This design comes from an exercise in tuning for small area and a short achievable clock period on the open sky130 flow, not from production work. Where RTL was checked, it was by simulation tests only, not by an equivalence proof against the original. The series may have gaps, and a smaller design here may also do less where the tests do not look. Only the layout flow was run in runs 2 to 7; the RTL was not checked for function there. Power and IR drop assume default switching activity.

## design/flow/run.sh

```bash
#!/bin/bash
# synth_recipe.tcl (not shown) runs the flow's synth.tcl, then flattens the netlist and writes it again
# the make line also repeats each setting of config.mk as NAME=value (left out here)
make -C /OpenROAD-flow-scripts/flow DESIGN_CONFIG=/design/flow/config.mk WORK_HOME=/design/flow/orfs CLKGATE_MAP_FILE= SYNTH_SCRIPT=/design/flow/synth_recipe.tcl finish
```

## design/flow/config.mk

```make
export PLATFORM = sky130hd
export DESIGN_NAME = PE
export DESIGN_NICKNAME = PE
export VERILOG_FILES = /design/flow/design.v
export SDC_FILE = /design/flow/constraint.sdc
export NUM_CORES = 4
export LEC_CHECK = 0
export CAP_MARGIN = 20
export CORE_MARGIN = 2
export CORE_UTILIZATION = 40
export SLEW_MARGIN = 20
```

## design/flow/constraint.sdc

```tcl
create_clock -name core_clock -period 6.5 [get_ports {clk}]
set_input_delay 1.3000 -clock core_clock [delete_from_list [all_inputs] [get_ports {clk}]]
set_output_delay 1.3000 -clock core_clock [all_outputs]
set_load 0.01 [all_outputs]
```

## design/flow/design.v

```verilog
`timescale 1ns/1ps
module register #(
    parameter NUM_STAGES = 2,
    parameter DATA_WIDTH = 2
)(
    input  wire                  CLK,
    input  wire                  RESET,
    input  wire [DATA_WIDTH-1:0] DIN,
    output wire [DATA_WIDTH-1:0] DOUT
);
genvar i;
generate
if (NUM_STAGES == 0) 
begin
    assign DOUT = DIN;
end 
else if (NUM_STAGES > 0) 
begin
    reg [NUM_STAGES*DATA_WIDTH-1:0] din_delay;
    always @(posedge CLK)
    begin
        if(RESET)
        begin
            din_delay[DATA_WIDTH-1:0] <= 0;
        end else
        begin
            din_delay[DATA_WIDTH-1:0] <= DIN;
        end
    end
    for (i=1; i<NUM_STAGES; i=i+1)
    begin : REGISTER_STAGES
        always @(posedge CLK)
        begin
            if(RESET)
            begin
                din_delay[i*DATA_WIDTH+:DATA_WIDTH] <= 0;
            end else
            begin
                din_delay[i*DATA_WIDTH+:DATA_WIDTH] <= din_delay[(i-1)*DATA_WIDTH+:DATA_WIDTH];
            end
        end
    end
    assign DOUT = din_delay[(NUM_STAGES-1)*DATA_WIDTH+:DATA_WIDTH];
end
endgenerate
endmodule
`timescale 1ns/1ps
module macc #(
    parameter OP_0_WIDTH  = 16,
    parameter OP_1_WIDTH  = 16,
    parameter ACC_WIDTH   = 48,
    parameter OUT_WIDTH   = 16,
    parameter TYPE = "FIXED_POINT",
    parameter FRAC_BITS = 0,
    parameter INT_BITS = 16 - 1 - 0
) (
  input  wire                                         clk,
  input  wire                                         reset,
  input  wire                                         enable,
  input  wire                                         clear,
  input  wire   [ 3                    -1 : 0 ]       op_code,
  input  signed [ OP_0_WIDTH           -1 : 0 ]       op_0,
  input  signed [ OP_1_WIDTH           -1 : 0 ]       op_1,
  input  signed [ ACC_WIDTH            -1 : 0 ]       op_add,
  output signed [ OUT_WIDTH            -1 : 0 ]       out
);
    localparam integer OP_CODE_WIDTH = 3;
    reg  [OP_CODE_WIDTH-1:0] op_code_d;
    reg  [OP_CODE_WIDTH-1:0] op_code_dd;
    reg  signed [OP_0_WIDTH-1:0] op_0_d;
    reg  signed [OP_1_WIDTH-1:0] op_1_d;
    reg  signed [ACC_WIDTH-1:0]  op_add_d;
    reg  signed [ACC_WIDTH-1:0]  op_add_dd;
    reg  signed [ACC_WIDTH-1:0]  product;
    wire signed [ACC_WIDTH-1:0]  data_ADD;
    reg  signed [OUT_WIDTH-1:0]  out_reg;
    wire [255:0] GND = 256'd0;
    reg enable_d;
    reg enable_dd;
    reg clear_d;
    reg clear_dd;
    always @(posedge clk)
    begin
        if (reset) begin
            op_0_d <= 0;
            op_1_d <= 0;
            op_add_d <= 0;
            op_code_d <= 0;
        end else begin
            op_code_d <= op_code;
            if (enable) begin
                op_0_d <= op_0;
                op_1_d <= (op_code[0])? op_0 : op_1;
                op_add_d <= op_add;
            end else begin
                op_0_d <= 0;
                op_1_d <= 0;
                op_add_d <= 0;
            end
        end
    end
    always@(posedge clk)
      enable_d <= enable;
    always@(posedge clk)
      clear_d <= clear;
    always @(posedge clk)
    begin
        if (reset) begin
            product <= 0;
            op_code_dd <= 0;
        end else begin
            if (enable_d) begin
                product <= op_0_d * op_1_d;
            end else begin
                product <= 0;
            end
            op_code_dd <= op_code_d;
        end
    end
    always@(posedge clk)
      enable_dd <= enable_d;
    always@(posedge clk)
      clear_dd <= clear_d;
    always @(posedge clk)
      op_add_dd <= op_add_d;
    assign data_ADD = (op_code_dd[2:1] == 2'd0) ? GND[ACC_WIDTH-1:0] :
      (op_code_dd[1] == 2'd1) ? out_reg : op_add_dd;
    always @(posedge clk)
    begin
        if (reset || clear_dd) begin
            out_reg <= 0;
        end
        else if (enable_dd) begin
            out_reg <= product + (data_ADD <<< FRAC_BITS);
        end
    end
    assign out = out_reg >>> FRAC_BITS;
endmodule
module ram
#(
  parameter integer DATA_WIDTH    = 10,
  parameter integer ADDR_WIDTH    = 12,
  parameter         RAM_TYPE      = "block"
)
(
  input  wire                         clk,
  input  wire                         reset,
  input  wire                         s_read_req,
  input  wire [ ADDR_WIDTH  -1 : 0 ]  s_read_addr,
  output reg  [ DATA_WIDTH  -1 : 0 ]  s_read_data,
  input  wire                         s_write_req,
  input  wire [ ADDR_WIDTH  -1 : 0 ]  s_write_addr,
  input  wire [ DATA_WIDTH  -1 : 0 ]  s_write_data
);
  (* RAM_STYLE = RAM_TYPE *)
  reg  [ DATA_WIDTH -1 : 0 ] mem [ 0 : 1<<ADDR_WIDTH ];
  reg[ADDR_WIDTH-1:0] rd_addr;
  reg[ADDR_WIDTH-1:0] wr_addr;
  reg[DATA_WIDTH-1:0] wr_data;
  reg rd_addr_v;
  reg wr_addr_v;
  always @(posedge clk)
    if (reset)
      rd_addr_v <= 1'b0;
    else
      rd_addr_v <= s_read_req;
  always @(posedge clk)
  begin
    if (reset)
      rd_addr <= 0;
    else if (s_read_req)
      rd_addr <= s_read_addr;
  end
  always @(posedge clk)
  begin
    if (reset)
    begin
      wr_addr <= 0;
    end
    else if (s_write_req)
    begin
      wr_addr <= s_write_addr;
    end
  end
  always @(posedge clk)
    if (reset)
      wr_addr_v <= 1'b0;
    else
      wr_addr_v <= s_write_req;
  always @(posedge clk)
    if (reset)
      wr_data <= 0;
    else if (s_write_req)
      wr_data <= s_write_data;
  always @(posedge clk)
  begin: RAM_WRITE
    if (wr_addr_v)
      mem[wr_addr] <= wr_data;
  end
  always @(posedge clk)
  begin: RAM_READ
    if (reset)
      s_read_data <= 0;
    else if (rd_addr_v)
      s_read_data <= mem[rd_addr];
  end
endmodule
`timescale 1ns/1ps
module fifo
#(   
    parameter   DATA_WIDTH          = 64,
    parameter   INIT                = "init.mif",
    parameter   ADDR_WIDTH          = 4,
    parameter   RAM_DEPTH           = (1 << ADDR_WIDTH),
    parameter   INITIALIZE_FIFO     = "no",
    parameter   TYPE                = "MLAB"
)(   
    input  wire                         clk,
    input  wire                         reset,
    input  wire                         push,
    input  wire                         pop,
    input  wire [ DATA_WIDTH -1 : 0 ]   data_in,
    output reg  [ DATA_WIDTH -1 : 0 ]   data_out,
    output reg                          empty,
    output reg                          full,
    output reg  [ ADDR_WIDTH    : 0 ]   fifo_count
);
reg     [ADDR_WIDTH-1:0]        wr_pointer;              
reg     [ADDR_WIDTH-1:0]        rd_pointer;              
reg     [DATA_WIDTH-1:0]        mem[0:RAM_DEPTH-1] ;      
always @ (fifo_count)
begin : FIFO_STATUS
  empty   = (fifo_count == 0);
  full    = (fifo_count == RAM_DEPTH);
end
always @ (posedge clk)
begin : FIFO_COUNTER
  if (reset)
    fifo_count <= 0;
  else if (push && (!pop||pop&&empty) && !full)
    fifo_count <= fifo_count + 1;
  else if (pop && (!push||push&&full) && !empty)
    fifo_count <= fifo_count - 1;
end
always @ (posedge clk)
begin : WRITE_PTR
  if (reset) begin
    wr_pointer <= 0;
  end
  else if (push && !full) begin
    wr_pointer <= wr_pointer + 1;
  end
end
always @ (posedge clk)
begin : READ_PTR
  if (reset) begin
    rd_pointer <= 0;
  end
  else if (pop && !empty) begin
    rd_pointer <= rd_pointer + 1;
  end
end
always @ (posedge clk)
begin : WRITE
  if (push & !full) begin
    mem[wr_pointer] <= data_in;
  end
end
always @ (posedge clk)
begin : READ
  if (reset) begin
    data_out <= 0;
  end
  if (pop && !empty) begin
    data_out <= mem[rd_pointer];
  end
  else begin
    data_out <= data_out;
  end
end
endmodule
module activation #(
  parameter OP_WIDTH  = 16,
  parameter TYPE        = "ReLU"
) (
  input  wire                                         clk,
  input  wire                                         reset,
  input  wire                                         enable,
  input  signed [ OP_WIDTH           -1 : 0 ]         in,
  output signed [ OP_WIDTH           -1 : 0 ]         out
);
reg [OP_WIDTH-1:0] activation_data;
always @(posedge clk)
begin
  if (reset)
    activation_data <= 0;
  else begin
    if (enable)
      activation_data <= in > 0 ? in : 0;
    else
      activation_data <= in;
  end
end
assign out = activation_data;
endmodule
`timescale 1ns/1ps
module PE #(
  parameter integer PE_BUF_ADDR_WIDTH   = 5,
  parameter integer OP_WIDTH            = 16,
  parameter integer ACC_WIDTH           = 16,
  parameter         LAYER_NORM          = "NO"
)
(
  input  wire                                         clk,
  input  wire                                         reset,
  input  wire                                         mask,
  input  wire  [ 10+2*PE_BUF_ADDR_WIDTH -1 : 0 ]      ctrl,
  input  wire                                         src_2_sel,
  input  wire  [ OP_WIDTH             -1 : 0 ]        read_data_0,
  input  wire  [ OP_WIDTH             -1 : 0 ]        read_data_1,
  input  wire  [ OP_WIDTH             -1 : 0 ]        read_data_2,
  output wire  [ OP_WIDTH             -1 : 0 ]        lrn_center,
  output wire  [ OP_WIDTH             -1 : 0 ]        write_data,
  output wire  [ OP_WIDTH             -1 : 0 ]        pe_buffer_read_data,
  input  wire                                         pe_neuron_read_req,
  input  wire  [ OP_WIDTH             -1 : 0 ]        pe_neuron_write_data,
  input  wire                                         pe_neuron_write_req,
  input  wire  [ PE_BUF_ADDR_WIDTH    -1 : 0 ]        pe_neuron_write_addr,
  output wire                                         write_valid
);
  localparam integer OP_CODE_WIDTH  = 3;
  localparam integer CTRL_WIDTH     = 10+2*PE_BUF_ADDR_WIDTH;
  wire [ OP_WIDTH           -1 : 0 ]  data_in;
  wire [ OP_WIDTH           -1 : 0 ]  pe_buffer_write_data;
  wire [ OP_WIDTH           -1 : 0 ]  pe_buffer_read_data_d;
  wire                                data_valid;
  wire                                centre_data_valid;
  wire                                src_2_sel_dd;
  wire                                _pe_buffer_write_req;
  wire                                pe_buffer_write_req;
  wire                                pe_buffer_read_req;
  wire                                _pe_buffer_read_req;
  wire                                flush, flush_d;
  wire                                enable;
  wire [ OP_CODE_WIDTH      -1 : 0 ]  op_code;
  wire [ PE_BUF_ADDR_WIDTH  -1 : 0 ]  buf_rd_addr;
  wire [ PE_BUF_ADDR_WIDTH-1:0] _buf_wr_addr;
  wire [ PE_BUF_ADDR_WIDTH-1:0] buf_wr_addr;
  wire [ OP_WIDTH-1:0] conv_out;
  wire norm_fifo_push;
  wire norm_fifo_pop;
  wire norm_fifo_empty;
  wire norm_fifo_full;
  wire [OP_WIDTH-1:0] norm_fifo_data_in;
  wire [OP_WIDTH-1:0] norm_fifo_data_out;
  assign {norm_fifo_push, norm_fifo_pop,
    buf_rd_addr, _buf_wr_addr,
    flush, write_valid, _pe_buffer_write_req, _pe_buffer_read_req, enable, op_code} = ctrl;
  assign pe_buffer_read_req = _pe_buffer_read_req || pe_neuron_read_req;
  assign pe_buffer_write_req = _pe_buffer_write_req || pe_neuron_write_req;
  assign buf_wr_addr = pe_neuron_write_req ?
    pe_neuron_write_addr : _buf_wr_addr;
  wire                         macc_enable;
  wire                         macc_clear;
  wire [OP_CODE_WIDTH -1 : 0]  macc_op_code;
  wire [OP_WIDTH      -1 : 0]  macc_op_0;
  wire [OP_WIDTH      -1 : 0]  macc_op_1;
  wire [OP_WIDTH      -1 : 0]  macc_op_add;
  wire [OP_WIDTH      -1 : 0]  macc_out;
  assign macc_enable    = enable && mask;
  assign macc_clear     = !mask;
  assign macc_op_code   = op_code;
  assign macc_op_0      = read_data_0;
  assign macc_op_1      = read_data_1;
  assign macc_op_add    = src_2_sel_dd == 0 ?
    read_data_2 : pe_buffer_read_data;
  assign conv_out     = !flush_d ? macc_out : pe_buffer_read_data_d;
  register #(
    .NUM_STAGES               ( 2                        ),
    .DATA_WIDTH               ( 1                        )
  ) src_2_delay (
    .CLK                      ( clk                      ),
    .RESET                    ( reset                    ),
    .DIN                      ( src_2_sel                ),
    .DOUT                     ( src_2_sel_dd             )
  );
  register #(
    .NUM_STAGES               ( 3                        ),
    .DATA_WIDTH               ( 1                        )
  ) macc_en_delay (
    .CLK                      ( clk                      ),
    .RESET                    ( reset                    ),
    .DIN                      ( flush                    ),
    .DOUT                     ( flush_d                  )
  );
  register #(
    .NUM_STAGES               ( 3                        ),
    .DATA_WIDTH               ( OP_WIDTH                 )
  ) fifo_out_delay (
    .CLK                      ( clk                      ),
    .RESET                    ( reset                    ),
    .DIN                      ( pe_buffer_read_data      ),
    .DOUT                     ( pe_buffer_read_data_d    )
  );
  macc #(
    .OP_0_WIDTH               ( OP_WIDTH                 ),
    .OP_1_WIDTH               ( OP_WIDTH                 ),
    .ACC_WIDTH                ( OP_WIDTH                 ),
    .OUT_WIDTH                ( OP_WIDTH                 )
  ) MACC_pe (
    .clk                      ( clk                      ),   
    .reset                    ( reset                    ),   
    .enable                   ( macc_enable              ),   
    .clear                    ( macc_clear               ),   
    .op_code                  ( macc_op_code             ),   
    .op_0                     ( macc_op_0                ),   
    .op_1                     ( macc_op_1                ),   
    .op_add                   ( macc_op_add              ),   
    .out                      ( macc_out                 )    
  );
  assign pe_buffer_write_data = pe_neuron_write_req ? pe_neuron_write_data :
    !flush_d ? macc_out : pe_buffer_read_data_d;
  ram #(
    .DATA_WIDTH               ( OP_WIDTH                 ),
    .ADDR_WIDTH               ( PE_BUF_ADDR_WIDTH        )
  ) pe_buffer (
    .clk                      ( clk                      ),   
    .reset                    ( reset                    ),   
    .s_write_req              ( pe_buffer_write_req      ),   
    .s_write_data             ( pe_buffer_write_data     ),   
    .s_write_addr             ( buf_wr_addr              ),   
    .s_read_req               ( pe_buffer_read_req       ),   
    .s_read_data              ( pe_buffer_read_data      ),   
    .s_read_addr              ( buf_rd_addr              )    
  );
  wire activation_enable = 1'b0;
  activation #(
    .OP_WIDTH                 ( OP_WIDTH                 )
  ) ReLU (
    .clk                      ( clk                      ),   
    .reset                    ( reset                    ),   
    .enable                   ( activation_enable        ),   
    .in                       ( conv_out                 ),   
    .out                      ( write_data               )    
  );
  assign norm_fifo_data_in = read_data_0;
  assign lrn_center = norm_fifo_data_out;
  fifo#(
    .DATA_WIDTH               ( OP_WIDTH                 ),
    .ADDR_WIDTH               ( 4                        )
  ) norm_fifo (
    .clk                      ( clk                      ),   
    .reset                    ( reset                    ),   
    .push                     ( norm_fifo_push           ),   
    .pop                      ( norm_fifo_pop            ),   
    .data_in                  ( norm_fifo_data_in        ),   
    .data_out                 ( norm_fifo_data_out       ),   
    .full                     ( norm_fifo_full           ),   
    .empty                    ( norm_fifo_empty          ),   
    .fifo_count               (                          )    
  );
endmodule
```

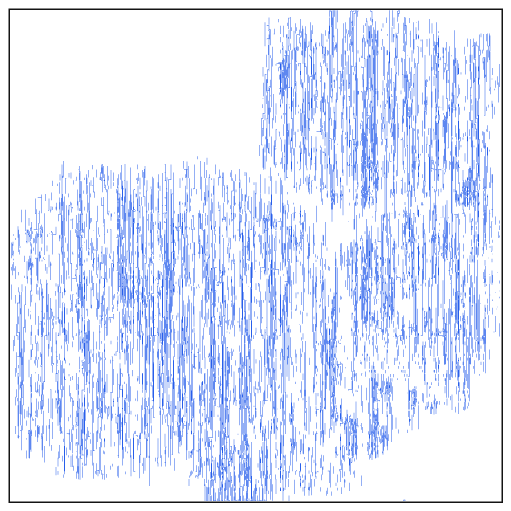
(run_1/m2.png)
(1.5 px per µm)
- share of all routed wire: 48%
- longest straight run: 124 µm
- main direction: vertical
- wire length on this layer: 46.8 mm
- nets with wire on the layer: 2547
GR Layer Usage met2: 29.37%
vias: 21689
Total Wirelength: 97760 µm

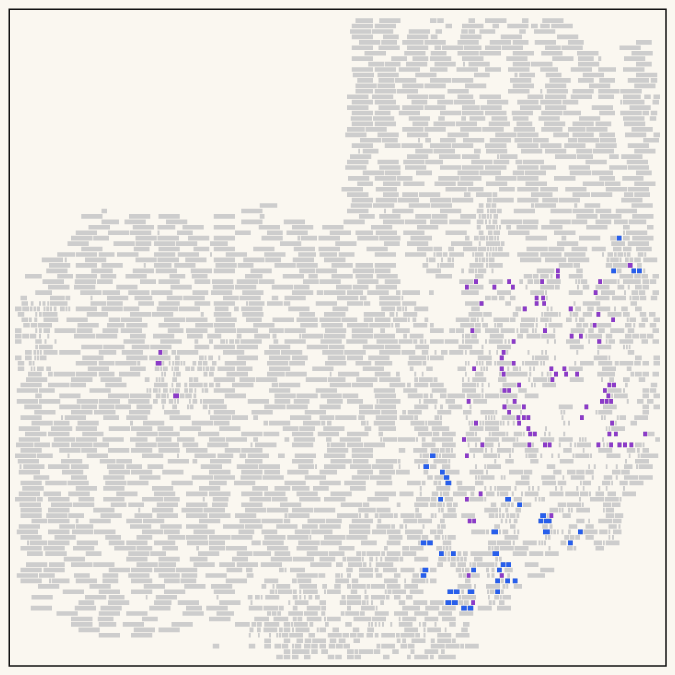
(run_1/gates.png)
(2 px per µm)
- blue: non-inverting ao/oa cells (cells 41; where south-east)
- purple: and/or cells (cells 90; where east)
Finished Layout Cells: 4102
commonest non-fill, non-tap cell in the layout: edfxtp_1
fraction of area in multi-input gates: 26.33%

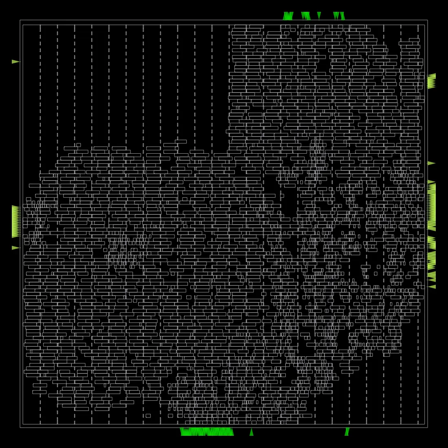
(run_1/placed.png)
Std-Cell Rows: 118
number of sequential cells: 1014

## run 1: metrics by stage
| stage | cell area [µm²] | setup WS [ns] | hold WS [ns] |
|---|---|---|---|
| 2_1_floorplan | 41890 | 1.349 | 0.3096 |
| 3_3_place_gp | 45070 | 0.9975 | 0.3172 |
| 3_5_place_dp | 45070 | 1.016 | 0.3128 |
| 4_1_cts | 48540 | 0.9906 | 0.3287 |
| 5_1_grt | 48560 | 0.6877 | 0.3282 |
| 6_report | 48570 | 0.9979 | 0.3268 |
## run 1: area by class of cell
cell class | instances | area share [%]
Inverter | 125 | 0.9661
Tap cell | 1380 | 3.555
Sequential cell | 1014 | 58.03
Clock buffer | 140 | 5.799
Clock inverter | 51 | 1.342
Antenna cell | 4 | 0.02061
Multi-Input combinational cell | 1178 | 26.33
Timing Repair Buffer | 210 | 3.957
## run 1: metal layers
layer	share of wire (%)	vias to the layer above	track usage [%]	wire [µm]
li1	-	9566	-	-
met1	44	11327	25.84	42980
met2	48	653	29.37	46770
met3	6.1	143	3.104	5929
met4	2.1	0	4.807	2084
met5	0	-	0	0
## run 1: cells in the mapped netlist (18+ instances only)
| library cell | count | area, µm² |
|---|---|---|
| a211oi_1 | 24 | 180.2 |
| a21oi_1 | 31 | 155.2 |
| and2_1 | 81 | 506.7 |
| buf_1 | 22 | 82.58 |
| buf_2 | 18 | 90.09 |
| clkbuf_1 | 75 | 281.5 |
| dfxtp_1 | 230 | 4604 |
| edfxtp_1 | 784 | 23540 |
| fa_1 | 81 | 1622 |
| ha_1 | 84 | 1051 |
| inv_1 | 125 | 469.2 |
| mux2i_1 | 81 | 810.8 |
| mux4_2 | 240 | 5405 |
| nand2_1 | 114 | 427.9 |
| nor2_1 | 176 | 660.6 |
| nor2b_1 | 63 | 394.1 |
| o21ai_0 | 23 | 115.1 |
| xnor2_1 | 45 | 394.1 |
## run 1: how the worst max path moves through the flow
stage / slack, ns / cells past startpoint / to
3_3_place_gp: 1.0 / 17 / MACC_pe.product[15]
3_5_place_dp: 1.02 / 17 / MACC_pe.product[15]
5_1_grt: 0.69 / 17 / MACC_pe.product[15]
2_1_floorplan: 1.35 / 18 / MACC_pe.product[15]
4_1_cts: 0.99 / 17 / MACC_pe.product[15]
6_report: 1.0 / 17 / MACC_pe.product[15]
==> flow_metrics.tcl, run 1 <==
set metrics [dict create \
    cts-root-buf "clkbuf_16" \
    setup.worst_path.end_class "register" \
    synth_xor_area_share_pct 1.287 \
    drc 0 \
    drv_cap 0 \
    grt_overflow 0 \
    start_util_pct 40.41 \
    drive_gt1_share_pct 18.54 \
    ant_nets 0 \
    final_cell_mix "edfxtp_1, mux4_2, dfxtp_1, nor2_1, clkdlybuf4s50_1" \
    cts_setup_buffers 0 \
    multi_input_area_um2 12790 \
    yosys_warnings 7 \
    min_path_type "register to register" \
    largest_register_ffs 512 \
    r2r_start "MACC_pe.op_1_d[1]" \
    cts_resized 0 \
    largestPowerGroup "registers" \
    post-route-period-util_pct 84.65 \
    critPathSlowestCell "dfxtp_1" \
    h-tree-depth 3 \
    cp_cell_sequence "nand2_1 -> fa_1 -> inv_1 -> fa_1 -> ha_1 -> inv_1 -> fa_1 -> fa_1 -> fa_1 -> inv_1 -> ha_1 -> or2_2 -> a31o_2 -> a2111oi_0 -> o21ai_0 -> xnor2_1 -> nor2_1" \
    crit_path_start_kind "register" \
    synthAdderAreaFrac_pct 6.380 \
    max_slew_margin_pct 26.90 \
    hpwlAfterDp_um 62210 \
    holdPathStages 0 \
    synth_mux_area_share_pct 14.84 \
    finalPower_mw 14.82 \
    routed_via_density 5.287 \
    regArea_um2 28180 \
    grt_use_total_pct 18.25 \
    ioPinCount 144 \
    fillers 8820 \
    worstHoldStart "MACC_pe.op_add_d[15]" \
    crit_type "register to register" \
    switchingPower_mw 3.350 \
    p_int_mw 11.47 \
    period_needed_ns 5.502 \
    io_buffers 141 \
    r2r-end "MACC_pe.product[15]" \
    die_height_um 327.6 \
    synth_area_um2 41890 \
    pwr-share-seq_pct 49.9 \
    reg2reg_setup_slack_ns 1.0 \
    p_leak_nw 16.61 \
    outcome "finished clean" \
    cts_hold_buf 0 \
    setup_viol 0 \
    cts_buffers 102 \
    regMostFlops "pe_buffer.mem" \
    reg2reg_depth 17 \
    p_comb_share_pct 9.6 \
    post-route-util_pct 46.86 \
    wl_per_cell_um 23.83 \
    clkLatencyLatePin_ns 0.69 \
    syn_inst 2442 \
    clock-skew-final_ns 0.04968 \
    core_um2 103600 \
    grt_max_degree 71 \
    synth-compound-area-share_pct 2.539 \
    area_delta_synth_final_pct 15.94 \
    gp_congestion 0.8562 \
    fin_nets 2891 \
    power_density_nw_per_um2 305.2 \
    hold_path_end "MACC_pe.op_add_dd[15]" \
    peakVddDrop_uv 285.3 \
    clkTransAtPathRegs_ns 0.07 \
    critical_path.most_common_cell "fa_1" \
]
==> run_1/layers.png <==
(1.5 px per µm) Two of the layers only.
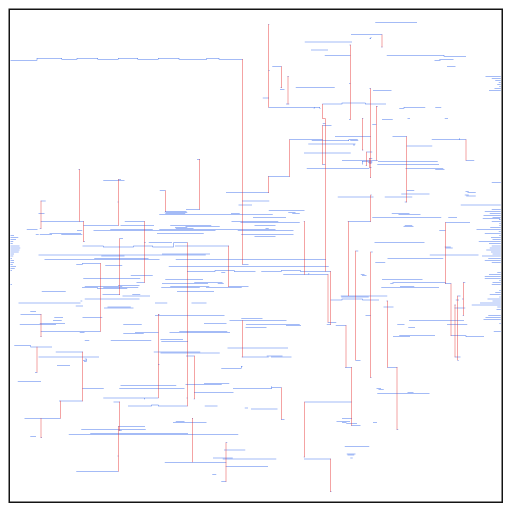

--- run 2 (changed files replaced; the others as in run 1) ---
==> design/flow/design.v <==
`timescale 1ns/1ps
module register #(
    parameter NUM_STAGES = 2,
    parameter DATA_WIDTH = 2,
    parameter USE_RESET  = 1
)(
    input  wire                  CLK,
    input  wire                  RESET,
    input  wire [DATA_WIDTH-1:0] DIN,
    output wire [DATA_WIDTH-1:0] DOUT
);
genvar i;
generate
if (NUM_STAGES == 0)
begin : pass
    assign DOUT = DIN;
end
else
begin : stages
    reg [NUM_STAGES*DATA_WIDTH-1:0] din_delay;
    for (i=0; i<NUM_STAGES; i=i+1)
    begin : REGISTER_STAGES
        wire [DATA_WIDTH-1:0] prev;
        if (i == 0) begin : first
            assign prev = DIN;
        end else begin : rest
            assign prev = din_delay[(i-1)*DATA_WIDTH+:DATA_WIDTH];
        end
        always @(posedge CLK)
        begin
            if (USE_RESET && RESET)
                din_delay[i*DATA_WIDTH+:DATA_WIDTH] <= 0;
            else
                din_delay[i*DATA_WIDTH+:DATA_WIDTH] <= prev;
        end
    end
    assign DOUT = din_delay[(NUM_STAGES-1)*DATA_WIDTH+:DATA_WIDTH];
end
endgenerate
endmodule
`timescale 1ns/1ps
module macc (
  input  wire                 clk,
  input  wire                 reset,
  input  wire                 enable,
  input  wire                 clear,
  input  wire [ 2 : 0 ]       op_code,
  input  wire [ 15 : 0 ]      op_0,
  input  wire [ 15 : 0 ]      op_1,
  input  wire [ 15 : 0 ]      op_add,
  output wire [ 15 : 0 ]      out
);
  reg  [15:0] a1;
  reg  [7:0] neg1, one1, two1;
  reg  [15:0] add1;
  reg  [1:0] mode1;
  reg  en1, clr1;
  wire [15:0] b = op_code[0] ? op_0 : op_1;
  wire [16:0] bx = {b, 1'b0};
  wire [7:0] neg0, one0, two0;
  genvar g;
  generate for (g = 0; g < 8; g = g + 1) begin : booth
    assign neg0[g] = bx[2*g+2];
    assign one0[g] = bx[2*g+1] ^ bx[2*g];
    assign two0[g] = (bx[2*g+2] & ~bx[2*g+1] & ~bx[2*g]) | (~bx[2*g+2] & bx[2*g+1] & bx[2*g]);
  end endgenerate
  always @(posedge clk) begin
    a1    <= op_0;
    neg1  <= neg0;
    one1  <= one0;
    two1  <= two0;
    add1  <= op_add;
    mode1 <= op_code[2:1];
    en1   <= enable && !reset;
    clr1  <= clear;
  end
  wire pp0_0;
  wire pp0_1;
  wire pp0_2;
  wire pp0_3;
  wire pp0_4;
  wire pp0_5;
  wire pp0_6;
  wire pp0_7;
  wire pp0_8;
  wire pp0_9;
  wire pp0_10;
  wire pp0_11;
  wire pp0_12;
  wire pp0_13;
  wire pp0_14;
  wire pp0_15;
  wire pp1_0;
  wire pp1_1;
  wire pp1_2;
  wire pp1_3;
  wire pp1_4;
  wire pp1_5;
  wire pp1_6;
  wire pp1_7;
  wire pp1_8;
  wire pp1_9;
  wire pp1_10;
  wire pp1_11;
  wire pp1_12;
  wire pp1_13;
  wire pp2_0;
  wire pp2_1;
  wire pp2_2;
  wire pp2_3;
  wire pp2_4;
  wire pp2_5;
  wire pp2_6;
  wire pp2_7;
  wire pp2_8;
  wire pp2_9;
  wire pp2_10;
  wire pp2_11;
  wire pp3_0;
  wire pp3_1;
  wire pp3_2;
  wire pp3_3;
  wire pp3_4;
  wire pp3_5;
  wire pp3_6;
  wire pp3_7;
  wire pp3_8;
  wire pp3_9;
  wire pp4_0;
  wire pp4_1;
  wire pp4_2;
  wire pp4_3;
  wire pp4_4;
  wire pp4_5;
  wire pp4_6;
  wire pp4_7;
  wire pp5_0;
  wire pp5_1;
  wire pp5_2;
  wire pp5_3;
  wire pp5_4;
  wire pp5_5;
  wire pp6_0;
  wire pp6_1;
  wire pp6_2;
  wire pp6_3;
  wire pp7_0;
  wire pp7_1;
  wire t2s1;
  wire t2c2;
  wire t2s3;
  wire t2c4;
  wire t2s5;
  wire t2c6;
  wire t2s7;
  wire t2c8;
  wire t2s9;
  wire t2c10;
  wire t2s11;
  wire t2c12;
  wire t2s13;
  wire t2c14;
  wire t2s15;
  wire t2c16;
  wire t2s17;
  wire t2c18;
  wire t2s19;
  wire t2c20;
  wire t2s21;
  wire t2c22;
  wire t2s23;
  wire t2c24;
  wire t2s25;
  wire t2c26;
  wire t2s27;
  wire t2c28;
  wire t2s29;
  wire t2c30;
  wire t2s31;
  wire t2c32;
  wire t2s33;
  wire t2c34;
  wire t2s35;
  wire t2c36;
  wire t2s37;
  wire t2c38;
  wire t2s39;
  wire t2c40;
  wire t2s41;
  wire t2c42;
  wire t2s43;
  wire t2c44;
  wire t2s45;
  wire t2c46;
  wire t2s47;
  wire t2c48;
  wire t2s49;
  wire t2c50;
  wire t2s51;
  wire t2c52;
  wire t2s53;
  wire t2c54;
  wire t2s55;
  wire t2c56;
  wire t2s57;
  wire t2c58;
  wire t2s59;
  wire t2c60;
  wire t2s61;
  wire t2c62;
  wire t2s63;
  wire t2c64;
  wire t2s65;
  wire t2c66;
  wire t2s67;
  wire t2c68;
  wire t2s69;
  wire t2c70;
  wire t2s71;
  wire t2c72;
  wire t2s73;
  wire t2s74;
  wire t2s75;
  wire t2s76;
  wire t2s77;
  wire t2s78;
  assign pp0_0 = (one1[0] & a1[0]) ^ neg1[0];
  assign pp0_1 = ((one1[0] & a1[1]) | (two1[0] & a1[0])) ^ neg1[0];
  assign pp0_2 = ((one1[0] & a1[2]) | (two1[0] & a1[1])) ^ neg1[0];
  assign pp0_3 = ((one1[0] & a1[3]) | (two1[0] & a1[2])) ^ neg1[0];
  assign pp0_4 = ((one1[0] & a1[4]) | (two1[0] & a1[3])) ^ neg1[0];
  assign pp0_5 = ((one1[0] & a1[5]) | (two1[0] & a1[4])) ^ neg1[0];
  assign pp0_6 = ((one1[0] & a1[6]) | (two1[0] & a1[5])) ^ neg1[0];
  assign pp0_7 = ((one1[0] & a1[7]) | (two1[0] & a1[6])) ^ neg1[0];
  assign pp0_8 = ((one1[0] & a1[8]) | (two1[0] & a1[7])) ^ neg1[0];
  assign pp0_9 = ((one1[0] & a1[9]) | (two1[0] & a1[8])) ^ neg1[0];
  assign pp0_10 = ((one1[0] & a1[10]) | (two1[0] & a1[9])) ^ neg1[0];
  assign pp0_11 = ((one1[0] & a1[11]) | (two1[0] & a1[10])) ^ neg1[0];
  assign pp0_12 = ((one1[0] & a1[12]) | (two1[0] & a1[11])) ^ neg1[0];
  assign pp0_13 = ((one1[0] & a1[13]) | (two1[0] & a1[12])) ^ neg1[0];
  assign pp0_14 = ((one1[0] & a1[14]) | (two1[0] & a1[13])) ^ neg1[0];
  assign pp0_15 = ((one1[0] & a1[15]) | (two1[0] & a1[14])) ^ neg1[0];
  assign pp1_0 = (one1[1] & a1[0]) ^ neg1[1];
  assign pp1_1 = ((one1[1] & a1[1]) | (two1[1] & a1[0])) ^ neg1[1];
  assign pp1_2 = ((one1[1] & a1[2]) | (two1[1] & a1[1])) ^ neg1[1];
  assign pp1_3 = ((one1[1] & a1[3]) | (two1[1] & a1[2])) ^ neg1[1];
  assign pp1_4 = ((one1[1] & a1[4]) | (two1[1] & a1[3])) ^ neg1[1];
  assign pp1_5 = ((one1[1] & a1[5]) | (two1[1] & a1[4])) ^ neg1[1];
  assign pp1_6 = ((one1[1] & a1[6]) | (two1[1] & a1[5])) ^ neg1[1];
  assign pp1_7 = ((one1[1] & a1[7]) | (two1[1] & a1[6])) ^ neg1[1];
  assign pp1_8 = ((one1[1] & a1[8]) | (two1[1] & a1[7])) ^ neg1[1];
  assign pp1_9 = ((one1[1] & a1[9]) | (two1[1] & a1[8])) ^ neg1[1];
  assign pp1_10 = ((one1[1] & a1[10]) | (two1[1] & a1[9])) ^ neg1[1];
  assign pp1_11 = ((one1[1] & a1[11]) | (two1[1] & a1[10])) ^ neg1[1];
  assign pp1_12 = ((one1[1] & a1[12]) | (two1[1] & a1[11])) ^ neg1[1];
  assign pp1_13 = ((one1[1] & a1[13]) | (two1[1] & a1[12])) ^ neg1[1];
  assign pp2_0 = (one1[2] & a1[0]) ^ neg1[2];
  assign pp2_1 = ((one1[2] & a1[1]) | (two1[2] & a1[0])) ^ neg1[2];
  assign pp2_2 = ((one1[2] & a1[2]) | (two1[2] & a1[1])) ^ neg1[2];
  assign pp2_3 = ((one1[2] & a1[3]) | (two1[2] & a1[2])) ^ neg1[2];
  assign pp2_4 = ((one1[2] & a1[4]) | (two1[2] & a1[3])) ^ neg1[2];
  assign pp2_5 = ((one1[2] & a1[5]) | (two1[2] & a1[4])) ^ neg1[2];
  assign pp2_6 = ((one1[2] & a1[6]) | (two1[2] & a1[5])) ^ neg1[2];
  assign pp2_7 = ((one1[2] & a1[7]) | (two1[2] & a1[6])) ^ neg1[2];
  assign pp2_8 = ((one1[2] & a1[8]) | (two1[2] & a1[7])) ^ neg1[2];
  assign pp2_9 = ((one1[2] & a1[9]) | (two1[2] & a1[8])) ^ neg1[2];
  assign pp2_10 = ((one1[2] & a1[10]) | (two1[2] & a1[9])) ^ neg1[2];
  assign pp2_11 = ((one1[2] & a1[11]) | (two1[2] & a1[10])) ^ neg1[2];
  assign pp3_0 = (one1[3] & a1[0]) ^ neg1[3];
  assign pp3_1 = ((one1[3] & a1[1]) | (two1[3] & a1[0])) ^ neg1[3];
  assign pp3_2 = ((one1[3] & a1[2]) | (two1[3] & a1[1])) ^ neg1[3];
  assign pp3_3 = ((one1[3] & a1[3]) | (two1[3] & a1[2])) ^ neg1[3];
  assign pp3_4 = ((one1[3] & a1[4]) | (two1[3] & a1[3])) ^ neg1[3];
  assign pp3_5 = ((one1[3] & a1[5]) | (two1[3] & a1[4])) ^ neg1[3];
  assign pp3_6 = ((one1[3] & a1[6]) | (two1[3] & a1[5])) ^ neg1[3];
  assign pp3_7 = ((one1[3] & a1[7]) | (two1[3] & a1[6])) ^ neg1[3];
  assign pp3_8 = ((one1[3] & a1[8]) | (two1[3] & a1[7])) ^ neg1[3];
  assign pp3_9 = ((one1[3] & a1[9]) | (two1[3] & a1[8])) ^ neg1[3];
  assign pp4_0 = (one1[4] & a1[0]) ^ neg1[4];
  assign pp4_1 = ((one1[4] & a1[1]) | (two1[4] & a1[0])) ^ neg1[4];
  assign pp4_2 = ((one1[4] & a1[2]) | (two1[4] & a1[1])) ^ neg1[4];
  assign pp4_3 = ((one1[4] & a1[3]) | (two1[4] & a1[2])) ^ neg1[4];
  assign pp4_4 = ((one1[4] & a1[4]) | (two1[4] & a1[3])) ^ neg1[4];
  assign pp4_5 = ((one1[4] & a1[5]) | (two1[4] & a1[4])) ^ neg1[4];
  assign pp4_6 = ((one1[4] & a1[6]) | (two1[4] & a1[5])) ^ neg1[4];
  assign pp4_7 = ((one1[4] & a1[7]) | (two1[4] & a1[6])) ^ neg1[4];
  assign pp5_0 = (one1[5] & a1[0]) ^ neg1[5];
  assign pp5_1 = ((one1[5] & a1[1]) | (two1[5] & a1[0])) ^ neg1[5];
  assign pp5_2 = ((one1[5] & a1[2]) | (two1[5] & a1[1])) ^ neg1[5];
  assign pp5_3 = ((one1[5] & a1[3]) | (two1[5] & a1[2])) ^ neg1[5];
  assign pp5_4 = ((one1[5] & a1[4]) | (two1[5] & a1[3])) ^ neg1[5];
  assign pp5_5 = ((one1[5] & a1[5]) | (two1[5] & a1[4])) ^ neg1[5];
  assign pp6_0 = (one1[6] & a1[0]) ^ neg1[6];
  assign pp6_1 = ((one1[6] & a1[1]) | (two1[6] & a1[0])) ^ neg1[6];
  assign pp6_2 = ((one1[6] & a1[2]) | (two1[6] & a1[1])) ^ neg1[6];
  assign pp6_3 = ((one1[6] & a1[3]) | (two1[6] & a1[2])) ^ neg1[6];
  assign pp7_0 = (one1[7] & a1[0]) ^ neg1[7];
  assign pp7_1 = ((one1[7] & a1[1]) | (two1[7] & a1[0])) ^ neg1[7];
  assign t2s1 = neg1[2] ^ pp0_4;
  assign t2c2 = neg1[2] & pp0_4;
  assign t2s3 = pp0_5 ^ pp1_3;
  assign t2c4 = pp0_5 & pp1_3;
  assign t2s5 = neg1[3] ^ pp0_6 ^ pp1_4;
  assign t2c6 = (neg1[3] & pp0_6) | (neg1[3] & pp1_4) | (pp0_6 & pp1_4);
  assign t2s7 = pp2_2 ^ pp3_0;
  assign t2c8 = pp2_2 & pp3_0;
  assign t2s9 = pp0_7 ^ pp1_5 ^ pp2_3;
  assign t2c10 = (pp0_7 & pp1_5) | (pp0_7 & pp2_3) | (pp1_5 & pp2_3);
  assign t2s11 = pp3_1 ^ t2c8;
  assign t2c12 = pp3_1 & t2c8;
  assign t2s13 = neg1[4] ^ pp0_8 ^ pp1_6;
  assign t2c14 = (neg1[4] & pp0_8) | (neg1[4] & pp1_6) | (pp0_8 & pp1_6);
  assign t2s15 = pp2_4 ^ pp3_2 ^ pp4_0;
  assign t2c16 = (pp2_4 & pp3_2) | (pp2_4 & pp4_0) | (pp3_2 & pp4_0);
  assign t2s17 = t2c12 ^ t2c10;
  assign t2c18 = t2c12 & t2c10;
  assign t2s19 = pp0_9 ^ pp1_7 ^ pp2_5;
  assign t2c20 = (pp0_9 & pp1_7) | (pp0_9 & pp2_5) | (pp1_7 & pp2_5);
  assign t2s21 = pp3_3 ^ pp4_1 ^ t2c14;
  assign t2c22 = (pp3_3 & pp4_1) | (pp3_3 & t2c14) | (pp4_1 & t2c14);
  assign t2s23 = t2c16 ^ t2s19;
  assign t2c24 = t2c16 & t2s19;
  assign t2s25 = neg1[5] ^ pp0_10 ^ pp1_8;
  assign t2c26 = (neg1[5] & pp0_10) | (neg1[5] & pp1_8) | (pp0_10 & pp1_8);
  assign t2s27 = pp2_6 ^ pp3_4 ^ pp4_2;
  assign t2c28 = (pp2_6 & pp3_4) | (pp2_6 & pp4_2) | (pp3_4 & pp4_2);
  assign t2s29 = pp5_0 ^ t2c20 ^ t2s25;
  assign t2c30 = (pp5_0 & t2c20) | (pp5_0 & t2s25) | (t2c20 & t2s25);
  assign t2s31 = t2s27 ^ t2c24;
  assign t2c32 = t2s27 & t2c24;
  assign t2s33 = pp0_11 ^ pp1_9 ^ pp2_7;
  assign t2c34 = (pp0_11 & pp1_9) | (pp0_11 & pp2_7) | (pp1_9 & pp2_7);
  assign t2s35 = pp3_5 ^ pp4_3 ^ pp5_1;
  assign t2c36 = (pp3_5 & pp4_3) | (pp3_5 & pp5_1) | (pp4_3 & pp5_1);
  assign t2s37 = t2c26 ^ t2c28 ^ t2s33;
  assign t2c38 = (t2c26 & t2c28) | (t2c26 & t2s33) | (t2c28 & t2s33);
  assign t2s39 = t2s35 ^ t2c32;
  assign t2c40 = t2s35 & t2c32;
  assign t2s41 = neg1[6] ^ pp0_12 ^ pp1_10;
  assign t2c42 = (neg1[6] & pp0_12) | (neg1[6] & pp1_10) | (pp0_12 & pp1_10);
  assign t2s43 = pp2_8 ^ pp3_6 ^ pp4_4;
  assign t2c44 = (pp2_8 & pp3_6) | (pp2_8 & pp4_4) | (pp3_6 & pp4_4);
  assign t2s45 = pp5_2 ^ pp6_0 ^ t2c34;
  assign t2c46 = (pp5_2 & pp6_0) | (pp5_2 & t2c34) | (pp6_0 & t2c34);
  assign t2s47 = t2c36 ^ t2s41 ^ t2s43;
  assign t2c48 = (t2c36 & t2s41) | (t2c36 & t2s43) | (t2s41 & t2s43);
  assign t2s49 = t2c38 ^ t2s45;
  assign t2c50 = t2c38 & t2s45;
  assign t2s51 = pp0_13 ^ pp1_11 ^ pp2_9;
  assign t2c52 = (pp0_13 & pp1_11) | (pp0_13 & pp2_9) | (pp1_11 & pp2_9);
  assign t2s53 = pp3_7 ^ pp4_5 ^ pp5_3;
  assign t2c54 = (pp3_7 & pp4_5) | (pp3_7 & pp5_3) | (pp4_5 & pp5_3);
  assign t2s55 = pp6_1 ^ t2c42 ^ t2c44;
  assign t2c56 = (pp6_1 & t2c42) | (pp6_1 & t2c44) | (t2c42 & t2c44);
  assign t2s57 = t2s51 ^ t2s53 ^ t2c46;
  assign t2c58 = (t2s51 & t2s53) | (t2s51 & t2c46) | (t2s53 & t2c46);
  assign t2s59 = t2c48 ^ t2s55;
  assign t2c60 = t2c48 & t2s55;
  assign t2s61 = neg1[7] ^ pp0_14 ^ pp1_12;
  assign t2c62 = (neg1[7] & pp0_14) | (neg1[7] & pp1_12) | (pp0_14 & pp1_12);
  assign t2s63 = pp2_10 ^ pp3_8 ^ pp4_6;
  assign t2c64 = (pp2_10 & pp3_8) | (pp2_10 & pp4_6) | (pp3_8 & pp4_6);
  assign t2s65 = pp5_4 ^ pp6_2 ^ pp7_0;
  assign t2c66 = (pp5_4 & pp6_2) | (pp5_4 & pp7_0) | (pp6_2 & pp7_0);
  assign t2s67 = t2c52 ^ t2c54 ^ t2s61;
  assign t2c68 = (t2c52 & t2c54) | (t2c52 & t2s61) | (t2c54 & t2s61);
  assign t2s69 = t2s63 ^ t2s65 ^ t2c56;
  assign t2c70 = (t2s63 & t2s65) | (t2s63 & t2c56) | (t2s65 & t2c56);
  assign t2s71 = t2s67 ^ t2c60;
  assign t2c72 = t2s67 & t2c60;
  assign t2s73 = pp0_15 ^ pp1_13 ^ pp2_11;
  assign t2s74 = pp3_9 ^ pp4_7 ^ pp5_5;
  assign t2s75 = pp6_3 ^ pp7_1 ^ t2c62;
  assign t2s76 = t2c64 ^ t2c66 ^ t2s73;
  assign t2s77 = t2s74 ^ t2c68 ^ t2s75;
  assign t2s78 = t2s76 ^ t2c70;
  reg  p2_0_0;
  reg  p2_0_1;
  reg  p2_1_0;
  reg  p2_2_0;
  reg  p2_2_1;
  reg  p2_2_2;
  reg  p2_3_0;
  reg  p2_3_1;
  reg  p2_4_0;
  reg  p2_4_1;
  reg  p2_4_2;
  reg  p2_5_0;
  reg  p2_5_1;
  reg  p2_5_2;
  reg  p2_6_0;
  reg  p2_6_1;
  reg  p2_6_2;
  reg  p2_7_0;
  reg  p2_7_1;
  reg  p2_7_2;
  reg  p2_8_0;
  reg  p2_8_1;
  reg  p2_8_2;
  reg  p2_9_0;
  reg  p2_9_1;
  reg  p2_9_2;
  reg  p2_10_0;
  reg  p2_10_1;
  reg  p2_10_2;
  reg  p2_11_0;
  reg  p2_11_1;
  reg  p2_11_2;
  reg  p2_12_0;
  reg  p2_12_1;
  reg  p2_12_2;
  reg  p2_13_0;
  reg  p2_13_1;
  reg  p2_13_2;
  reg  p2_14_0;
  reg  p2_14_1;
  reg  p2_14_2;
  reg  p2_15_0;
  reg  p2_15_1;
  reg  p2_15_2;
  reg  [15:0] add2;
  reg  [1:0] mode2;
  reg  en2, clr2;
  always @(posedge clk) begin
    p2_0_0 <= neg1[0];
    p2_0_1 <= pp0_0;
    p2_1_0 <= pp0_1;
    p2_2_0 <= neg1[1];
    p2_2_1 <= pp0_2;
    p2_2_2 <= pp1_0;
    p2_3_0 <= pp0_3;
    p2_3_1 <= pp1_1;
    p2_4_0 <= pp1_2;
    p2_4_1 <= pp2_0;
    p2_4_2 <= t2s1;
    p2_5_0 <= pp2_1;
    p2_5_1 <= t2c2;
    p2_5_2 <= t2s3;
    p2_6_0 <= t2c4;
    p2_6_1 <= t2s7;
    p2_6_2 <= t2s5;
    p2_7_0 <= t2c6;
    p2_7_1 <= t2s11;
    p2_7_2 <= t2s9;
    p2_8_0 <= t2s13;
    p2_8_1 <= t2s15;
    p2_8_2 <= t2s17;
    p2_9_0 <= t2c18;
    p2_9_1 <= t2s23;
    p2_9_2 <= t2s21;
    p2_10_0 <= t2c22;
    p2_10_1 <= t2s29;
    p2_10_2 <= t2s31;
    p2_11_0 <= t2c30;
    p2_11_1 <= t2s37;
    p2_11_2 <= t2s39;
    p2_12_0 <= t2s47;
    p2_12_1 <= t2c40;
    p2_12_2 <= t2s49;
    p2_13_0 <= t2c50;
    p2_13_1 <= t2s59;
    p2_13_2 <= t2s57;
    p2_14_0 <= t2c58;
    p2_14_1 <= t2s69;
    p2_14_2 <= t2s71;
    p2_15_0 <= t2c72;
    p2_15_1 <= t2s77;
    p2_15_2 <= t2s78;
    add2  <= add1;
    mode2 <= mode1;
    en2   <= en1;
    clr2  <= clr1;
  end
  reg  [15:0] acc;
  wire [15:0] dadd = mode2[0] ? acc : mode2[1] ? add2 : 16'd0;
  wire t3s79;
  wire t3c80;
  wire t3s81;
  wire t3c82;
  wire t3s83;
  wire t3c84;
  wire t3s85;
  wire t3c86;
  wire t3s87;
  wire t3c88;
  wire t3s89;
  wire t3c90;
  wire t3s91;
  wire t3c92;
  wire t3s93;
  wire t3c94;
  wire t3s95;
  wire t3c96;
  wire t3s97;
  wire t3c98;
  wire t3s99;
  wire t3c100;
  wire t3s101;
  wire t3c102;
  wire t3s103;
  wire t3c104;
  wire t3s105;
  wire t3c106;
  wire t3s107;
  wire t3c108;
  wire t3s109;
  wire t3c110;
  wire t3s111;
  wire t3c112;
  wire t3s113;
  wire t3c114;
  wire t3s115;
  wire t3c116;
  wire t3s117;
  wire t3c118;
  wire t3s119;
  wire t3c120;
  wire t3s121;
  wire t3c122;
  wire t3s123;
  wire t3c124;
  wire t3s125;
  wire t3c126;
  wire t3s127;
  wire t3c128;
  wire t3s129;
  wire t3c130;
  wire t3s131;
  wire t3c132;
  wire t3s133;
  wire t3c134;
  wire t3s135;
  wire t3s136;
  assign t3s79 = p2_0_0 ^ p2_0_1;
  assign t3c80 = p2_0_0 & p2_0_1;
  assign t3s81 = p2_1_0 ^ t3c80;
  assign t3c82 = p2_1_0 & t3c80;
  assign t3s83 = p2_2_0 ^ p2_2_1 ^ p2_2_2;
  assign t3c84 = (p2_2_0 & p2_2_1) | (p2_2_0 & p2_2_2) | (p2_2_1 & p2_2_2);
  assign t3s85 = dadd[2] ^ t3c82;
  assign t3c86 = dadd[2] & t3c82;
  assign t3s87 = p2_3_0 ^ p2_3_1 ^ dadd[3];
  assign t3c88 = (p2_3_0 & p2_3_1) | (p2_3_0 & dadd[3]) | (p2_3_1 & dadd[3]);
  assign t3s89 = t3c84 ^ t3c86;
  assign t3c90 = t3c84 & t3c86;
  assign t3s91 = p2_4_0 ^ p2_4_1 ^ p2_4_2;
  assign t3c92 = (p2_4_0 & p2_4_1) | (p2_4_0 & p2_4_2) | (p2_4_1 & p2_4_2);
  assign t3s93 = dadd[4] ^ t3s91 ^ t3c88;
  assign t3c94 = (dadd[4] & t3s91) | (dadd[4] & t3c88) | (t3s91 & t3c88);
  assign t3s95 = p2_5_0 ^ p2_5_1 ^ p2_5_2;
  assign t3c96 = (p2_5_0 & p2_5_1) | (p2_5_0 & p2_5_2) | (p2_5_1 & p2_5_2);
  assign t3s97 = dadd[5] ^ t3c92 ^ t3s95;
  assign t3c98 = (dadd[5] & t3c92) | (dadd[5] & t3s95) | (t3c92 & t3s95);
  assign t3s99 = p2_6_0 ^ p2_6_1 ^ p2_6_2;
  assign t3c100 = (p2_6_0 & p2_6_1) | (p2_6_0 & p2_6_2) | (p2_6_1 & p2_6_2);
  assign t3s101 = dadd[6] ^ t3c96 ^ t3s99;
  assign t3c102 = (dadd[6] & t3c96) | (dadd[6] & t3s99) | (t3c96 & t3s99);
  assign t3s103 = p2_7_0 ^ p2_7_1 ^ p2_7_2;
  assign t3c104 = (p2_7_0 & p2_7_1) | (p2_7_0 & p2_7_2) | (p2_7_1 & p2_7_2);
  assign t3s105 = dadd[7] ^ t3c100 ^ t3s103;
  assign t3c106 = (dadd[7] & t3c100) | (dadd[7] & t3s103) | (t3c100 & t3s103);
  assign t3s107 = p2_8_0 ^ p2_8_1 ^ p2_8_2;
  assign t3c108 = (p2_8_0 & p2_8_1) | (p2_8_0 & p2_8_2) | (p2_8_1 & p2_8_2);
  assign t3s109 = dadd[8] ^ t3c104 ^ t3s107;
  assign t3c110 = (dadd[8] & t3c104) | (dadd[8] & t3s107) | (t3c104 & t3s107);
  assign t3s111 = p2_9_0 ^ p2_9_1 ^ p2_9_2;
  assign t3c112 = (p2_9_0 & p2_9_1) | (p2_9_0 & p2_9_2) | (p2_9_1 & p2_9_2);
  assign t3s113 = dadd[9] ^ t3c108 ^ t3s111;
  assign t3c114 = (dadd[9] & t3c108) | (dadd[9] & t3s111) | (t3c108 & t3s111);
  assign t3s115 = p2_10_0 ^ p2_10_1 ^ p2_10_2;
  assign t3c116 = (p2_10_0 & p2_10_1) | (p2_10_0 & p2_10_2) | (p2_10_1 & p2_10_2);
  assign t3s117 = dadd[10] ^ t3c112 ^ t3s115;
  assign t3c118 = (dadd[10] & t3c112) | (dadd[10] & t3s115) | (t3c112 & t3s115);
  assign t3s119 = p2_11_0 ^ p2_11_1 ^ p2_11_2;
  assign t3c120 = (p2_11_0 & p2_11_1) | (p2_11_0 & p2_11_2) | (p2_11_1 & p2_11_2);
  assign t3s121 = dadd[11] ^ t3c116 ^ t3s119;
  assign t3c122 = (dadd[11] & t3c116) | (dadd[11] & t3s119) | (t3c116 & t3s119);
  assign t3s123 = p2_12_0 ^ p2_12_1 ^ p2_12_2;
  assign t3c124 = (p2_12_0 & p2_12_1) | (p2_12_0 & p2_12_2) | (p2_12_1 & p2_12_2);
  assign t3s125 = dadd[12] ^ t3c120 ^ t3s123;
  assign t3c126 = (dadd[12] & t3c120) | (dadd[12] & t3s123) | (t3c120 & t3s123);
  assign t3s127 = p2_13_0 ^ p2_13_1 ^ p2_13_2;
  assign t3c128 = (p2_13_0 & p2_13_1) | (p2_13_0 & p2_13_2) | (p2_13_1 & p2_13_2);
  assign t3s129 = dadd[13] ^ t3c124 ^ t3s127;
  assign t3c130 = (dadd[13] & t3c124) | (dadd[13] & t3s127) | (t3c124 & t3s127);
  assign t3s131 = p2_14_0 ^ p2_14_1 ^ p2_14_2;
  assign t3c132 = (p2_14_0 & p2_14_1) | (p2_14_0 & p2_14_2) | (p2_14_1 & p2_14_2);
  assign t3s133 = dadd[14] ^ t3c128 ^ t3s131;
  assign t3c134 = (dadd[14] & t3c128) | (dadd[14] & t3s131) | (t3c128 & t3s131);
  assign t3s135 = p2_15_0 ^ p2_15_1 ^ p2_15_2;
  assign t3s136 = dadd[15] ^ t3c132 ^ t3s135;
  wire [15:0] rx = {t3c134, t3c130, t3c126, t3c122, t3c118, t3c114, t3c110, t3c106, t3c102, t3c98, t3s97, t3c90, t3s87, t3s83, dadd[1], dadd[0]};
  wire [15:0] ry = {t3s136, t3s133, t3s129, t3s125, t3s121, t3s117, t3s113, t3s109, t3s105, t3s101, t3c94, t3s93, t3s89, t3s85, t3s81, t3s79};
  always @(posedge clk) begin
    if (reset || clr2)
      acc <= 16'd0;
    else if (en2)
      acc <= rx + ry;
  end
  assign out = acc;
endmodule
module ram
#(
  parameter integer DATA_WIDTH    = 16,
  parameter integer ADDR_WIDTH    = 5
)
(
  input  wire                         clk,
  input  wire                         reset,
  input  wire                         s_read_req,
  input  wire [ ADDR_WIDTH  -1 : 0 ]  s_read_addr,
  output reg  [ DATA_WIDTH  -1 : 0 ]  s_read_data,
  input  wire                         s_write_req,
  input  wire [ ADDR_WIDTH  -1 : 0 ]  s_write_addr,
  input  wire [ DATA_WIDTH  -1 : 0 ]  s_write_data
);
  reg  [ DATA_WIDTH -1 : 0 ] mem [ 0 : (1<<ADDR_WIDTH)-1 ];
  reg  [ ADDR_WIDTH -1 : 0 ] rd_addr;
  reg  [ ADDR_WIDTH -1 : 0 ] wr_addr;
  reg  [ DATA_WIDTH -1 : 0 ] wr_data;
  reg                        rd_addr_v;
  reg                        wr_addr_v;
  always @(posedge clk) begin
    rd_addr_v <= s_read_req && !reset;
    wr_addr_v <= s_write_req && !reset;
    rd_addr   <= s_read_addr;
    wr_addr   <= s_write_addr;
    wr_data   <= s_write_data;
  end
  always @(posedge clk)
    if (wr_addr_v)
      mem[wr_addr] <= wr_data;
  always @(posedge clk)
    if (reset)
      s_read_data <= 0;
    else if (rd_addr_v)
      s_read_data <= mem[rd_addr];
endmodule
`timescale 1ns/1ps
module fifo
#(
    parameter   DATA_WIDTH          = 16,
    parameter   ADDR_WIDTH          = 4,
    parameter   RAM_DEPTH           = (1 << ADDR_WIDTH)
)(
    input  wire                         clk,
    input  wire                         reset,
    input  wire                         push,
    input  wire                         pop,
    input  wire [ DATA_WIDTH -1 : 0 ]   data_in,
    output reg  [ DATA_WIDTH -1 : 0 ]   data_out
);
reg     [ADDR_WIDTH-1:0]        wr_pointer;
reg     [ADDR_WIDTH-1:0]        rd_pointer;
reg     [ADDR_WIDTH  :0]        fifo_count;
reg     [DATA_WIDTH-1:0]        mem[0:RAM_DEPTH-1];
wire empty = (fifo_count == 0);
wire full  = (fifo_count == RAM_DEPTH);
wire do_push = push && !full;
wire do_pop  = pop && !empty;
always @ (posedge clk)
begin
  if (reset)
    fifo_count <= 0;
  else if (do_push && !do_pop)
    fifo_count <= fifo_count + 1;
  else if (do_pop && !do_push)
    fifo_count <= fifo_count - 1;
end
always @ (posedge clk)
begin
  if (reset)
    wr_pointer <= 0;
  else if (do_push)
    wr_pointer <= wr_pointer + 1;
end
always @ (posedge clk)
begin
  if (reset)
    rd_pointer <= 0;
  else if (do_pop)
    rd_pointer <= rd_pointer + 1;
end
always @ (posedge clk)
  if (do_push)
    mem[wr_pointer] <= data_in;
always @ (posedge clk)
  if (do_pop)
    data_out <= mem[rd_pointer];
endmodule
module activation #(
  parameter OP_WIDTH  = 16
) (
  input  wire                                         clk,
  input  wire                                         enable,
  input  wire        [ OP_WIDTH           -1 : 0 ]    in,
  output wire        [ OP_WIDTH           -1 : 0 ]    out
);
reg [OP_WIDTH-1:0] activation_data;
always @(posedge clk)
  if (enable)
    activation_data <= ($signed(in) > 0) ? in : {OP_WIDTH{1'b0}};
  else
    activation_data <= in;
assign out = activation_data;
endmodule
`timescale 1ns/1ps
module PE #(
  parameter integer PE_BUF_ADDR_WIDTH   = 5,
  parameter integer OP_WIDTH            = 16,
  parameter integer ACC_WIDTH           = 16,
  parameter         LAYER_NORM          = "NO"
)
(
  input  wire                                         clk,
  input  wire                                         reset,
  input  wire                                         mask,
  input  wire  [ 10+2*PE_BUF_ADDR_WIDTH -1 : 0 ]      ctrl,
  input  wire                                         src_2_sel,
  input  wire  [ OP_WIDTH             -1 : 0 ]        read_data_0,
  input  wire  [ OP_WIDTH             -1 : 0 ]        read_data_1,
  input  wire  [ OP_WIDTH             -1 : 0 ]        read_data_2,
  output wire  [ OP_WIDTH             -1 : 0 ]        lrn_center,
  output wire  [ OP_WIDTH             -1 : 0 ]        write_data,
  output wire  [ OP_WIDTH             -1 : 0 ]        pe_buffer_read_data,
  input  wire                                         pe_neuron_read_req,
  input  wire  [ OP_WIDTH             -1 : 0 ]        pe_neuron_write_data,
  input  wire                                         pe_neuron_write_req,
  input  wire  [ PE_BUF_ADDR_WIDTH    -1 : 0 ]        pe_neuron_write_addr,
  output wire                                         write_valid
);
  localparam integer OP_CODE_WIDTH  = 3;
  wire [ OP_WIDTH           -1 : 0 ]  pe_buffer_write_data;
  wire [ OP_WIDTH           -1 : 0 ]  pe_buffer_read_data_d;
  wire                                src_2_sel_dd;
  wire                                _pe_buffer_write_req;
  wire                                pe_buffer_write_req;
  wire                                pe_buffer_read_req;
  wire                                _pe_buffer_read_req;
  wire                                flush, flush_d;
  wire                                enable;
  wire [ OP_CODE_WIDTH      -1 : 0 ]  op_code;
  wire [ PE_BUF_ADDR_WIDTH  -1 : 0 ]  buf_rd_addr;
  wire [ PE_BUF_ADDR_WIDTH  -1 : 0 ]  _buf_wr_addr;
  wire [ PE_BUF_ADDR_WIDTH  -1 : 0 ]  buf_wr_addr;
  wire [ OP_WIDTH           -1 : 0 ]  conv_out;
  wire                                norm_fifo_push;
  wire                                norm_fifo_pop;
  wire [ OP_WIDTH           -1 : 0 ]  macc_out;
  assign {norm_fifo_push, norm_fifo_pop,
    buf_rd_addr, _buf_wr_addr,
    flush, write_valid, _pe_buffer_write_req, _pe_buffer_read_req, enable, op_code} = ctrl;
  assign pe_buffer_read_req  = _pe_buffer_read_req || pe_neuron_read_req;
  assign pe_buffer_write_req = _pe_buffer_write_req || pe_neuron_write_req;
  assign buf_wr_addr = pe_neuron_write_req ? pe_neuron_write_addr : _buf_wr_addr;
  wire [OP_WIDTH-1:0] macc_op_add = src_2_sel_dd == 0 ?
    read_data_2 : pe_buffer_read_data;
  assign conv_out = !flush_d ? macc_out : pe_buffer_read_data_d;
  register #(.NUM_STAGES(2), .DATA_WIDTH(1)) src_2_delay (
    .CLK(clk), .RESET(reset), .DIN(src_2_sel), .DOUT(src_2_sel_dd));
  register #(.NUM_STAGES(3), .DATA_WIDTH(1)) macc_en_delay (
    .CLK(clk), .RESET(reset), .DIN(flush), .DOUT(flush_d));
  register #(.NUM_STAGES(3), .DATA_WIDTH(OP_WIDTH), .USE_RESET(0)) fifo_out_delay (
    .CLK(clk), .RESET(reset), .DIN(pe_buffer_read_data), .DOUT(pe_buffer_read_data_d));
  macc MACC_pe (
    .clk      ( clk                 ),
    .reset    ( reset               ),
    .enable   ( enable && mask      ),
    .clear    ( !mask               ),
    .op_code  ( op_code             ),
    .op_0     ( read_data_0         ),
    .op_1     ( read_data_1         ),
    .op_add   ( macc_op_add         ),
    .out      ( macc_out            )
  );
  assign pe_buffer_write_data = pe_neuron_write_req ? pe_neuron_write_data : conv_out;
  ram #(
    .DATA_WIDTH               ( OP_WIDTH                 ),
    .ADDR_WIDTH               ( PE_BUF_ADDR_WIDTH        )
  ) pe_buffer (
    .clk                      ( clk                      ),
    .reset                    ( reset                    ),
    .s_write_req              ( pe_buffer_write_req      ),
    .s_write_data             ( pe_buffer_write_data     ),
    .s_write_addr             ( buf_wr_addr              ),
    .s_read_req               ( pe_buffer_read_req       ),
    .s_read_data              ( pe_buffer_read_data      ),
    .s_read_addr              ( buf_rd_addr              )
  );
  activation #(
    .OP_WIDTH                 ( OP_WIDTH                 )
  ) ReLU (
    .clk                      ( clk                      ),
    .enable                   ( 1'b0                     ),
    .in                       ( conv_out                 ),
    .out                      ( write_data               )
  );
  fifo #(
    .DATA_WIDTH               ( OP_WIDTH                 ),
    .ADDR_WIDTH               ( 4                        )
  ) norm_fifo (
    .clk                      ( clk                      ),
    .reset                    ( reset                    ),
    .push                     ( norm_fifo_push           ),
    .pop                      ( norm_fifo_pop            ),
    .data_in                  ( read_data_0              ),
    .data_out                 ( lrn_center               )
  );
endmodule
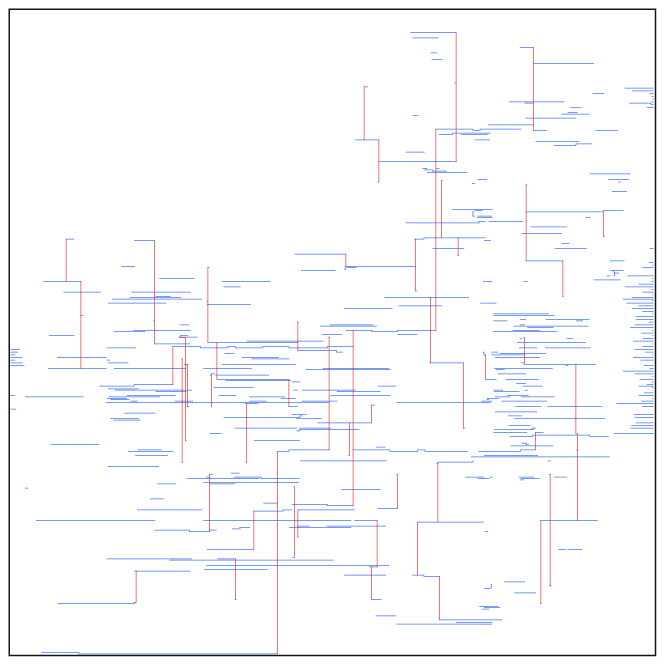
(run_2/layers.png)
(2 px per µm) Two of the layers only.
- red: M4 (wire length 1590 µm)
- blue: M3 (wire length 5790 µm)
Total Routing Usage GR: 18.44%
vias: 20310
Wirelength per Cell: 25.04 µm
Total Wirelength: 94950 µm

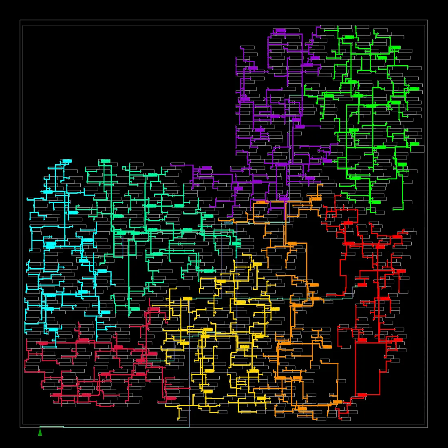
(run_2/cts.png)
number of sequential cells: 1050
TritonCTS buffer count: 106
CTS Sinks: 1050
H-tree levels: 3
Clock Root Buffer: clkbuf_16

==> flow_metrics.tcl, run 2 <==
set metrics [dict create \
    final_cell_area_um2 47310 \
    reg2reg_depth 11 \
    drc 0 \
    reg2reg_setup_slack_ns 2.44 \
    whs_ns 0.3253 \
    grt_overflow 0 \
    setup.worst_path.end_class "register" \
    drive_gt1_share_pct 23.35 \
    cts_hold_buf 0 \
    finalPower_mw 17.69 \
    post-route-period-util_pct 62.47 \
    r2r-end "MACC_pe.acc[13]" \
    cp_cell_sequence "a22oi_1 -> fa_1 -> fa_1 -> inv_1 -> ha_1 -> a21oi_1 -> o21ai_0 -> o21ai_0 -> a31oi_1 -> nor4b_1 -> a211o_1" \
    io_buffers 141 \
    max_slew_margin_pct 23.64 \
    core_um2 100300 \
    critPathSlowestCell "dfxtp_1" \
    peakVddDrop_uv 290.8 \
    routed_via_density 5.357 \
    layout_commonest_cell "edfxtp_1" \
    row_count 116 \
    grt_max_degree 99 \
    fin_nets 2530 \
    gp_congestion 0.8368 \
    start_util_pct 40.41 \
    r2r_start "MACC_pe.mode2[0]" \
    synth_top_area_share_pct 58.08 \
    min_path_type "register to register" \
    power_density_nw_per_um2 373.9 \
    outcome "finished clean" \
    cts_setup_buffers 0 \
    yosys_warnings 7 \
    clkLatencyLatePin_ns 0.71 \
    endpoint "MACC_pe.acc[13]" \
    crit_path_start_kind "register" \
    synth_area_leaders "edfxtp_1, mux4_2, dfxtp_1" \
    syn_inst 2136 \
    ant_nets 0 \
    ioPinCount 144 \
    synth.cells.most_frequent "edfxtp_1, dfxtp_1, mux4_2, nor2_1" \
    clkTransAtPathRegs_ns 0.06 \
    drv_cap 0 \
    placed_area_um2 43820 \
    area_delta_synth_final_pct 16.72 \
    die_height_um 322.3 \
    p_leak_nw 15.95 \
]
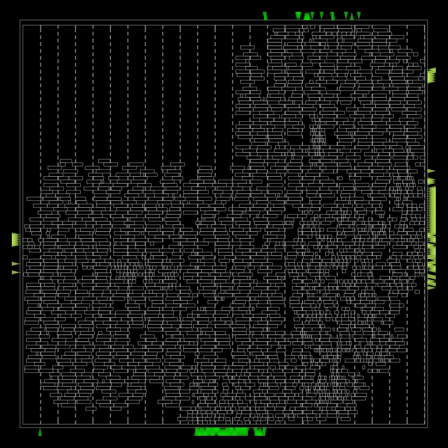
(run_2/placed.png)
Finished Layout Cells: 3791
FILL cells: 8349

==> run 2: logic make-up after synthesis <==
family | synth area share, %
flops | 71.22
mux | 15.73
buf+inv | 1.898
simple gates | 2.040
compound gates | 2.970
xor+xnor | 2.420
fa+ha+maj | 3.723
==> run 2: worst min path at each step <==
stage	cells past startpoint	endpoint	startpoint
global route	0	fifo_out_delay.stages.din_delay[30]	fifo_out_delay.stages.din_delay[14]
global placement	0	fifo_out_delay.stages.din_delay[21]	fifo_out_delay.stages.din_delay[5]
detailed placement	0	MACC_pe.add2[6]	MACC_pe.add1[6]
finish	0	fifo_out_delay.stages.din_delay[46]	fifo_out_delay.stages.din_delay[30]
floorplan	0	MACC_pe.add2[0]	MACC_pe.add1[0]
CTS	0	fifo_out_delay.stages.din_delay[23]	fifo_out_delay.stages.din_delay[7]
==> run 2: power breakdown <==
group | leakage (nW) | switching (mW) | internal (mW)
clock | 1.68 | 2.53 | 3.49
combinational | 4.89 | 1.91 | 1.67
sequential | 9.38 | 0.410 | 7.68
==> run 2: through the flow <==
stage	worst slack, ns	util (%)
after floorplan	2.851	-
final	2.439	47.17
after CTS	2.466	47.14
after detailed placement	2.473	43.69
after global placement	2.538	43.69
after global routing	2.205	47.17
==> run 2: worst max-delay path: cells and delay by family, from the launching register on <==
family          cells  cell delay (ns)
buf+inv             1             0.05
compound gates      6             1.54
simple gates        1             0.33
flops               1             0.76
fa+ha+maj           3             1.32
==> run 2: routing by layer <==
layer / GRT usage, % / vias to the layer above / routed length [µm]
li1: - / 8750 / -
met1: 26.27 / 10752 / 41640
met2: 29.85 / 691 / 45910
met3: 2.907 / 117 / 5793
met4: 4.424 / 0 / 1594
met5: 0 / - / 0
==> run 2: area by class of cell <==
| cell class | count | area [µm²] | share of cell area, % |
|---|---|---|---|
| diodes | 1 | 2.502 | 0.005290 |
| clock buffers | 140 | 2851 | 6.027 |
| clock inverters | 56 | 608.1 | 1.285 |
| inverters | 82 | 307.8 | 0.6506 |
| multi-input cells | 894 | 11000 | 23.24 |
| flip-flops and latches | 1050 | 28890 | 61.07 |
| well taps | 1357 | 1698 | 3.589 |
| repair buffers | 211 | 1952 | 4.126 |
==> run_2/m2.png <==
(2 px per µm)
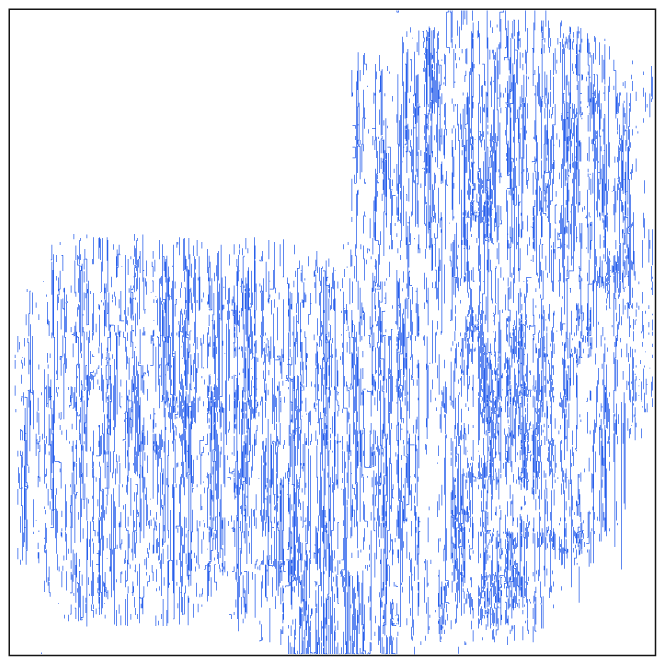

--- run 3: outline of the changes from run 2 ---
design/flow/design.v: 809 -> 875 lines; modules unchanged: 5
  macc: edited, 560 -> 626 lines
--- a/design/flow/config.mk
+++ b/design/flow/config.mk
@@ -6,6 +6,8 @@
 export NUM_CORES = 4
 export LEC_CHECK = 0
+export ABC_CLOCK_PERIOD_IN_PS = 2800
 export CAP_MARGIN = 20
 export CORE_MARGIN = 2
-export CORE_UTILIZATION = 40
+export CORE_UTILIZATION = 60
+export SETUP_SLACK_MARGIN = 3.9
 export SLEW_MARGIN = 20
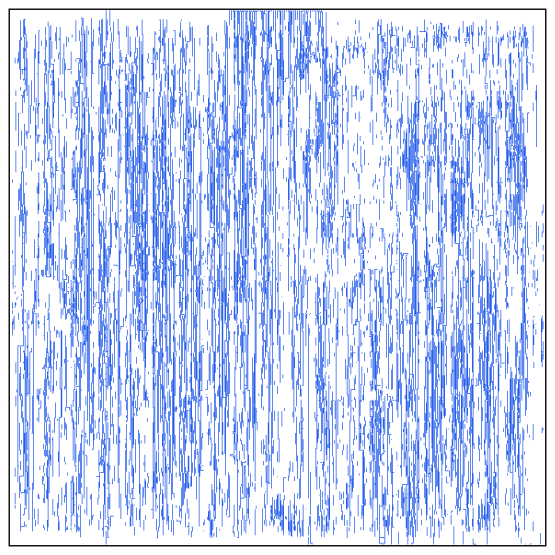
(run_3/m2.png)
(2 px per µm)
- wire length on this layer: 47.3 mm
- nets with wire on the layer: 2319
- longest straight run: 147 µm
- main direction: vertical
Total Wirelength: 95200 µm
GR Layer Usage met2: 45.55%

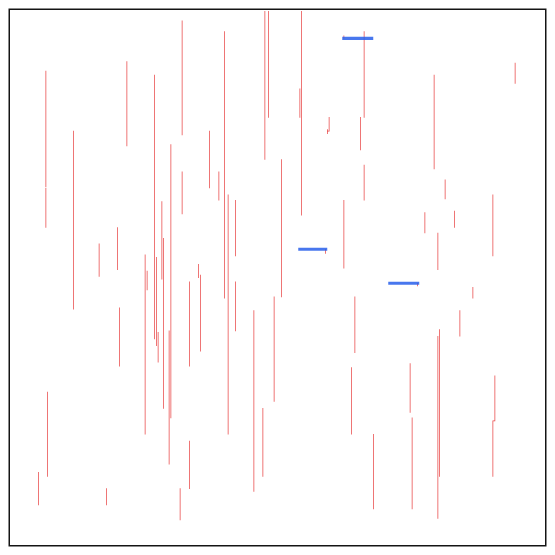
(run_3/layers.png)
(2 px per µm) Two of the layers only.
- blue: M5 (wire length 40.5 µm)
- red: M4 (wire length 2660 µm)
Wirelength per Cell: 27.15 µm
vias: 21004

==> flow_metrics.tcl, run 3 <==
set metrics [dict create \
    fmax_mhz 384.6 \
    drive_gt1_share_pct 25.83 \
    worstMarginPinSlew_ns 0.9781 \
    cts_hold_buf 0 \
    cts-root-buf "clkbuf_16" \
    syn-mean-instance-area_um2 18.35 \
    clkTransAtPathRegs_ns 0.06 \
    synth_seq_cells 1066 \
    wl_met3_um 6105 \
    crit_type "primary input to primary output" \
    layout_commonest_cell "edfxtp_1" \
    final_cell_mix "edfxtp_1, mux4_2, dfxtp_1, clkbuf_16, nor2_1" \
    worstHoldStart "MACC_pe.add1[0]" \
    largest_register_ffs 512 \
    ant_nets 0 \
    die_x_um 267.5 \
    switchingPower_mw 4.096 \
    io_buffers 141 \
    ys.flop_type "edfxtp_1" \
    r2r-end "norm_fifo.fifo_count[4]" \
    grt_overflow 0 \
    peakVddDrop_uv 250.3 \
    reg2reg_setup_slack_ns 3.90 \
    antenna_found_initial 6 \
    post-route-period-util_pct 40.00 \
    core_um2 68710 \
    fillers 4444 \
    drc 0 \
    syn_nets 2467 \
    synth_most_common_cell "edfxtp_1" \
    row_count 96 \
    start_util_pct 60.65 \
    synth_area_um2 41670 \
    synth_area_leaders "edfxtp_1, dfxtp_1, mux4_2" \
    synth_edf_count 784 \
    met3_usage_pct 4.220 \
    grt_use_total_pct 27.43 \
    setup_viol 0 \
    crit_path_start_kind "primary input" \
    cp_max_fo 1 \
    p_comb_share_pct 14.7 \
    synth_largest_area_cell "edfxtp_1" \
    clkLatencyLatePin_ns 0.67 \
    synth.distinct_cells 51 \
    grt_max_degree 68 \
    setup.worst_path.end_class "primary output" \
    syn_inst 2271 \
    min_path_type "register to register" \
    hpwlAfterDp_um 59410 \
    top_layer "met5" \
    reg2reg_depth 10 \
    grt_use_met1_pct 38.19 \
    switching_share_pct 24.49 \
    regMostFlops "pe_buffer.mem" \
    fin_nets 2676 \
    whs_ns 0.3219 \
    routed_via_density 5.989 \
    yosys_warnings 7 \
    wl_met1_um 39080 \
    gp_congestion 0.8303 \
    clock-skew-final_ns 0.01765 \
    multi_input_area_um2 11790 \
    max_slew_margin_pct 34.80 \
    setup_tns_ns 0 \
    drtIter0Drc 2103 \
    cts_buffers 103 \
    clock_path_buffers 3 \
    first_pass_iters 7 \
    p_int_mw 12.63 \
    p_leak_nw 16.80 \
    grt_pass1_wl_um 141100 \
    power_density_nw_per_um2 346.0 \
    pwr-share-seq_pct 48.2 \
    outcome "finished clean" \
    async_flop_share_pct 0 \
    ioPinCount 144 \
    wl_met2_um 47320 \
    h-tree-depth 3 \
    regArea_um2 29330 \
    grt_pass1_vias 21534 \
    die-area_um2 71570 \
    p_clk_share_pct 37.1 \
    grt-busiest-layer "met2" \
    drv_cap 0 \
    synth_top_area_share_pct 56.50 \
    synth.cells.most_frequent "edfxtp_1, dfxtp_1, mux4_2, nor2_1, mux2i_1" \
    hold_path_end "MACC_pe.add2[0]" \
    cts_tree "built" \
    hold_viol_final 0 \
    cts_sinks 1066 \
    required_ns 5.20 \
    reg.largest.list "pe_buffer.mem (512), norm_fifo.mem (256), fifo_out_delay.stages.din_delay (48)" \
    cts_resized 199 \
    r2r_start "norm_fifo.fifo_count[3]" \
    period_needed_ns 2.600 \
    cts_setup_buffers 19 \
    holdPathStages 0 \
    die_height_um 267.5 \
]
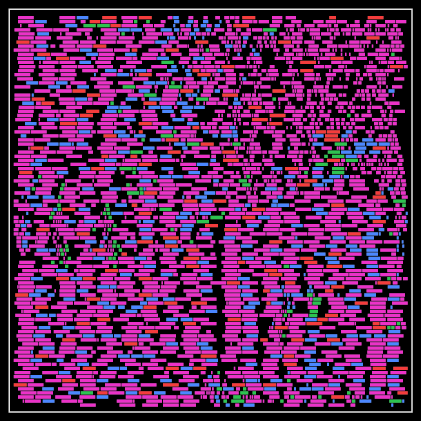
(run_3/sizing.png)
(1.5 px per µm)
- green: x3 and x4 (cells 115; most used buf_4)
- blue: x2 (cells 399; most used mux4_2)
- red: x6 and larger (cells 150; most used clkbuf_16)
- magenta: x1 and smaller (cells 1907; most used edfxtp_1)
Area growth, synth to finish: 16.01%
Buffers excl. clock: 228
Design Area, Final: 48340 µm²
post-route setup slack: 3.900 ns

[run 3: cell types whose count changed after synthesis, sizes merged, moves of 16 or more]
cell | before | now
mux4 | 240 | 224
mux2 | 55 | 37
dfxtp | 266 | 282
nor2 | 99 | 116
clkbuf | 61 | 77
mux2i | 35 | 104
[run 3: cell type report]
cell class	instances	share of cell area [%]
antenna	5	0.02588
timing repair buffer	228	4.351
clock buffer	140	5.966
inverter	94	0.7351
clock inverter	56	1.455
multi-input combinational	987	24.39
tap	931	2.410
sequential	1066	60.67
[run 3: cell families (layout without fill, tap and decap cells)]
| logic type | Yosys count | count (layout) | share of synthesized area, % |
|---|---|---|---|
| adder cells (fa/ha/maj) | 101 | 101 | 4.204 |
| AND/OR/NAND/NOR | 231 | 231 | 2.474 |
| flip-flops | 1066 | 1066 | 70.05 |
| other | 0 | 5 | 0 |
| XOR/XNOR | 119 | 119 | 2.501 |
| multiplexers | 365 | 365 | 15.61 |
| buffers and inverters | 218 | 518 | 2.186 |
| AO/OA/AOI/OAI | 171 | 171 | 2.979 |
[run 3: metrics by stage]
stage | setup slack, ns | power, mW | util (%) | std cells | cell area (µm²)
final | 3.900 | 16.72 | 70.35 | 3507 | 48340
after global routing | 3.765 | 17.41 | 70.34 | 3504 | 48330
after CTS | 3.814 | 16.86 | 70.26 | 3498 | 48270
after detailed placement | 2.722 | 10.64 | 64.47 | 3282 | 44300
after global placement | 2.814 | 10.58 | 64.46 | 3282 | 44290
after floorplan | 3.567 | 9.723 | - | 2271 | 41820
[run 3: power groups by stage]
stage / logic (mW) / registers, mW / clock network [mW]
final: 2.45 / 8.06 / 6.21
after global routing: 2.72 / 8.11 / 6.58
after CTS: 2.48 / 8.08 / 6.31
after detailed placement: 2.39 / 8.25 / 0
after global placement: 2.35 / 8.23 / 0
after floorplan: 1.65 / 8.07 / 0
[run 3: how the worst max path moves through the flow]
stage	start	to	slack, ns	cells past startpoint
global placement	ctrl[19]	norm_fifo.mem[15][10]	2.81	4
CTS	pe_buffer.s_read_data[2]	pe_buffer_read_data[2]	3.81	1
floorplan	ctrl[19]	norm_fifo.fifo_count[4]	3.57	10
global route	norm_fifo.fifo_count[3]	norm_fifo.fifo_count[4]	3.76	10
finish	ctrl[6]	write_valid	3.90	0
detailed placement	ctrl[19]	norm_fifo.mem[15][10]	2.72	4
==> run_3/gates.png <==
(3 px per µm)
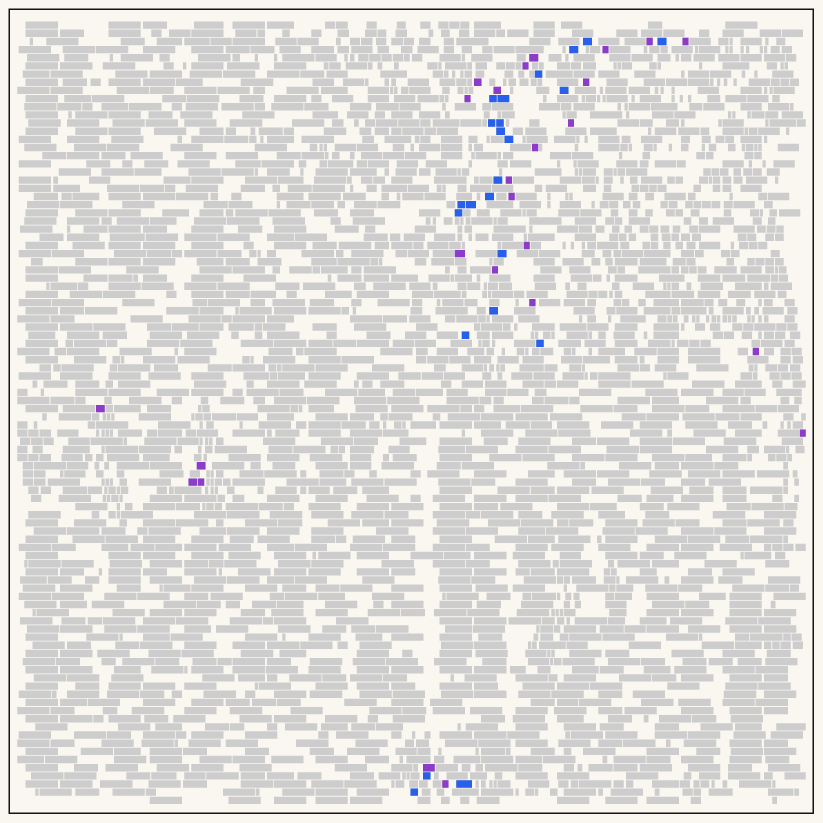

==> run 4, diff against run 3 <==
--- a/design/flow/config.mk
+++ b/design/flow/config.mk
@@ -11,2 +11,4 @@
 export CORE_UTILIZATION = 60
+export CTS_CLUSTER_DIAMETER = 80
+export CTS_CLUSTER_SIZE = 28
 export SETUP_SLACK_MARGIN = 3.9
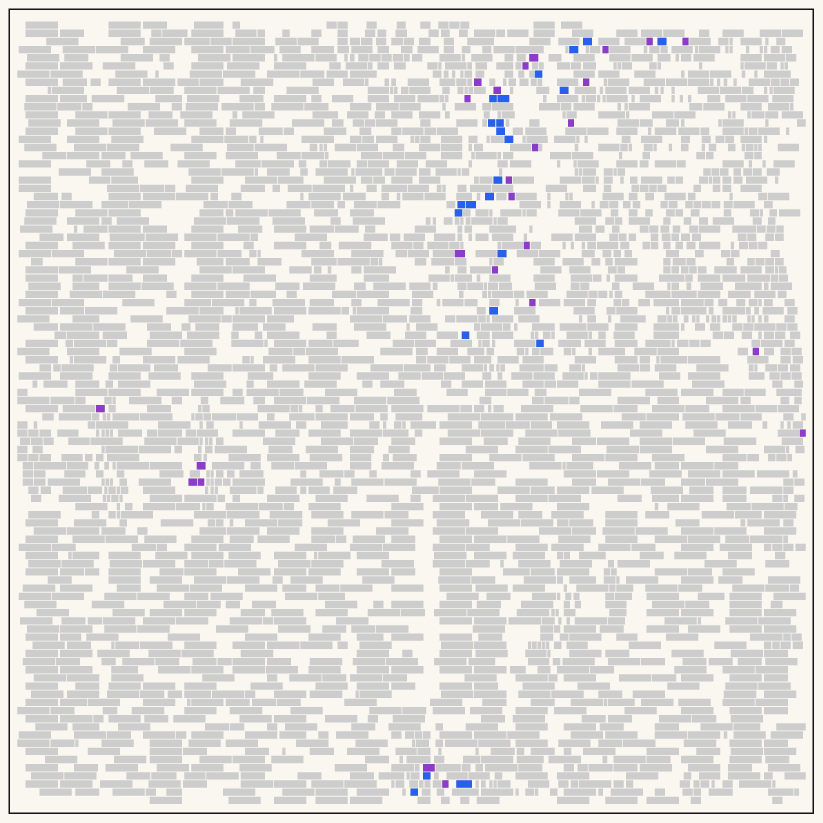
(run_4/gates.png)
(3 px per µm)
Finished Layout Cells: 3400
fraction of area in multi-input gates: 25.48%

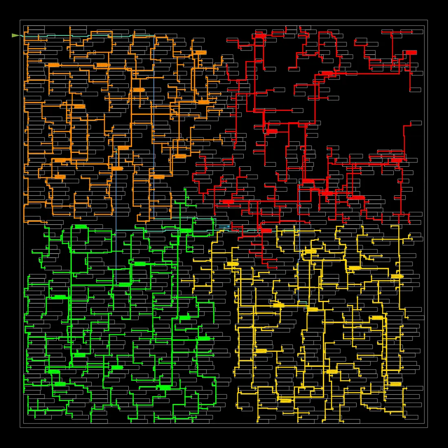
(run_4/cts.png)
TritonCTS buffer count: 46
number of sequential cells: 1066
CTS Sinks: 1066
H-tree levels: 2

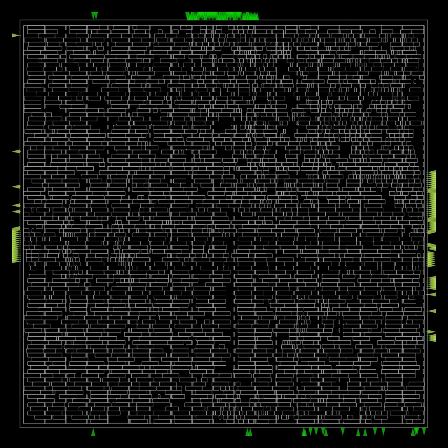
(run_4/placed.png)
Tapcells: 931
sequential fraction of total cell area: 63.37%
Core Box Area: 68710 µm²
Std-Cell Rows: 96
FILL cells: 4637

==> flow_metrics.tcl, run 4 <==
set metrics [dict create \
    synth_largest_area_cell "edfxtp_1" \
    die_x_um 267.5 \
    synth_edf_count 784 \
    layout_commonest_cell "edfxtp_1" \
    grt_max_degree 68 \
    setup.worst_path.end_class "primary output" \
    r2r_start "norm_fifo.fifo_count[1]" \
    start_util_pct 60.65 \
    placed_area_um2 44300 \
    whs_ns 0.3222 \
    crit_type "primary input to primary output" \
    required_ns 5.20 \
    grt_pass1_wl_um 138600 \
    worstHoldStart "MACC_pe.add1[5]" \
    fin_nets 2626 \
    regMostFlops "pe_buffer.mem" \
    r2r-end "norm_fifo.fifo_count[4]" \
    grt_overflow 0 \
    final_cell_area_um2 46300 \
    synth_top_area_share_pct 56.50 \
    cts_tree "built" \
    synth_seq_cells 1066 \
    worstMarginPinSlew_ns 0.9929 \
    ant_nets 0 \
    setup_viol 0 \
    die-area_um2 71570 \
    reg2reg_setup_slack_ns 3.92 \
    reg.largest.list "pe_buffer.mem (512), norm_fifo.mem (256), fifo_out_delay.stages.din_delay (48)" \
    clock_path_buffers 3 \
    outcome "finished clean" \
    grt_use_total_pct 26.87 \
    max_slew_margin_pct 33.70 \
    first_pass_iters 7 \
    clock-skew-final_ns 0.02295 \
    reg2reg_depth 10 \
    async_flop_share_pct 0 \
    synth.cells.most_frequent "edfxtp_1, dfxtp_1, mux4_2, nor2_1, mux2i_1" \
    cts-root-buf "clkbuf_16" \
    drive_gt1_share_pct 22.67 \
    wl_per_cell_um 27.64 \
]
==> run 4: cell counts after synthesis <==
No cell type changed its count.
==> run 4: cell families after synthesis <==
kind of cell               after synthesis  synth area share, %
DFF                                   1066                70.05
AOI/OAI and AO/OA                      171                2.979
adders and majority gates              101                4.204
and+or+nand+nor                        231                2.474
buffers and inverters                  218                2.186
muxes                                  365                15.61
xor gates and xnor gates               119                2.501
==> run 4: worst max path at each step <==
stage | slack, ns | to | from | cells past startpoint
finish | 3.90 | write_valid | ctrl[6] | 0
global placement | 2.81 | norm_fifo.mem[15][10] | ctrl[19] | 4
CTS | 3.84 | pe_buffer_read_data[2] | pe_buffer.s_read_data[2] | 1
detailed placement | 2.72 | norm_fifo.mem[15][10] | ctrl[19] | 4
global route | 3.79 | norm_fifo.fifo_count[4] | norm_fifo.fifo_count[1] | 10
floorplan | 3.57 | norm_fifo.fifo_count[4] | ctrl[19] | 10
==> run 4: what timing repair did <==
item,4_1_cts,5_1_grt
cloned,1,0
setup endpoints to repair,350,41
buffers inserted,16,14
gates resized for setup,179,41
endpoints found under the hold margin,0,0
pin swaps,9,11
==> run 4: stage by stage <==
step	power (mW)	setup WS, ns	std cells
after floorplan	9.723	3.567	2271
after global placement	10.58	2.814	3282
after detailed placement	10.64	2.722	3282
after CTS	14.06	3.836	3383
after global routing	14.58	3.794	3399
final	13.98	3.900	3400
==> run 4: where the power goes <==
group | switching (mW) | internal (mW) | leakage, nW
combinational | 1.30 | 1.18 | 5.58
sequential | 0.304 | 7.74 | 9.50
clock | 2.03 | 1.42 | 0.675
==> run 4: per-layer routing <==
layer / wire [µm] / vias up / GRT usage [%]
li1: - / 8966 / -
met1: 38990 / 10822 / 37.65
met2: 47320 / 652 / 45.43
met3: 5378 / 120 / 3.457
met4: 2248 / 6 / 6.719
met5: 40 / - / 0
==> run 4: final cells by class <==
class / instances / area (µm²)
diodes: 3 / 7.507
well taps: 931 / 1165
flip-flops and latches: 1066 / 29340
repair buffers: 235 / 2242
inverters: 94 / 355.3
clock buffers: 72 / 1291
multi-input cells: 987 / 11800
fillers: 4637 / 22400
clock inverters: 12 / 105.1
==> run_4/sizing.png <==
(1.5 px per µm)
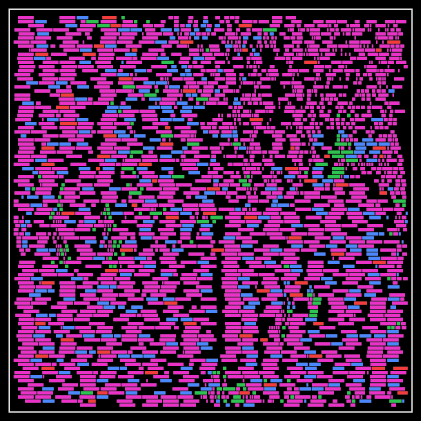

--- run 5: outline of the changes from run 4 ---
design/flow/design.v: 875 -> 959 lines; modules unchanged: 3
  macc: edited, 626 -> 702 lines
  ram: edited, 37 -> 38 lines
  fifo: edited, 51 -> 58 lines
==> module ram as of run 5 <==
module ram
#(
  parameter integer DATA_WIDTH    = 16,
  parameter integer ADDR_WIDTH    = 5
)
(
  input  wire                         clk,
  input  wire                         reset,
  input  wire                         s_read_req,
  input  wire [ ADDR_WIDTH  -1 : 0 ]  s_read_addr,
  output reg  [ DATA_WIDTH  -1 : 0 ]  s_read_data,
  input  wire                         s_write_req,
  input  wire [ ADDR_WIDTH  -1 : 0 ]  s_write_addr,
  input  wire [ DATA_WIDTH  -1 : 0 ]  s_write_data
);
  reg  [ DATA_WIDTH -1 : 0 ] mem [ 0 : (1<<ADDR_WIDTH)-1 ];
  reg  [ DATA_WIDTH -1 : 0 ] rd_data;
  reg                        rd_v;
  reg  [ DATA_WIDTH -1 : 0 ] rd_mux;
  integer k;
  always @(*) begin
    rd_mux = {DATA_WIDTH{1'b0}};
    for (k = 0; k < (1<<ADDR_WIDTH); k = k + 1)
      rd_mux = rd_mux | (mem[k] & {DATA_WIDTH{s_read_addr == k}});
  end
  always @(posedge clk) begin
    rd_v    <= s_read_req && !reset;
    rd_data <= rd_mux;
  end
  always @(posedge clk)
    if (s_write_req && !reset)
      mem[s_write_addr] <= s_write_data;
  always @(posedge clk)
    if (reset)
      s_read_data <= 0;
    else if (rd_v)
      s_read_data <= rd_data;
endmodule
==> module fifo as of run 5 <==
module fifo
#(
    parameter   DATA_WIDTH          = 16,
    parameter   ADDR_WIDTH          = 4,
    parameter   RAM_DEPTH           = (1 << ADDR_WIDTH)
)(
    input  wire                         clk,
    input  wire                         reset,
    input  wire                         push,
    input  wire                         pop,
    input  wire [ DATA_WIDTH -1 : 0 ]   data_in,
    output reg  [ DATA_WIDTH -1 : 0 ]   data_out
);
reg     [ADDR_WIDTH-1:0]        wr_pointer;
reg     [ADDR_WIDTH-1:0]        rd_pointer;
reg     [ADDR_WIDTH  :0]        fifo_count;
reg     [DATA_WIDTH-1:0]        mem[0:RAM_DEPTH-1];
wire empty = (fifo_count == 0);
wire full  = (fifo_count == RAM_DEPTH);
wire do_push = push && !full;
wire do_pop  = pop && !empty;
always @ (posedge clk)
begin
  if (reset)
    fifo_count <= 0;
  else if (do_push && !do_pop)
    fifo_count <= fifo_count + 1;
  else if (do_pop && !do_push)
    fifo_count <= fifo_count - 1;
end
always @ (posedge clk)
begin
  if (reset)
    wr_pointer <= 0;
  else if (do_push)
    wr_pointer <= wr_pointer + 1;
end
always @ (posedge clk)
begin
  if (reset)
    rd_pointer <= 0;
  else if (do_pop)
    rd_pointer <= rd_pointer + 1;
end
always @ (posedge clk)
  if (do_push)
    mem[wr_pointer] <= data_in;
reg [DATA_WIDTH-1:0] rd_mux;
integer k;
always @(*) begin
  rd_mux = {DATA_WIDTH{1'b0}};
  for (k = 0; k < RAM_DEPTH; k = k + 1)
    rd_mux = rd_mux | (mem[k] & {DATA_WIDTH{rd_pointer == k}});
end
always @ (posedge clk)
  if (do_pop)
    data_out <= rd_mux;
endmodule
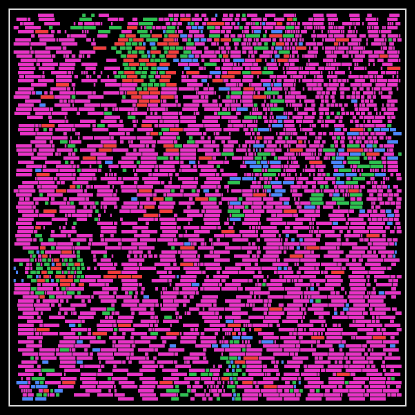
(run_5/sizing.png)
(1.5 px per µm)
- red: x6 and larger (cells 142; most used buf_12)
- blue: x2 (cells 152; most used dfxtp_2)
- magenta: x1 and smaller (cells 2453; most used edfxtp_1)
- green: x3 and x4 (cells 292; most used buf_4)
Design Area, Final: 47890 µm²
Buffers excl. clock: 360
Area growth, synth to finish: 18.66%
post-route setup slack: 3.786 ns

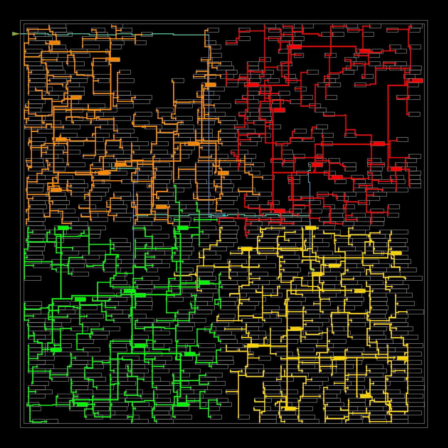
(run_5/cts.png)
TritonCTS buffer count: 45
number of sequential cells: 1040
CTS Sinks: 1040

==> flow_metrics.tcl, run 5 <==
set metrics [dict create \
    fin_nets 3220 \
    fmax_mhz 368.4 \
    clock_path_buffers 3 \
    die_x_um 263.4 \
    outcome "finished clean" \
    power_density_nw_per_um2 288.8 \
    r2r-end "pe_buffer.mem[5][14]" \
    hold_viol_final 0 \
    hpwlAfterDp_um 76600 \
    max_slew_margin_pct 29.71 \
    cp_max_fo 16 \
    grt_max_degree 40 \
    path_buf_inv 4 \
    yosys_warnings 7 \
    regMostFlops "pe_buffer.mem" \
    grt_use_total_pct 37.14 \
    num_vias 25872 \
    syn_nets 2925 \
    pre_cts_ws_ns 2.401 \
    r2r_start "MACC_pe.accc[0]" \
    die-area_um2 69360 \
    worstHoldStart "MACC_pe.en1" \
    drtIter0Drc 4011 \
    syn-mean-instance-area_um2 14.90 \
    ioPinCount 144 \
    setup_viol 0 \
    clkLatencyLatePin_ns 0.64 \
    cp_top_family "compound AO/OA/AOI/OAI gates" \
    worst-endpoint-arrival_ns 3.09 \
    worstMarginPinSlew_ns 1.054 \
    start_util_pct 60.31 \
    finalPower_mw 13.83 \
    core_um2 66920 \
    synth.cells.most_frequent "edfxtp_1, a22oi_1, dfxtp_1, nor2_1, nand2_1" \
    clock-skew-final_ns 0.03157 \
    fillers 4362 \
    synth_largest_area_cell "edfxtp_1" \
    synth_seq_cells 1040 \
    cts-root-buf "clkbuf_16" \
    h-tree-depth 2 \
    first_pass_iters 6 \
    drive_gt1_share_pct 19.28 \
    antenna_found_initial 8 \
    period_needed_ns 2.714 \
    synth.distinct_cells 64 \
    async_flop_share_pct 0 \
    drc 0 \
    ys_seq_area_share_pct 71.03 \
    holdPathStages 0 \
    reg2reg_setup_slack_ns 3.79 \
    drv_cap 0 \
    crit_path_start_kind "register" \
    gp_congestion 0.9297 \
    synth_area_leaders "edfxtp_1, dfxtp_1, a22oi_1" \
    cts_tree "built" \
    crit_type "register to register" \
    post-route-period-util_pct 41.76 \
    p_leak_nw 16.67 \
    synth_most_common_cell "edfxtp_1" \
    largest_register_ffs 512 \
    wl_per_cell_um 33.47 \
    grt_pass1_wl_um 182400 \
    ant_nets 0 \
    setup.worst_path.end_class "register" \
    layout_commonest_cell "edfxtp_1" \
    synth_top_area_share_pct 58.33 \
    routed_via_density 6.607 \
    ys.flop_type "edfxtp_1" \
    clkTransAtPathRegs_ns 0.11 \
    grt_pass1_vias 25321 \
    rsz0062_at_grt "true" \
    reg2reg_depth 12 \
    final_cell_mix "edfxtp_1, a22oi_1, dfxtp_1, nand2_1, inv_1" \
    critPathSlowestCell "dfxtp_2" \
    hold_path_end "MACC_pe.en2" \
    reg.largest.list "pe_buffer.mem (512), norm_fifo.mem (256), fifo_out_delay.stages.din_delay (48)" \
    syn_inst 2709 \
    wirelength_um 131100 \
    peakVddDrop_uv 257.5 \
    finalMaxSlewViolations 0 \
    synth_area_um2 40360 \
    io_buffers 141 \
    cp_cell_sequence "ha_4 -> inv_2 -> fa_2 -> nand2b_4 -> a21o_4 -> a32oi_4 -> buf_6 -> o31ai_4 -> mux2i_2 -> nor3_4 -> buf_4 -> buf_12" \
    cts_hold_buf 0 \
    grt_overflow 0 \
    min_path_type "register to register" \
    die_height_um 263.4 \
    max_stage_delay_ns 0.37 \
    setup_tns_ns 0 \
    required_ns 6.88 \
    synth_edf_count 784 \
]
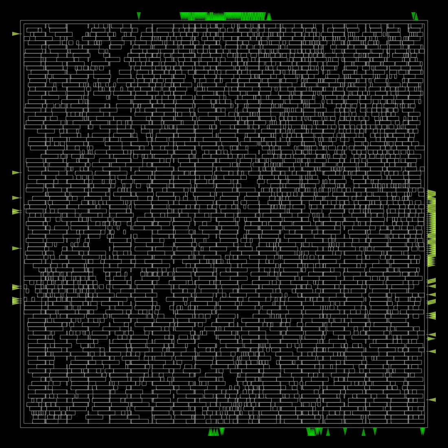
(run_5/placed.png)
post-route core utilization: 71.57%
Std-Cell Rows: 95
sequential fraction of total cell area: 60.18%
Tapcells: 873

-- run 5: report_power, final --
part	total [mW]	switching, mW	internal [mW]
logic	2.58	1.50	1.08
registers	7.77	0.205	7.56
clock network	3.48	2.06	1.42
total	13.8	3.77	10.1
-- run 5: final cells by class --
cell class,count,area (µm²),share of cell area [%]
inverters,143,548.0,1.144
repair buffers,360,3900,8.143
flip-flops and latches,1040,28820,60.18
clock inverters,9,110.1,0.2299
clock buffers,73,1295,2.704
diodes,4,10.01,0.02090
well taps,873,1092,2.281
multi-input cells,1414,12110,25.29
-- run 5: how the worst max path moves through the flow --
| stage | startpoint | end | slack (ns) | depth (start not counted) |
|---|---|---|---|---|
| 5_1_grt | MACC_pe.accs[7] | pe_buffer.mem[18][14] | 3.72 | 10 |
| 2_1_floorplan | ctrl[19] | norm_fifo.fifo_count[4] | 3.58 | 10 |
| 3_3_place_gp | ctrl[15] | pe_buffer.rd_data[11] | 2.25 | 7 |
| 3_5_place_dp | pe_neuron_write_req | pe_buffer.mem[21][13] | 2.40 | 8 |
| 4_1_cts | MACC_pe.accs[0] | pe_buffer.mem[18][15] | 3.74 | 11 |
| 6_report | MACC_pe.accc[0] | pe_buffer.mem[5][14] | 3.79 | 12 |
-- run 5: layer usage --
metal | part of all wire, % | vias up | track usage, %
met1 | 37 | 12947 | 50.11
met4 | 5.8 | 2 | 16.56
li1 | - | 10775 | -
met5 | 0.0099 | - | 0
met3 | 10 | 359 | 5.790
met2 | 47 | 1789 | 60.45
-- run 5: what timing repair did --
| item | in CTS | in global routing |
|---|---|---|
| resized for setup | 324 | 91 |
| setup buffers | 115 | 35 |
| cloned | 15 | 8 |
| endpoints found under the setup margin | 1283 | 724 |
| pin swaps | 85 | 31 |
-- run 5: kinds of logic after synthesis --
group,count (synthesis),synth area share [%]
flops,1040,71.03
compound gates,528,9.731
simple gates,519,5.909
buf+inv,269,2.619
fa+ha+maj,121,5.220
xor+xnor,116,2.517
mux,116,2.976
-- run 5: per-stage QoR --
stage          utilization [%]  instance area (µm²)  hold WS, ns  cells
2_1_floorplan                -                41110       0.3096   2709
3_3_place_gp             64.91                43440       0.3099   3655
3_5_place_dp             64.94                43460       0.3121   3655
4_1_cts                  70.56                47220       0.3265   3867
5_1_grt                  71.56                47890       0.3314   3913
6_report                 71.57                47890       0.3214   3916
==> run_5/gates.png <==
(3 px per µm)
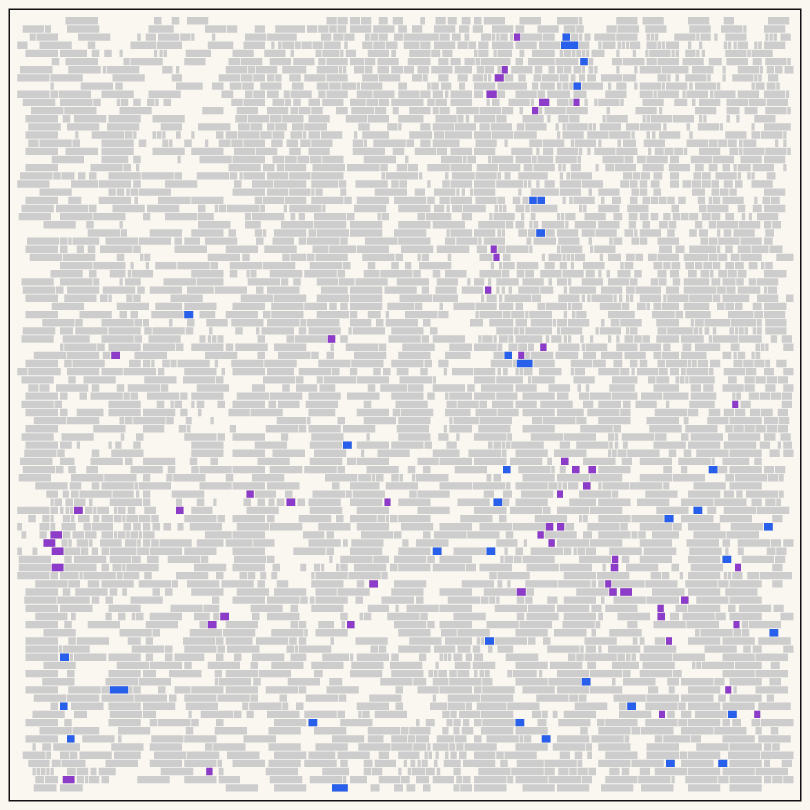

==> run 6, diff against run 5 <==
==> design/flow/flow/run.sh (new file) <==
#!/bin/bash
set -e
export BUFFER_PORTS_ARGS="-buffer_cell sky130_fd_sc_hd__buf_1"
export CTS_ARGS="-sink_clustering_enable -repair_clock_nets -sink_clustering_size 28 -sink_clustering_max_diameter 80 -dont_use_dummy_load"
bash standard.sh > standard.log 2>&1
==> design/flow/standard.sh (new file) <==
#!/bin/bash
# synth_recipe.tcl (not shown) runs the flow's synth.tcl, then flattens the netlist and writes it again
# the make line also repeats each setting of config.mk as NAME=value (left out here)
make -C /OpenROAD-flow-scripts/flow DESIGN_CONFIG=/design/flow/config.mk WORK_HOME=/design/flow/orfs CLKGATE_MAP_FILE= SYNTH_SCRIPT=/design/flow/synth_recipe.tcl "${@:-finish}"
--- a/design/flow/config.mk
+++ b/design/flow/config.mk
@@ -11,4 +11,2 @@
 export CORE_UTILIZATION = 60
-export CTS_CLUSTER_DIAMETER = 80
-export CTS_CLUSTER_SIZE = 28
 export SETUP_SLACK_MARGIN = 3.9
removed: design/flow/run.sh
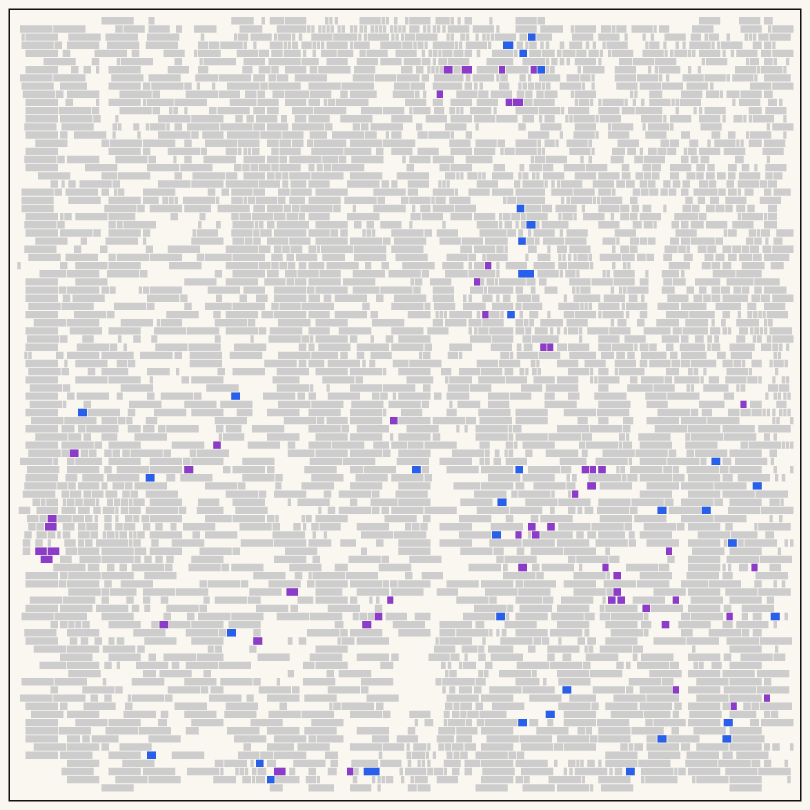
(run_6/gates.png)
(3 px per µm)
- purple: and/or cells (cells 54; where all over the die)
- blue: non-inverting ao/oa cells (cells 35; where all over the die)
Finished Layout Cells: 3844
fraction of area in multi-input gates: 26.10%

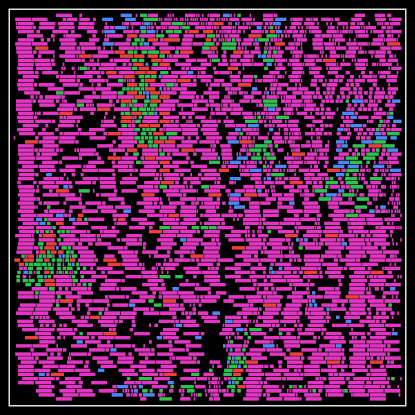
(run_6/sizing.png)
(1.5 px per µm)
- blue: x2 (cells 133; most used dfxtp_2)
- green: x3 and x4 (cells 268; most used buf_4)
- magenta: x1 and smaller (cells 2449; most used edfxtp_1)
- red: x6 and larger (cells 119; most used buf_12)
Buffers excl. clock: 329
post-route setup slack: 3.795 ns
Area growth, synth to finish: 14.97%

==> flow_metrics.tcl, run 6 <==
set metrics [dict create \
    outcome "finished clean" \
    fillers 4460 \
    min_path_type "register to register" \
    layout_commonest_cell "edfxtp_1" \
    grt_pass1_wl_um 172900 \
    synth_seq_cells 1040 \
    largest_register_ffs 512 \
    synth_area_leaders "edfxtp_1, dfxtp_1, a22oi_1" \
    start_util_pct 60.31 \
    cp_cell_sequence "ha_4 -> inv_2 -> fa_2 -> nand2b_4 -> a21o_4 -> a32oi_4 -> buf_4 -> o21ba_2 -> o31ai_4 -> buf_12 -> mux2_4" \
    cts_hold_buf 0 \
    synth.distinct_cells 64 \
    clkLatencyLatePin_ns 0.64 \
    final_cell_mix "edfxtp_1, a22oi_1, dfxtp_1, nand2_1, inv_1" \
    crit_type "register to register" \
    path_buf_inv 3 \
    clock-skew-final_ns 0.07003 \
    cts_setup_buffers 92 \
    ant_nets 0 \
    cp_top_family "compound AO/OA/AOI/OAI gates" \
    hold_path_end "MACC_pe.en2" \
    fmax_mhz 369.7 \
    die_x_um 263.4 \
    synth.cells.most_frequent "edfxtp_1, a22oi_1, dfxtp_1, nor2_1, nand2_1" \
    ioPinCount 144 \
    syn_inst 2709 \
    grt_max_degree 40 \
    synth_area_um2 40360 \
    holdPathStages 0 \
    clkTransAtPathRegs_ns 0.10 \
    worstMarginPinSlew_ns 1.117 \
    peakVddDrop_uv 266.5 \
    hold_viol_final 0 \
    reg2reg_setup_slack_ns 3.79 \
    cts_tree "built" \
    synth_largest_area_cell "edfxtp_1" \
    cts_sinks 1040 \
    drc 0 \
    grt_overflow 0 \
    syn_nets 2925 \
    grt_pass1_vias 24570 \
    period_needed_ns 2.705 \
    ys.flop_type "edfxtp_1" \
    power_density_nw_per_um2 287.4 \
    rsz0062_at_grt "true" \
    die-area_um2 69360 \
    cts_buffers 45 \
    required_ns 6.86 \
    grt_use_total_pct 35.18 \
    setup.worst_path.end_class "register" \
    core_um2 66920 \
    synth_most_common_cell "edfxtp_1" \
    synth_edf_count 784 \
    ys_seq_area_share_pct 71.03 \
    synth_top_area_share_pct 58.33 \
    die_height_um 263.4 \
    critPathSlowestCell "dfxtp_2" \
    hpwlAfterDp_um 76160 \
    max_slew_margin_pct 25.47 \
    row_count 95 \
    routed_via_density 6.628 \
    post-route-period-util_pct 41.62 \
    r2r-end "pe_buffer.mem[12][10]" \
    p_leak_nw 15.86 \
    yosys_warnings 7 \
    first_pass_iters 6 \
    setup_tns_ns 0 \
    async_flop_share_pct 0 \
    gp_congestion 0.9401 \
    drtIter0Drc 3691 \
    setup_viol 0 \
    reg.largest.list "pe_buffer.mem (512), norm_fifo.mem (256), fifo_out_delay.stages.din_delay (48)" \
    r2r_start "MACC_pe.accc[0]" \
    pre_cts_ws_ns 2.207 \
    crit_path_start_kind "register" \
    cp_max_fo 8 \
    drv_cap 0 \
    cts_resized 176 \
    syn-mean-instance-area_um2 14.90 \
    clock_path_buffers 3 \
    worstHoldStart "MACC_pe.en1" \
    fin_nets 3187 \
    finalMaxSlewViolations 0 \
    io_buffers 141 \
    regMostFlops "pe_buffer.mem" \
    h-tree-depth 2 \
    drive_gt1_share_pct 17.51 \
    reg2reg_depth 11 \
    wl_per_cell_um 32.46 \
    antenna_found_initial 4 \
    cts-root-buf "clkbuf_16" \
    startpoint "MACC_pe.accc[0]" \
    max_stage_delay_ns 0.38 \
]
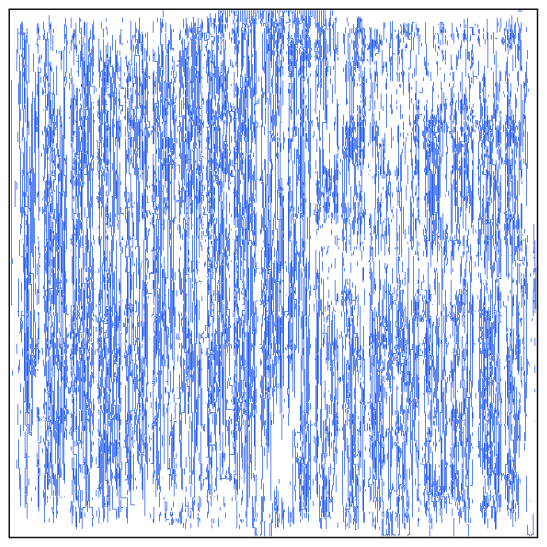
(run_6/m2.png)
(2 px per µm)
Total Wirelength: 124800 µm
vias: 25479
GR Layer Usage met2: 57.36%

-- run 6: cell types whose count changed in the layout (fill, tap and decap cells not counted), sizes merged --
cell and change:
clkdlybuf4s50 -82, clkbuf -34, clkinv -4, inv -3, clkinvlp -2, mux2 -2
clkdlybuf4s15 -23, buf +100, bufbuf -1, dlygate4sd2 -18, dlymetal6s2s -1, diode -2
-- run 6: kinds of logic after synthesis --
kind of cell	after synthesis	synth area share, %
flip-flops	1040	71.03
AO/OA/AOI/OAI	528	9.731
AND/OR/NAND/NOR	519	5.909
buffers and inverters	269	2.619
adder cells (fa/ha/maj)	121	5.220
XOR/XNOR	116	2.517
multiplexers	116	2.976
-- run 6: stage by stage --
stage / power, mW / std cells / area (µm²) / hold slack, ns / util, %
2_1_floorplan: 9.302 / 2709 / 41110 / 0.3096 / -
3_3_place_gp: 10.03 / 3652 / 42540 / 0.3097 / 63.57
3_5_place_dp: 10.10 / 3652 / 42550 / 0.3121 / 63.59
4_1_cts: 13.25 / 3796 / 45520 / 0.3351 / 68.02
5_1_grt: 13.85 / 3842 / 46400 / 0.3361 / 69.33
6_report: 13.33 / 3844 / 46400 / 0.3346 / 69.34
-- run 6: cell type report --
type                    instances  area [µm²]  share of cell area [%]
flip-flops and latches       1040       28790                   62.04
diodes                          2       5.005                 0.01079
clock buffers                  45        1126                   2.427
repair buffers                329        2708                   5.835
well taps                     873        1092                   2.354
inverters                     143       570.5                   1.230
multi-input cells            1412       12110                   26.10
-- run 6: power breakdown --
part / leakage [nW] / internal (mW) / switching, mW / total, mW
registers: 9.27 / 7.56 / 0.208 / 7.77
logic: 6.04 / 0.946 / 1.46 / 2.40
clock network: 0.555 / 1.25 / 1.91 / 3.16
-- run 6: how the worst max path moves through the flow --
stage	end	slack, ns	cells past startpoint
final	pe_buffer.mem[12][10]	3.79	11
after global routing	pe_buffer.mem[20][15]	3.71	9
after CTS	pe_buffer.mem[27][10]	3.58	9
after detailed placement	pe_buffer.mem[22][5]	2.21	6
after global placement	pe_buffer.mem[22][5]	2.20	6
after floorplan	norm_fifo.fifo_count[4]	3.58	10
-- run 6: per-layer routing --
layer	global-route usage (%)	share of wire, %	up-vias
met4	15.78	5.1	2
met5	0	0.0088	-
li1	-	-	10666
met1	47.14	37	12818
met2	57.36	48	1698
met3	5.715	11	295
==> run_6/layers.png <==
(2 px per µm) Two of the layers only.
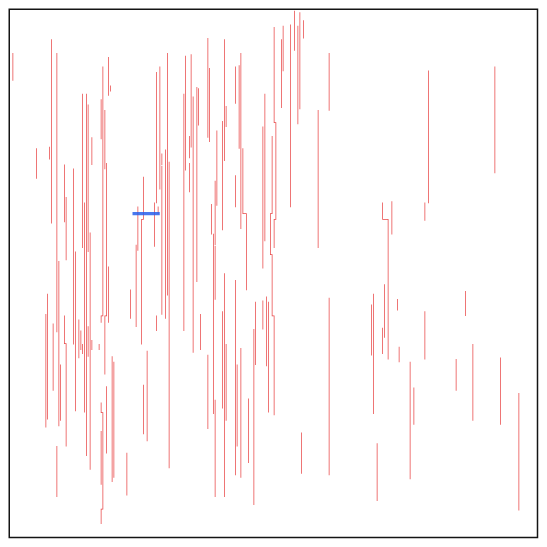

==> run 7, diff against run 6 <==
--- a/design/flow/design.v
+++ b/design/flow/design.v
@@ -759,4 +759,17 @@
   reg  [ DATA_WIDTH -1 : 0 ] mem [ 0 : (1<<ADDR_WIDTH)-1 ];
-  reg  [ DATA_WIDTH -1 : 0 ] rd_data;
-  reg                        rd_v;
+  reg  [ ADDR_WIDTH -1 : 0 ] rd_addr;
+  reg  [ ADDR_WIDTH -1 : 0 ] wr_addr;
+  reg  [ DATA_WIDTH -1 : 0 ] wr_data;
+  reg                        rd_addr_v;
+  reg                        wr_addr_v;
+  always @(posedge clk) begin
+    rd_addr_v <= s_read_req && !reset;
+    wr_addr_v <= s_write_req && !reset;
+    rd_addr   <= s_read_addr;
+    wr_addr   <= s_write_addr;
+    wr_data   <= s_write_data;
+  end
+  always @(posedge clk)
+    if (wr_addr_v)
+      mem[wr_addr] <= wr_data;
   reg  [ DATA_WIDTH -1 : 0 ] rd_mux;
@@ -766,16 +779,9 @@
     for (k = 0; k < (1<<ADDR_WIDTH); k = k + 1)
-      rd_mux = rd_mux | (mem[k] & {DATA_WIDTH{s_read_addr == k}});
-  end
-  always @(posedge clk) begin
-    rd_v    <= s_read_req && !reset;
-    rd_data <= rd_mux;
+      rd_mux = rd_mux | (mem[k] & {DATA_WIDTH{rd_addr == k}});
   end
   always @(posedge clk)
-    if (s_write_req && !reset)
-      mem[s_write_addr] <= s_write_data;
-  always @(posedge clk)
     if (reset)
       s_read_data <= 0;
-    else if (rd_v)
-      s_read_data <= rd_data;
+    else if (rd_addr_v)
+      s_read_data <= rd_mux;
 endmodule
@@ -795,8 +801,7 @@
 );
-reg     [ADDR_WIDTH-1:0]        wr_pointer;
-reg     [ADDR_WIDTH-1:0]        rd_pointer;
-reg     [ADDR_WIDTH  :0]        fifo_count;
+reg     [ADDR_WIDTH  :0]        wr_pointer;
+reg     [ADDR_WIDTH  :0]        rd_pointer;
 reg     [DATA_WIDTH-1:0]        mem[0:RAM_DEPTH-1];
-wire empty = (fifo_count == 0);
-wire full  = (fifo_count == RAM_DEPTH);
+wire empty = (wr_pointer == rd_pointer);
+wire full  = (wr_pointer == {~rd_pointer[ADDR_WIDTH], rd_pointer[ADDR_WIDTH-1:0]});
 wire do_push = push && !full;
@@ -806,11 +811,2 @@
   if (reset)
-    fifo_count <= 0;
-  else if (do_push && !do_pop)
-    fifo_count <= fifo_count + 1;
-  else if (do_pop && !do_push)
-    fifo_count <= fifo_count - 1;
-end
-always @ (posedge clk)
-begin
-  if (reset)
     wr_pointer <= 0;
@@ -828,3 +824,3 @@
   if (do_push)
-    mem[wr_pointer] <= data_in;
+    mem[wr_pointer[ADDR_WIDTH-1:0]] <= data_in;
 reg [DATA_WIDTH-1:0] rd_mux;
@@ -834,3 +830,3 @@
   for (k = 0; k < RAM_DEPTH; k = k + 1)
-    rd_mux = rd_mux | (mem[k] & {DATA_WIDTH{rd_pointer == k}});
+    rd_mux = rd_mux | (mem[k] & {DATA_WIDTH{rd_pointer[ADDR_WIDTH-1:0] == k}});
 end
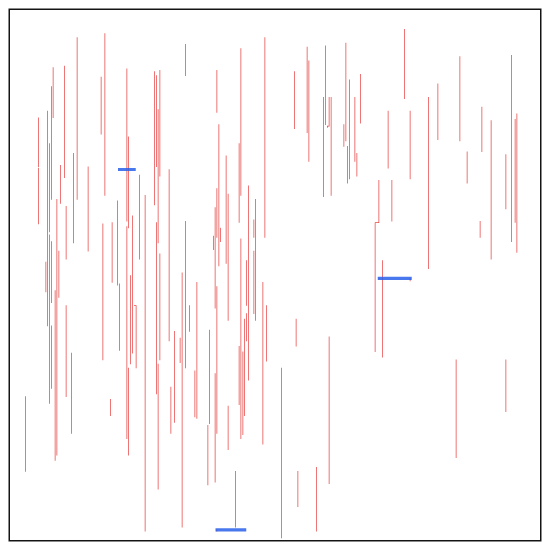
(run_7/layers.png)
(2 px per µm) Two of the layers only.
vias: 24709
Wirelength per Cell: 32.35 µm
Total Routing Usage GR: 34.32%

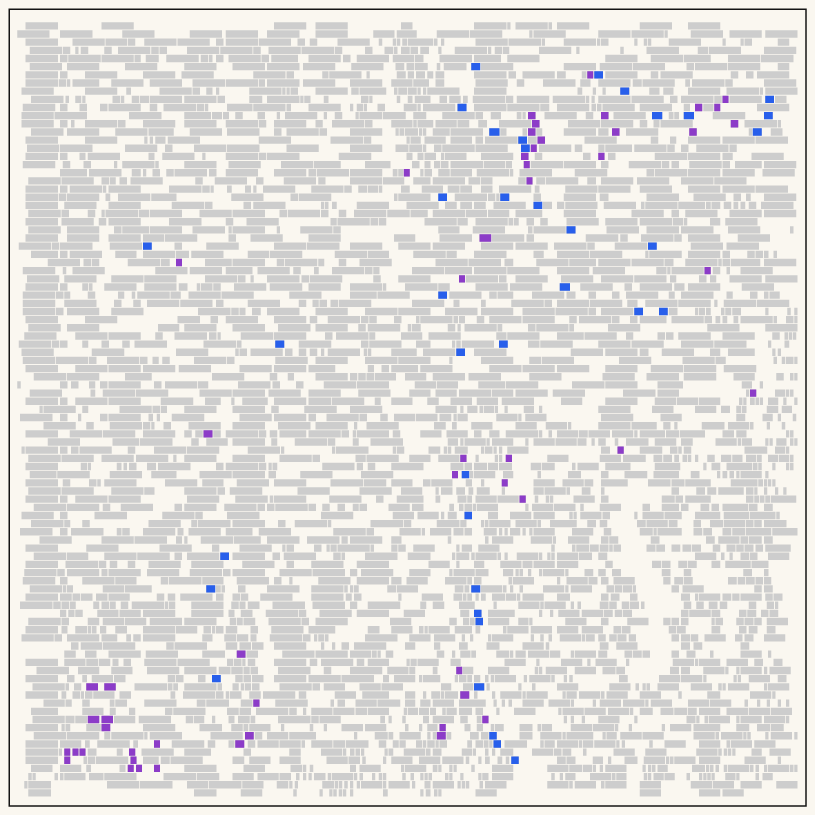
(run_7/gates.png)
(3 px per µm)
- purple: and/or cells (cells 54; where all over the die)
- blue: non-inverting ao/oa cells (cells 37)
fraction of area in multi-input gates: 25.38%
Finished Layout Cells: 3736

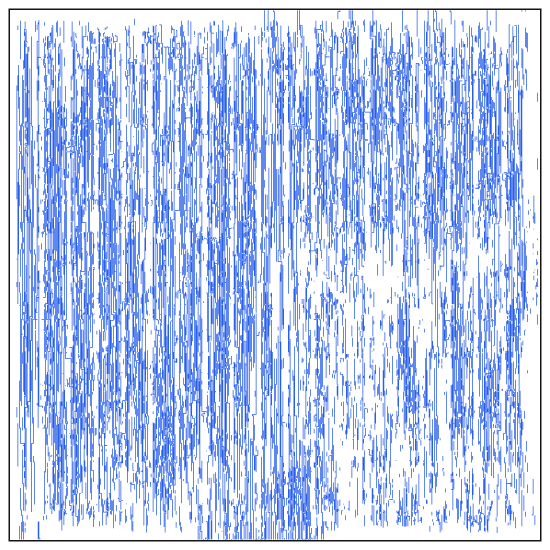
(run_7/m2.png)
(2 px per µm)
- share of all routed wire: 49%
- longest straight run: 141 µm
GR Layer Usage met2: 57.24%
Total Wirelength: 120900 µm

==> flow_metrics.tcl, run 7 <==
set metrics [dict create \
    cts_hold_buf 0 \
    clkTransAtPathRegs_ns 0.10 \
    critPathSlowestCell "a222oi_1" \
    die_x_um 265.1 \
    yosys_warnings 7 \
    grt_overflow 0 \
    synthAdderAreaFrac_pct 4.982 \
    grt_max_degree 37 \
    fillers 4757 \
    hpwlAfterDp_um 72840 \
    io_buffers 141 \
    cp_cell_sequence "clkbuf_8 -> nor2_1 -> and2_2 -> a222oi_1 -> nand3_1 -> a21oi_1 -> nand4_1" \
    cp_max_fo 36 \
    power_density_nw_per_um2 287.4 \
    r2r_start "norm_fifo.rd_pointer[2]" \
    outcome "finished clean" \
    ant_nets 0 \
    r2r-end "norm_fifo.data_out[15]" \
    post-route-util_pct 66.35 \
    cts_buffers 45 \
    final_cell_mix "edfxtp_1, a22oi_1, dfxtp_1, nand2_1, inv_1" \
    setup_tns_ns 0 \
    cts_sinks 1048 \
    async_flop_share_pct 0 \
    row_count 95 \
    hold_path_end "fifo_out_delay.stages.din_delay[42]" \
    p_int_mw 9.520 \
    ys.flop_type "edfxtp_1" \
    core_um2 67280 \
    syn-mean-instance-area_um2 15.09 \
    hold_viol_final 0 \
    met3_usage_pct 5.314 \
    ys_seq_area_share_pct 70.50 \
    synth_area_um2 40890 \
    synth.cells.most_frequent "edfxtp_1, a22oi_1, dfxtp_1, nand2_1, nor2_1" \
    period_needed_ns 2.628 \
    clock-skew-final_ns 0.08132 \
    dp.cells 3635 \
    setup_viol 0 \
    syn_inst 2710 \
    synth_area_leaders "edfxtp_1, dfxtp_1, a22oi_1" \
    clkLatencyLatePin_ns 0.65 \
    switchingPower_mw 3.309 \
    max_slew_margin_pct 26.76 \
    p_leak_nw 15.19 \
    synth_edf_count 784 \
    post-route-period-util_pct 40.44 \
    largest_register_ffs 512 \
    rsz0062_at_grt "true" \
    max_stage_delay_ns 0.47 \
    grt_pass1_vias 24046 \
    synth_top_family_by_area "compound AO/OA/AOI/OAI gates" \
    grt-busiest-layer "met2" \
    finalMaxSlewViolations 0 \
    fin_nets 3074 \
    grt_use_met1_pct 45.45 \
    worstHoldStart "fifo_out_delay.stages.din_delay[26]" \
]
[run 7: changes by cell type after synthesis, moves of 13 or more]
cell and delta:
mux2i_1 -23, nand2_1 -17, buf_6 +16, nor2_1 -34, clkbuf_1 -13, a222oi_1 +13
a22oi_1 -26
[run 7: metal layers]
metal,vias to the layer above,share of wire [%],routed length (µm)
li1,10441,-,-
met3,291,9.4,11310
met4,6,4.8,5775
met2,1523,49,58720
met5,-,0.030,36
met1,12448,37,45030
[run 7: power groups by stage]
stage / registers, mW / logic (mW) / clock network [mW]
floorplan: 7.83 / 1.19 / 0
global placement: 7.96 / 1.71 / 0
detailed placement: 7.97 / 1.75 / 0
CTS: 7.82 / 1.80 / 3.20
global route: 7.84 / 2.05 / 3.41
finish: 7.81 / 1.82 / 3.20
[run 7: stage by stage]
step,worst slack (ns),power [mW],hold slack [ns],cell area (µm²)
2_1_floorplan,3.657,9.016,0.3096,40960
4_1_cts,3.681,12.82,0.3325,44130
6_report,3.872,12.83,0.3294,44640
3_3_place_gp,3.017,9.669,0.3098,42400
3_5_place_dp,3.086,9.715,0.3121,42400
5_1_grt,3.757,13.31,0.3287,44640
[run 7: how the worst max path moves through the flow]
stage | endpoint | slack [ns] | depth (start not counted)
4_1_cts | pe_buffer.s_read_data[5] | 3.68 | 6
3_5_place_dp | pe_buffer.s_read_data[5] | 3.09 | 6
2_1_floorplan | norm_fifo.mem[11][0] | 3.66 | 3
3_3_place_gp | pe_buffer.s_read_data[5] | 3.02 | 6
6_report | norm_fifo.data_out[15] | 3.87 | 7
5_1_grt | norm_fifo.data_out[15] | 3.76 | 7
[run 7: kinds of logic after synthesis]
family,count (synthesis)
AOI/OAI and AO/OA,519
adders and majority gates,116
muxes,96
DFF,1048
buffers and inverters,275
xor gates and xnor gates,119
and+or+nand+nor,537
[run 7: cell type report]
| class | count | area, µm² | share of cell area, % |
|---|---|---|---|
| sequential | 1048 | 28970 | 64.89 |
| tap | 873 | 1092 | 2.447 |
| clock buffer | 45 | 1126 | 2.523 |
| antenna | 2 | 5.005 | 0.01121 |
| timing repair buffer | 241 | 1592 | 3.565 |
| inverter | 140 | 526.8 | 1.180 |
| multi-input combinational | 1387 | 11330 | 25.38 |
[run 7: timing repair]
item | in CTS | in global routing
resized for setup | 98 | 54
buffers inserted | 26 | 28
endpoints found under the setup margin | 291 | 190
pin swaps | 6 | 12

==> screenshots <==
Cell placement.
(a)
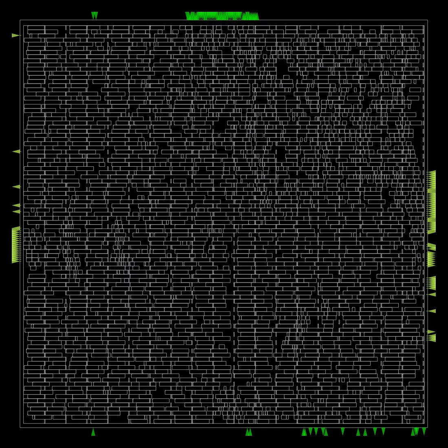
(b)
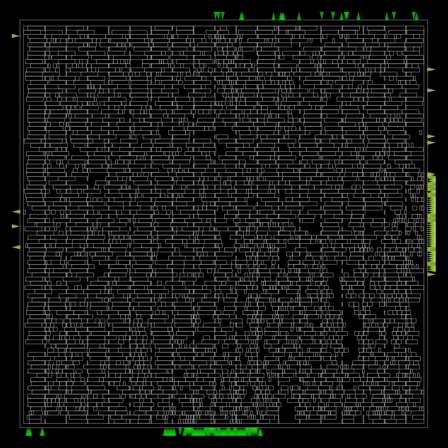
run 7 -> (b)
run 3 -> (a)


==> screenshots <==
Clock tree after CTS.
panel A
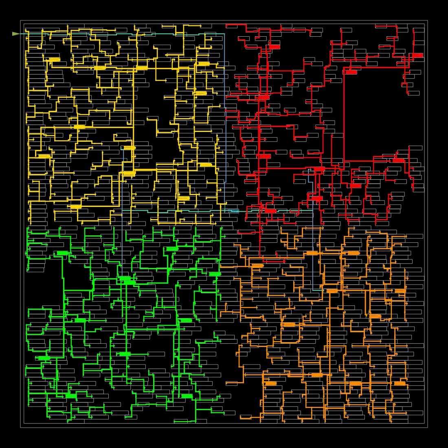
panel B
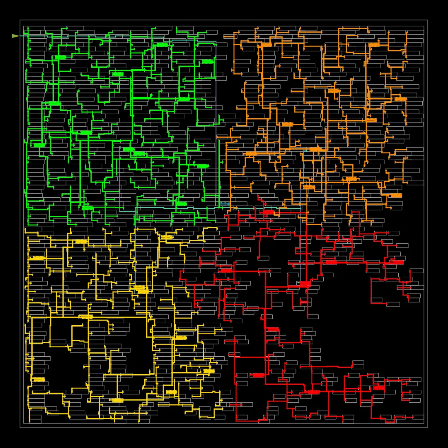
panel C
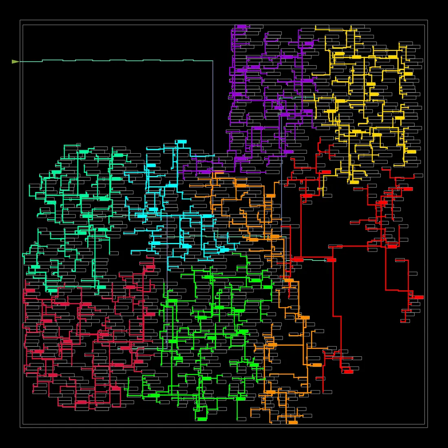
panel D
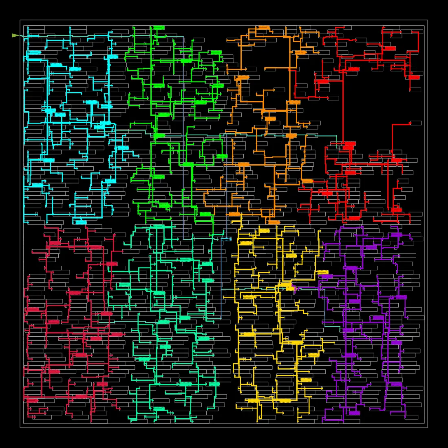
For run 6, see panel A.
For run 3, see panel D.
For run 7, see panel B.
For run 1, see panel C.

-- re-timing with driven ports --
The flow's constraints put no driver on any port. The routed layouts listed below were extracted and timed again, unchanged, in two steps.
Step 1, drivers: a clkbuf_16 drives clk and a buf_2 each remaining input, both assumed.
Step 2, shift: input delay + t, output delay - t, t = (earliest + latest rising clock arrival at the registers) / 2. This alone moves slack from input paths to output paths.
Slacks: no drivers / after step 1 / after step 2; pairs: no drivers / after step 1.
run | t (ns) | setup slack, ns | worst slew at a driven data input, ns
run 1 | 0.730 | 0.998 / 0.998 / 0.998 | 0.08
run 2 | 0.754 | 2.439 / 2.439 / 2.439 | 0.06
run 3 | 0.728 | 3.900 / 3.859 / 3.290 | 0.13
run 4 | 0.687 | 3.900 / 3.859 / 3.313 | 0.14
run 5 | 0.693 | 3.786 / 3.786 / 3.260 | 0.09
run 6 | 0.673 | 3.795 / 3.795 / 3.229 | 0.08
run 7 | 0.676 | 3.872 / 3.857 / 3.448 | 0.12
After both steps every run listed still meets setup and hold. For run 3, which loses most, drivers alone change the setup slack by -0.041 ns; drivers and shift together by -0.610 ns.
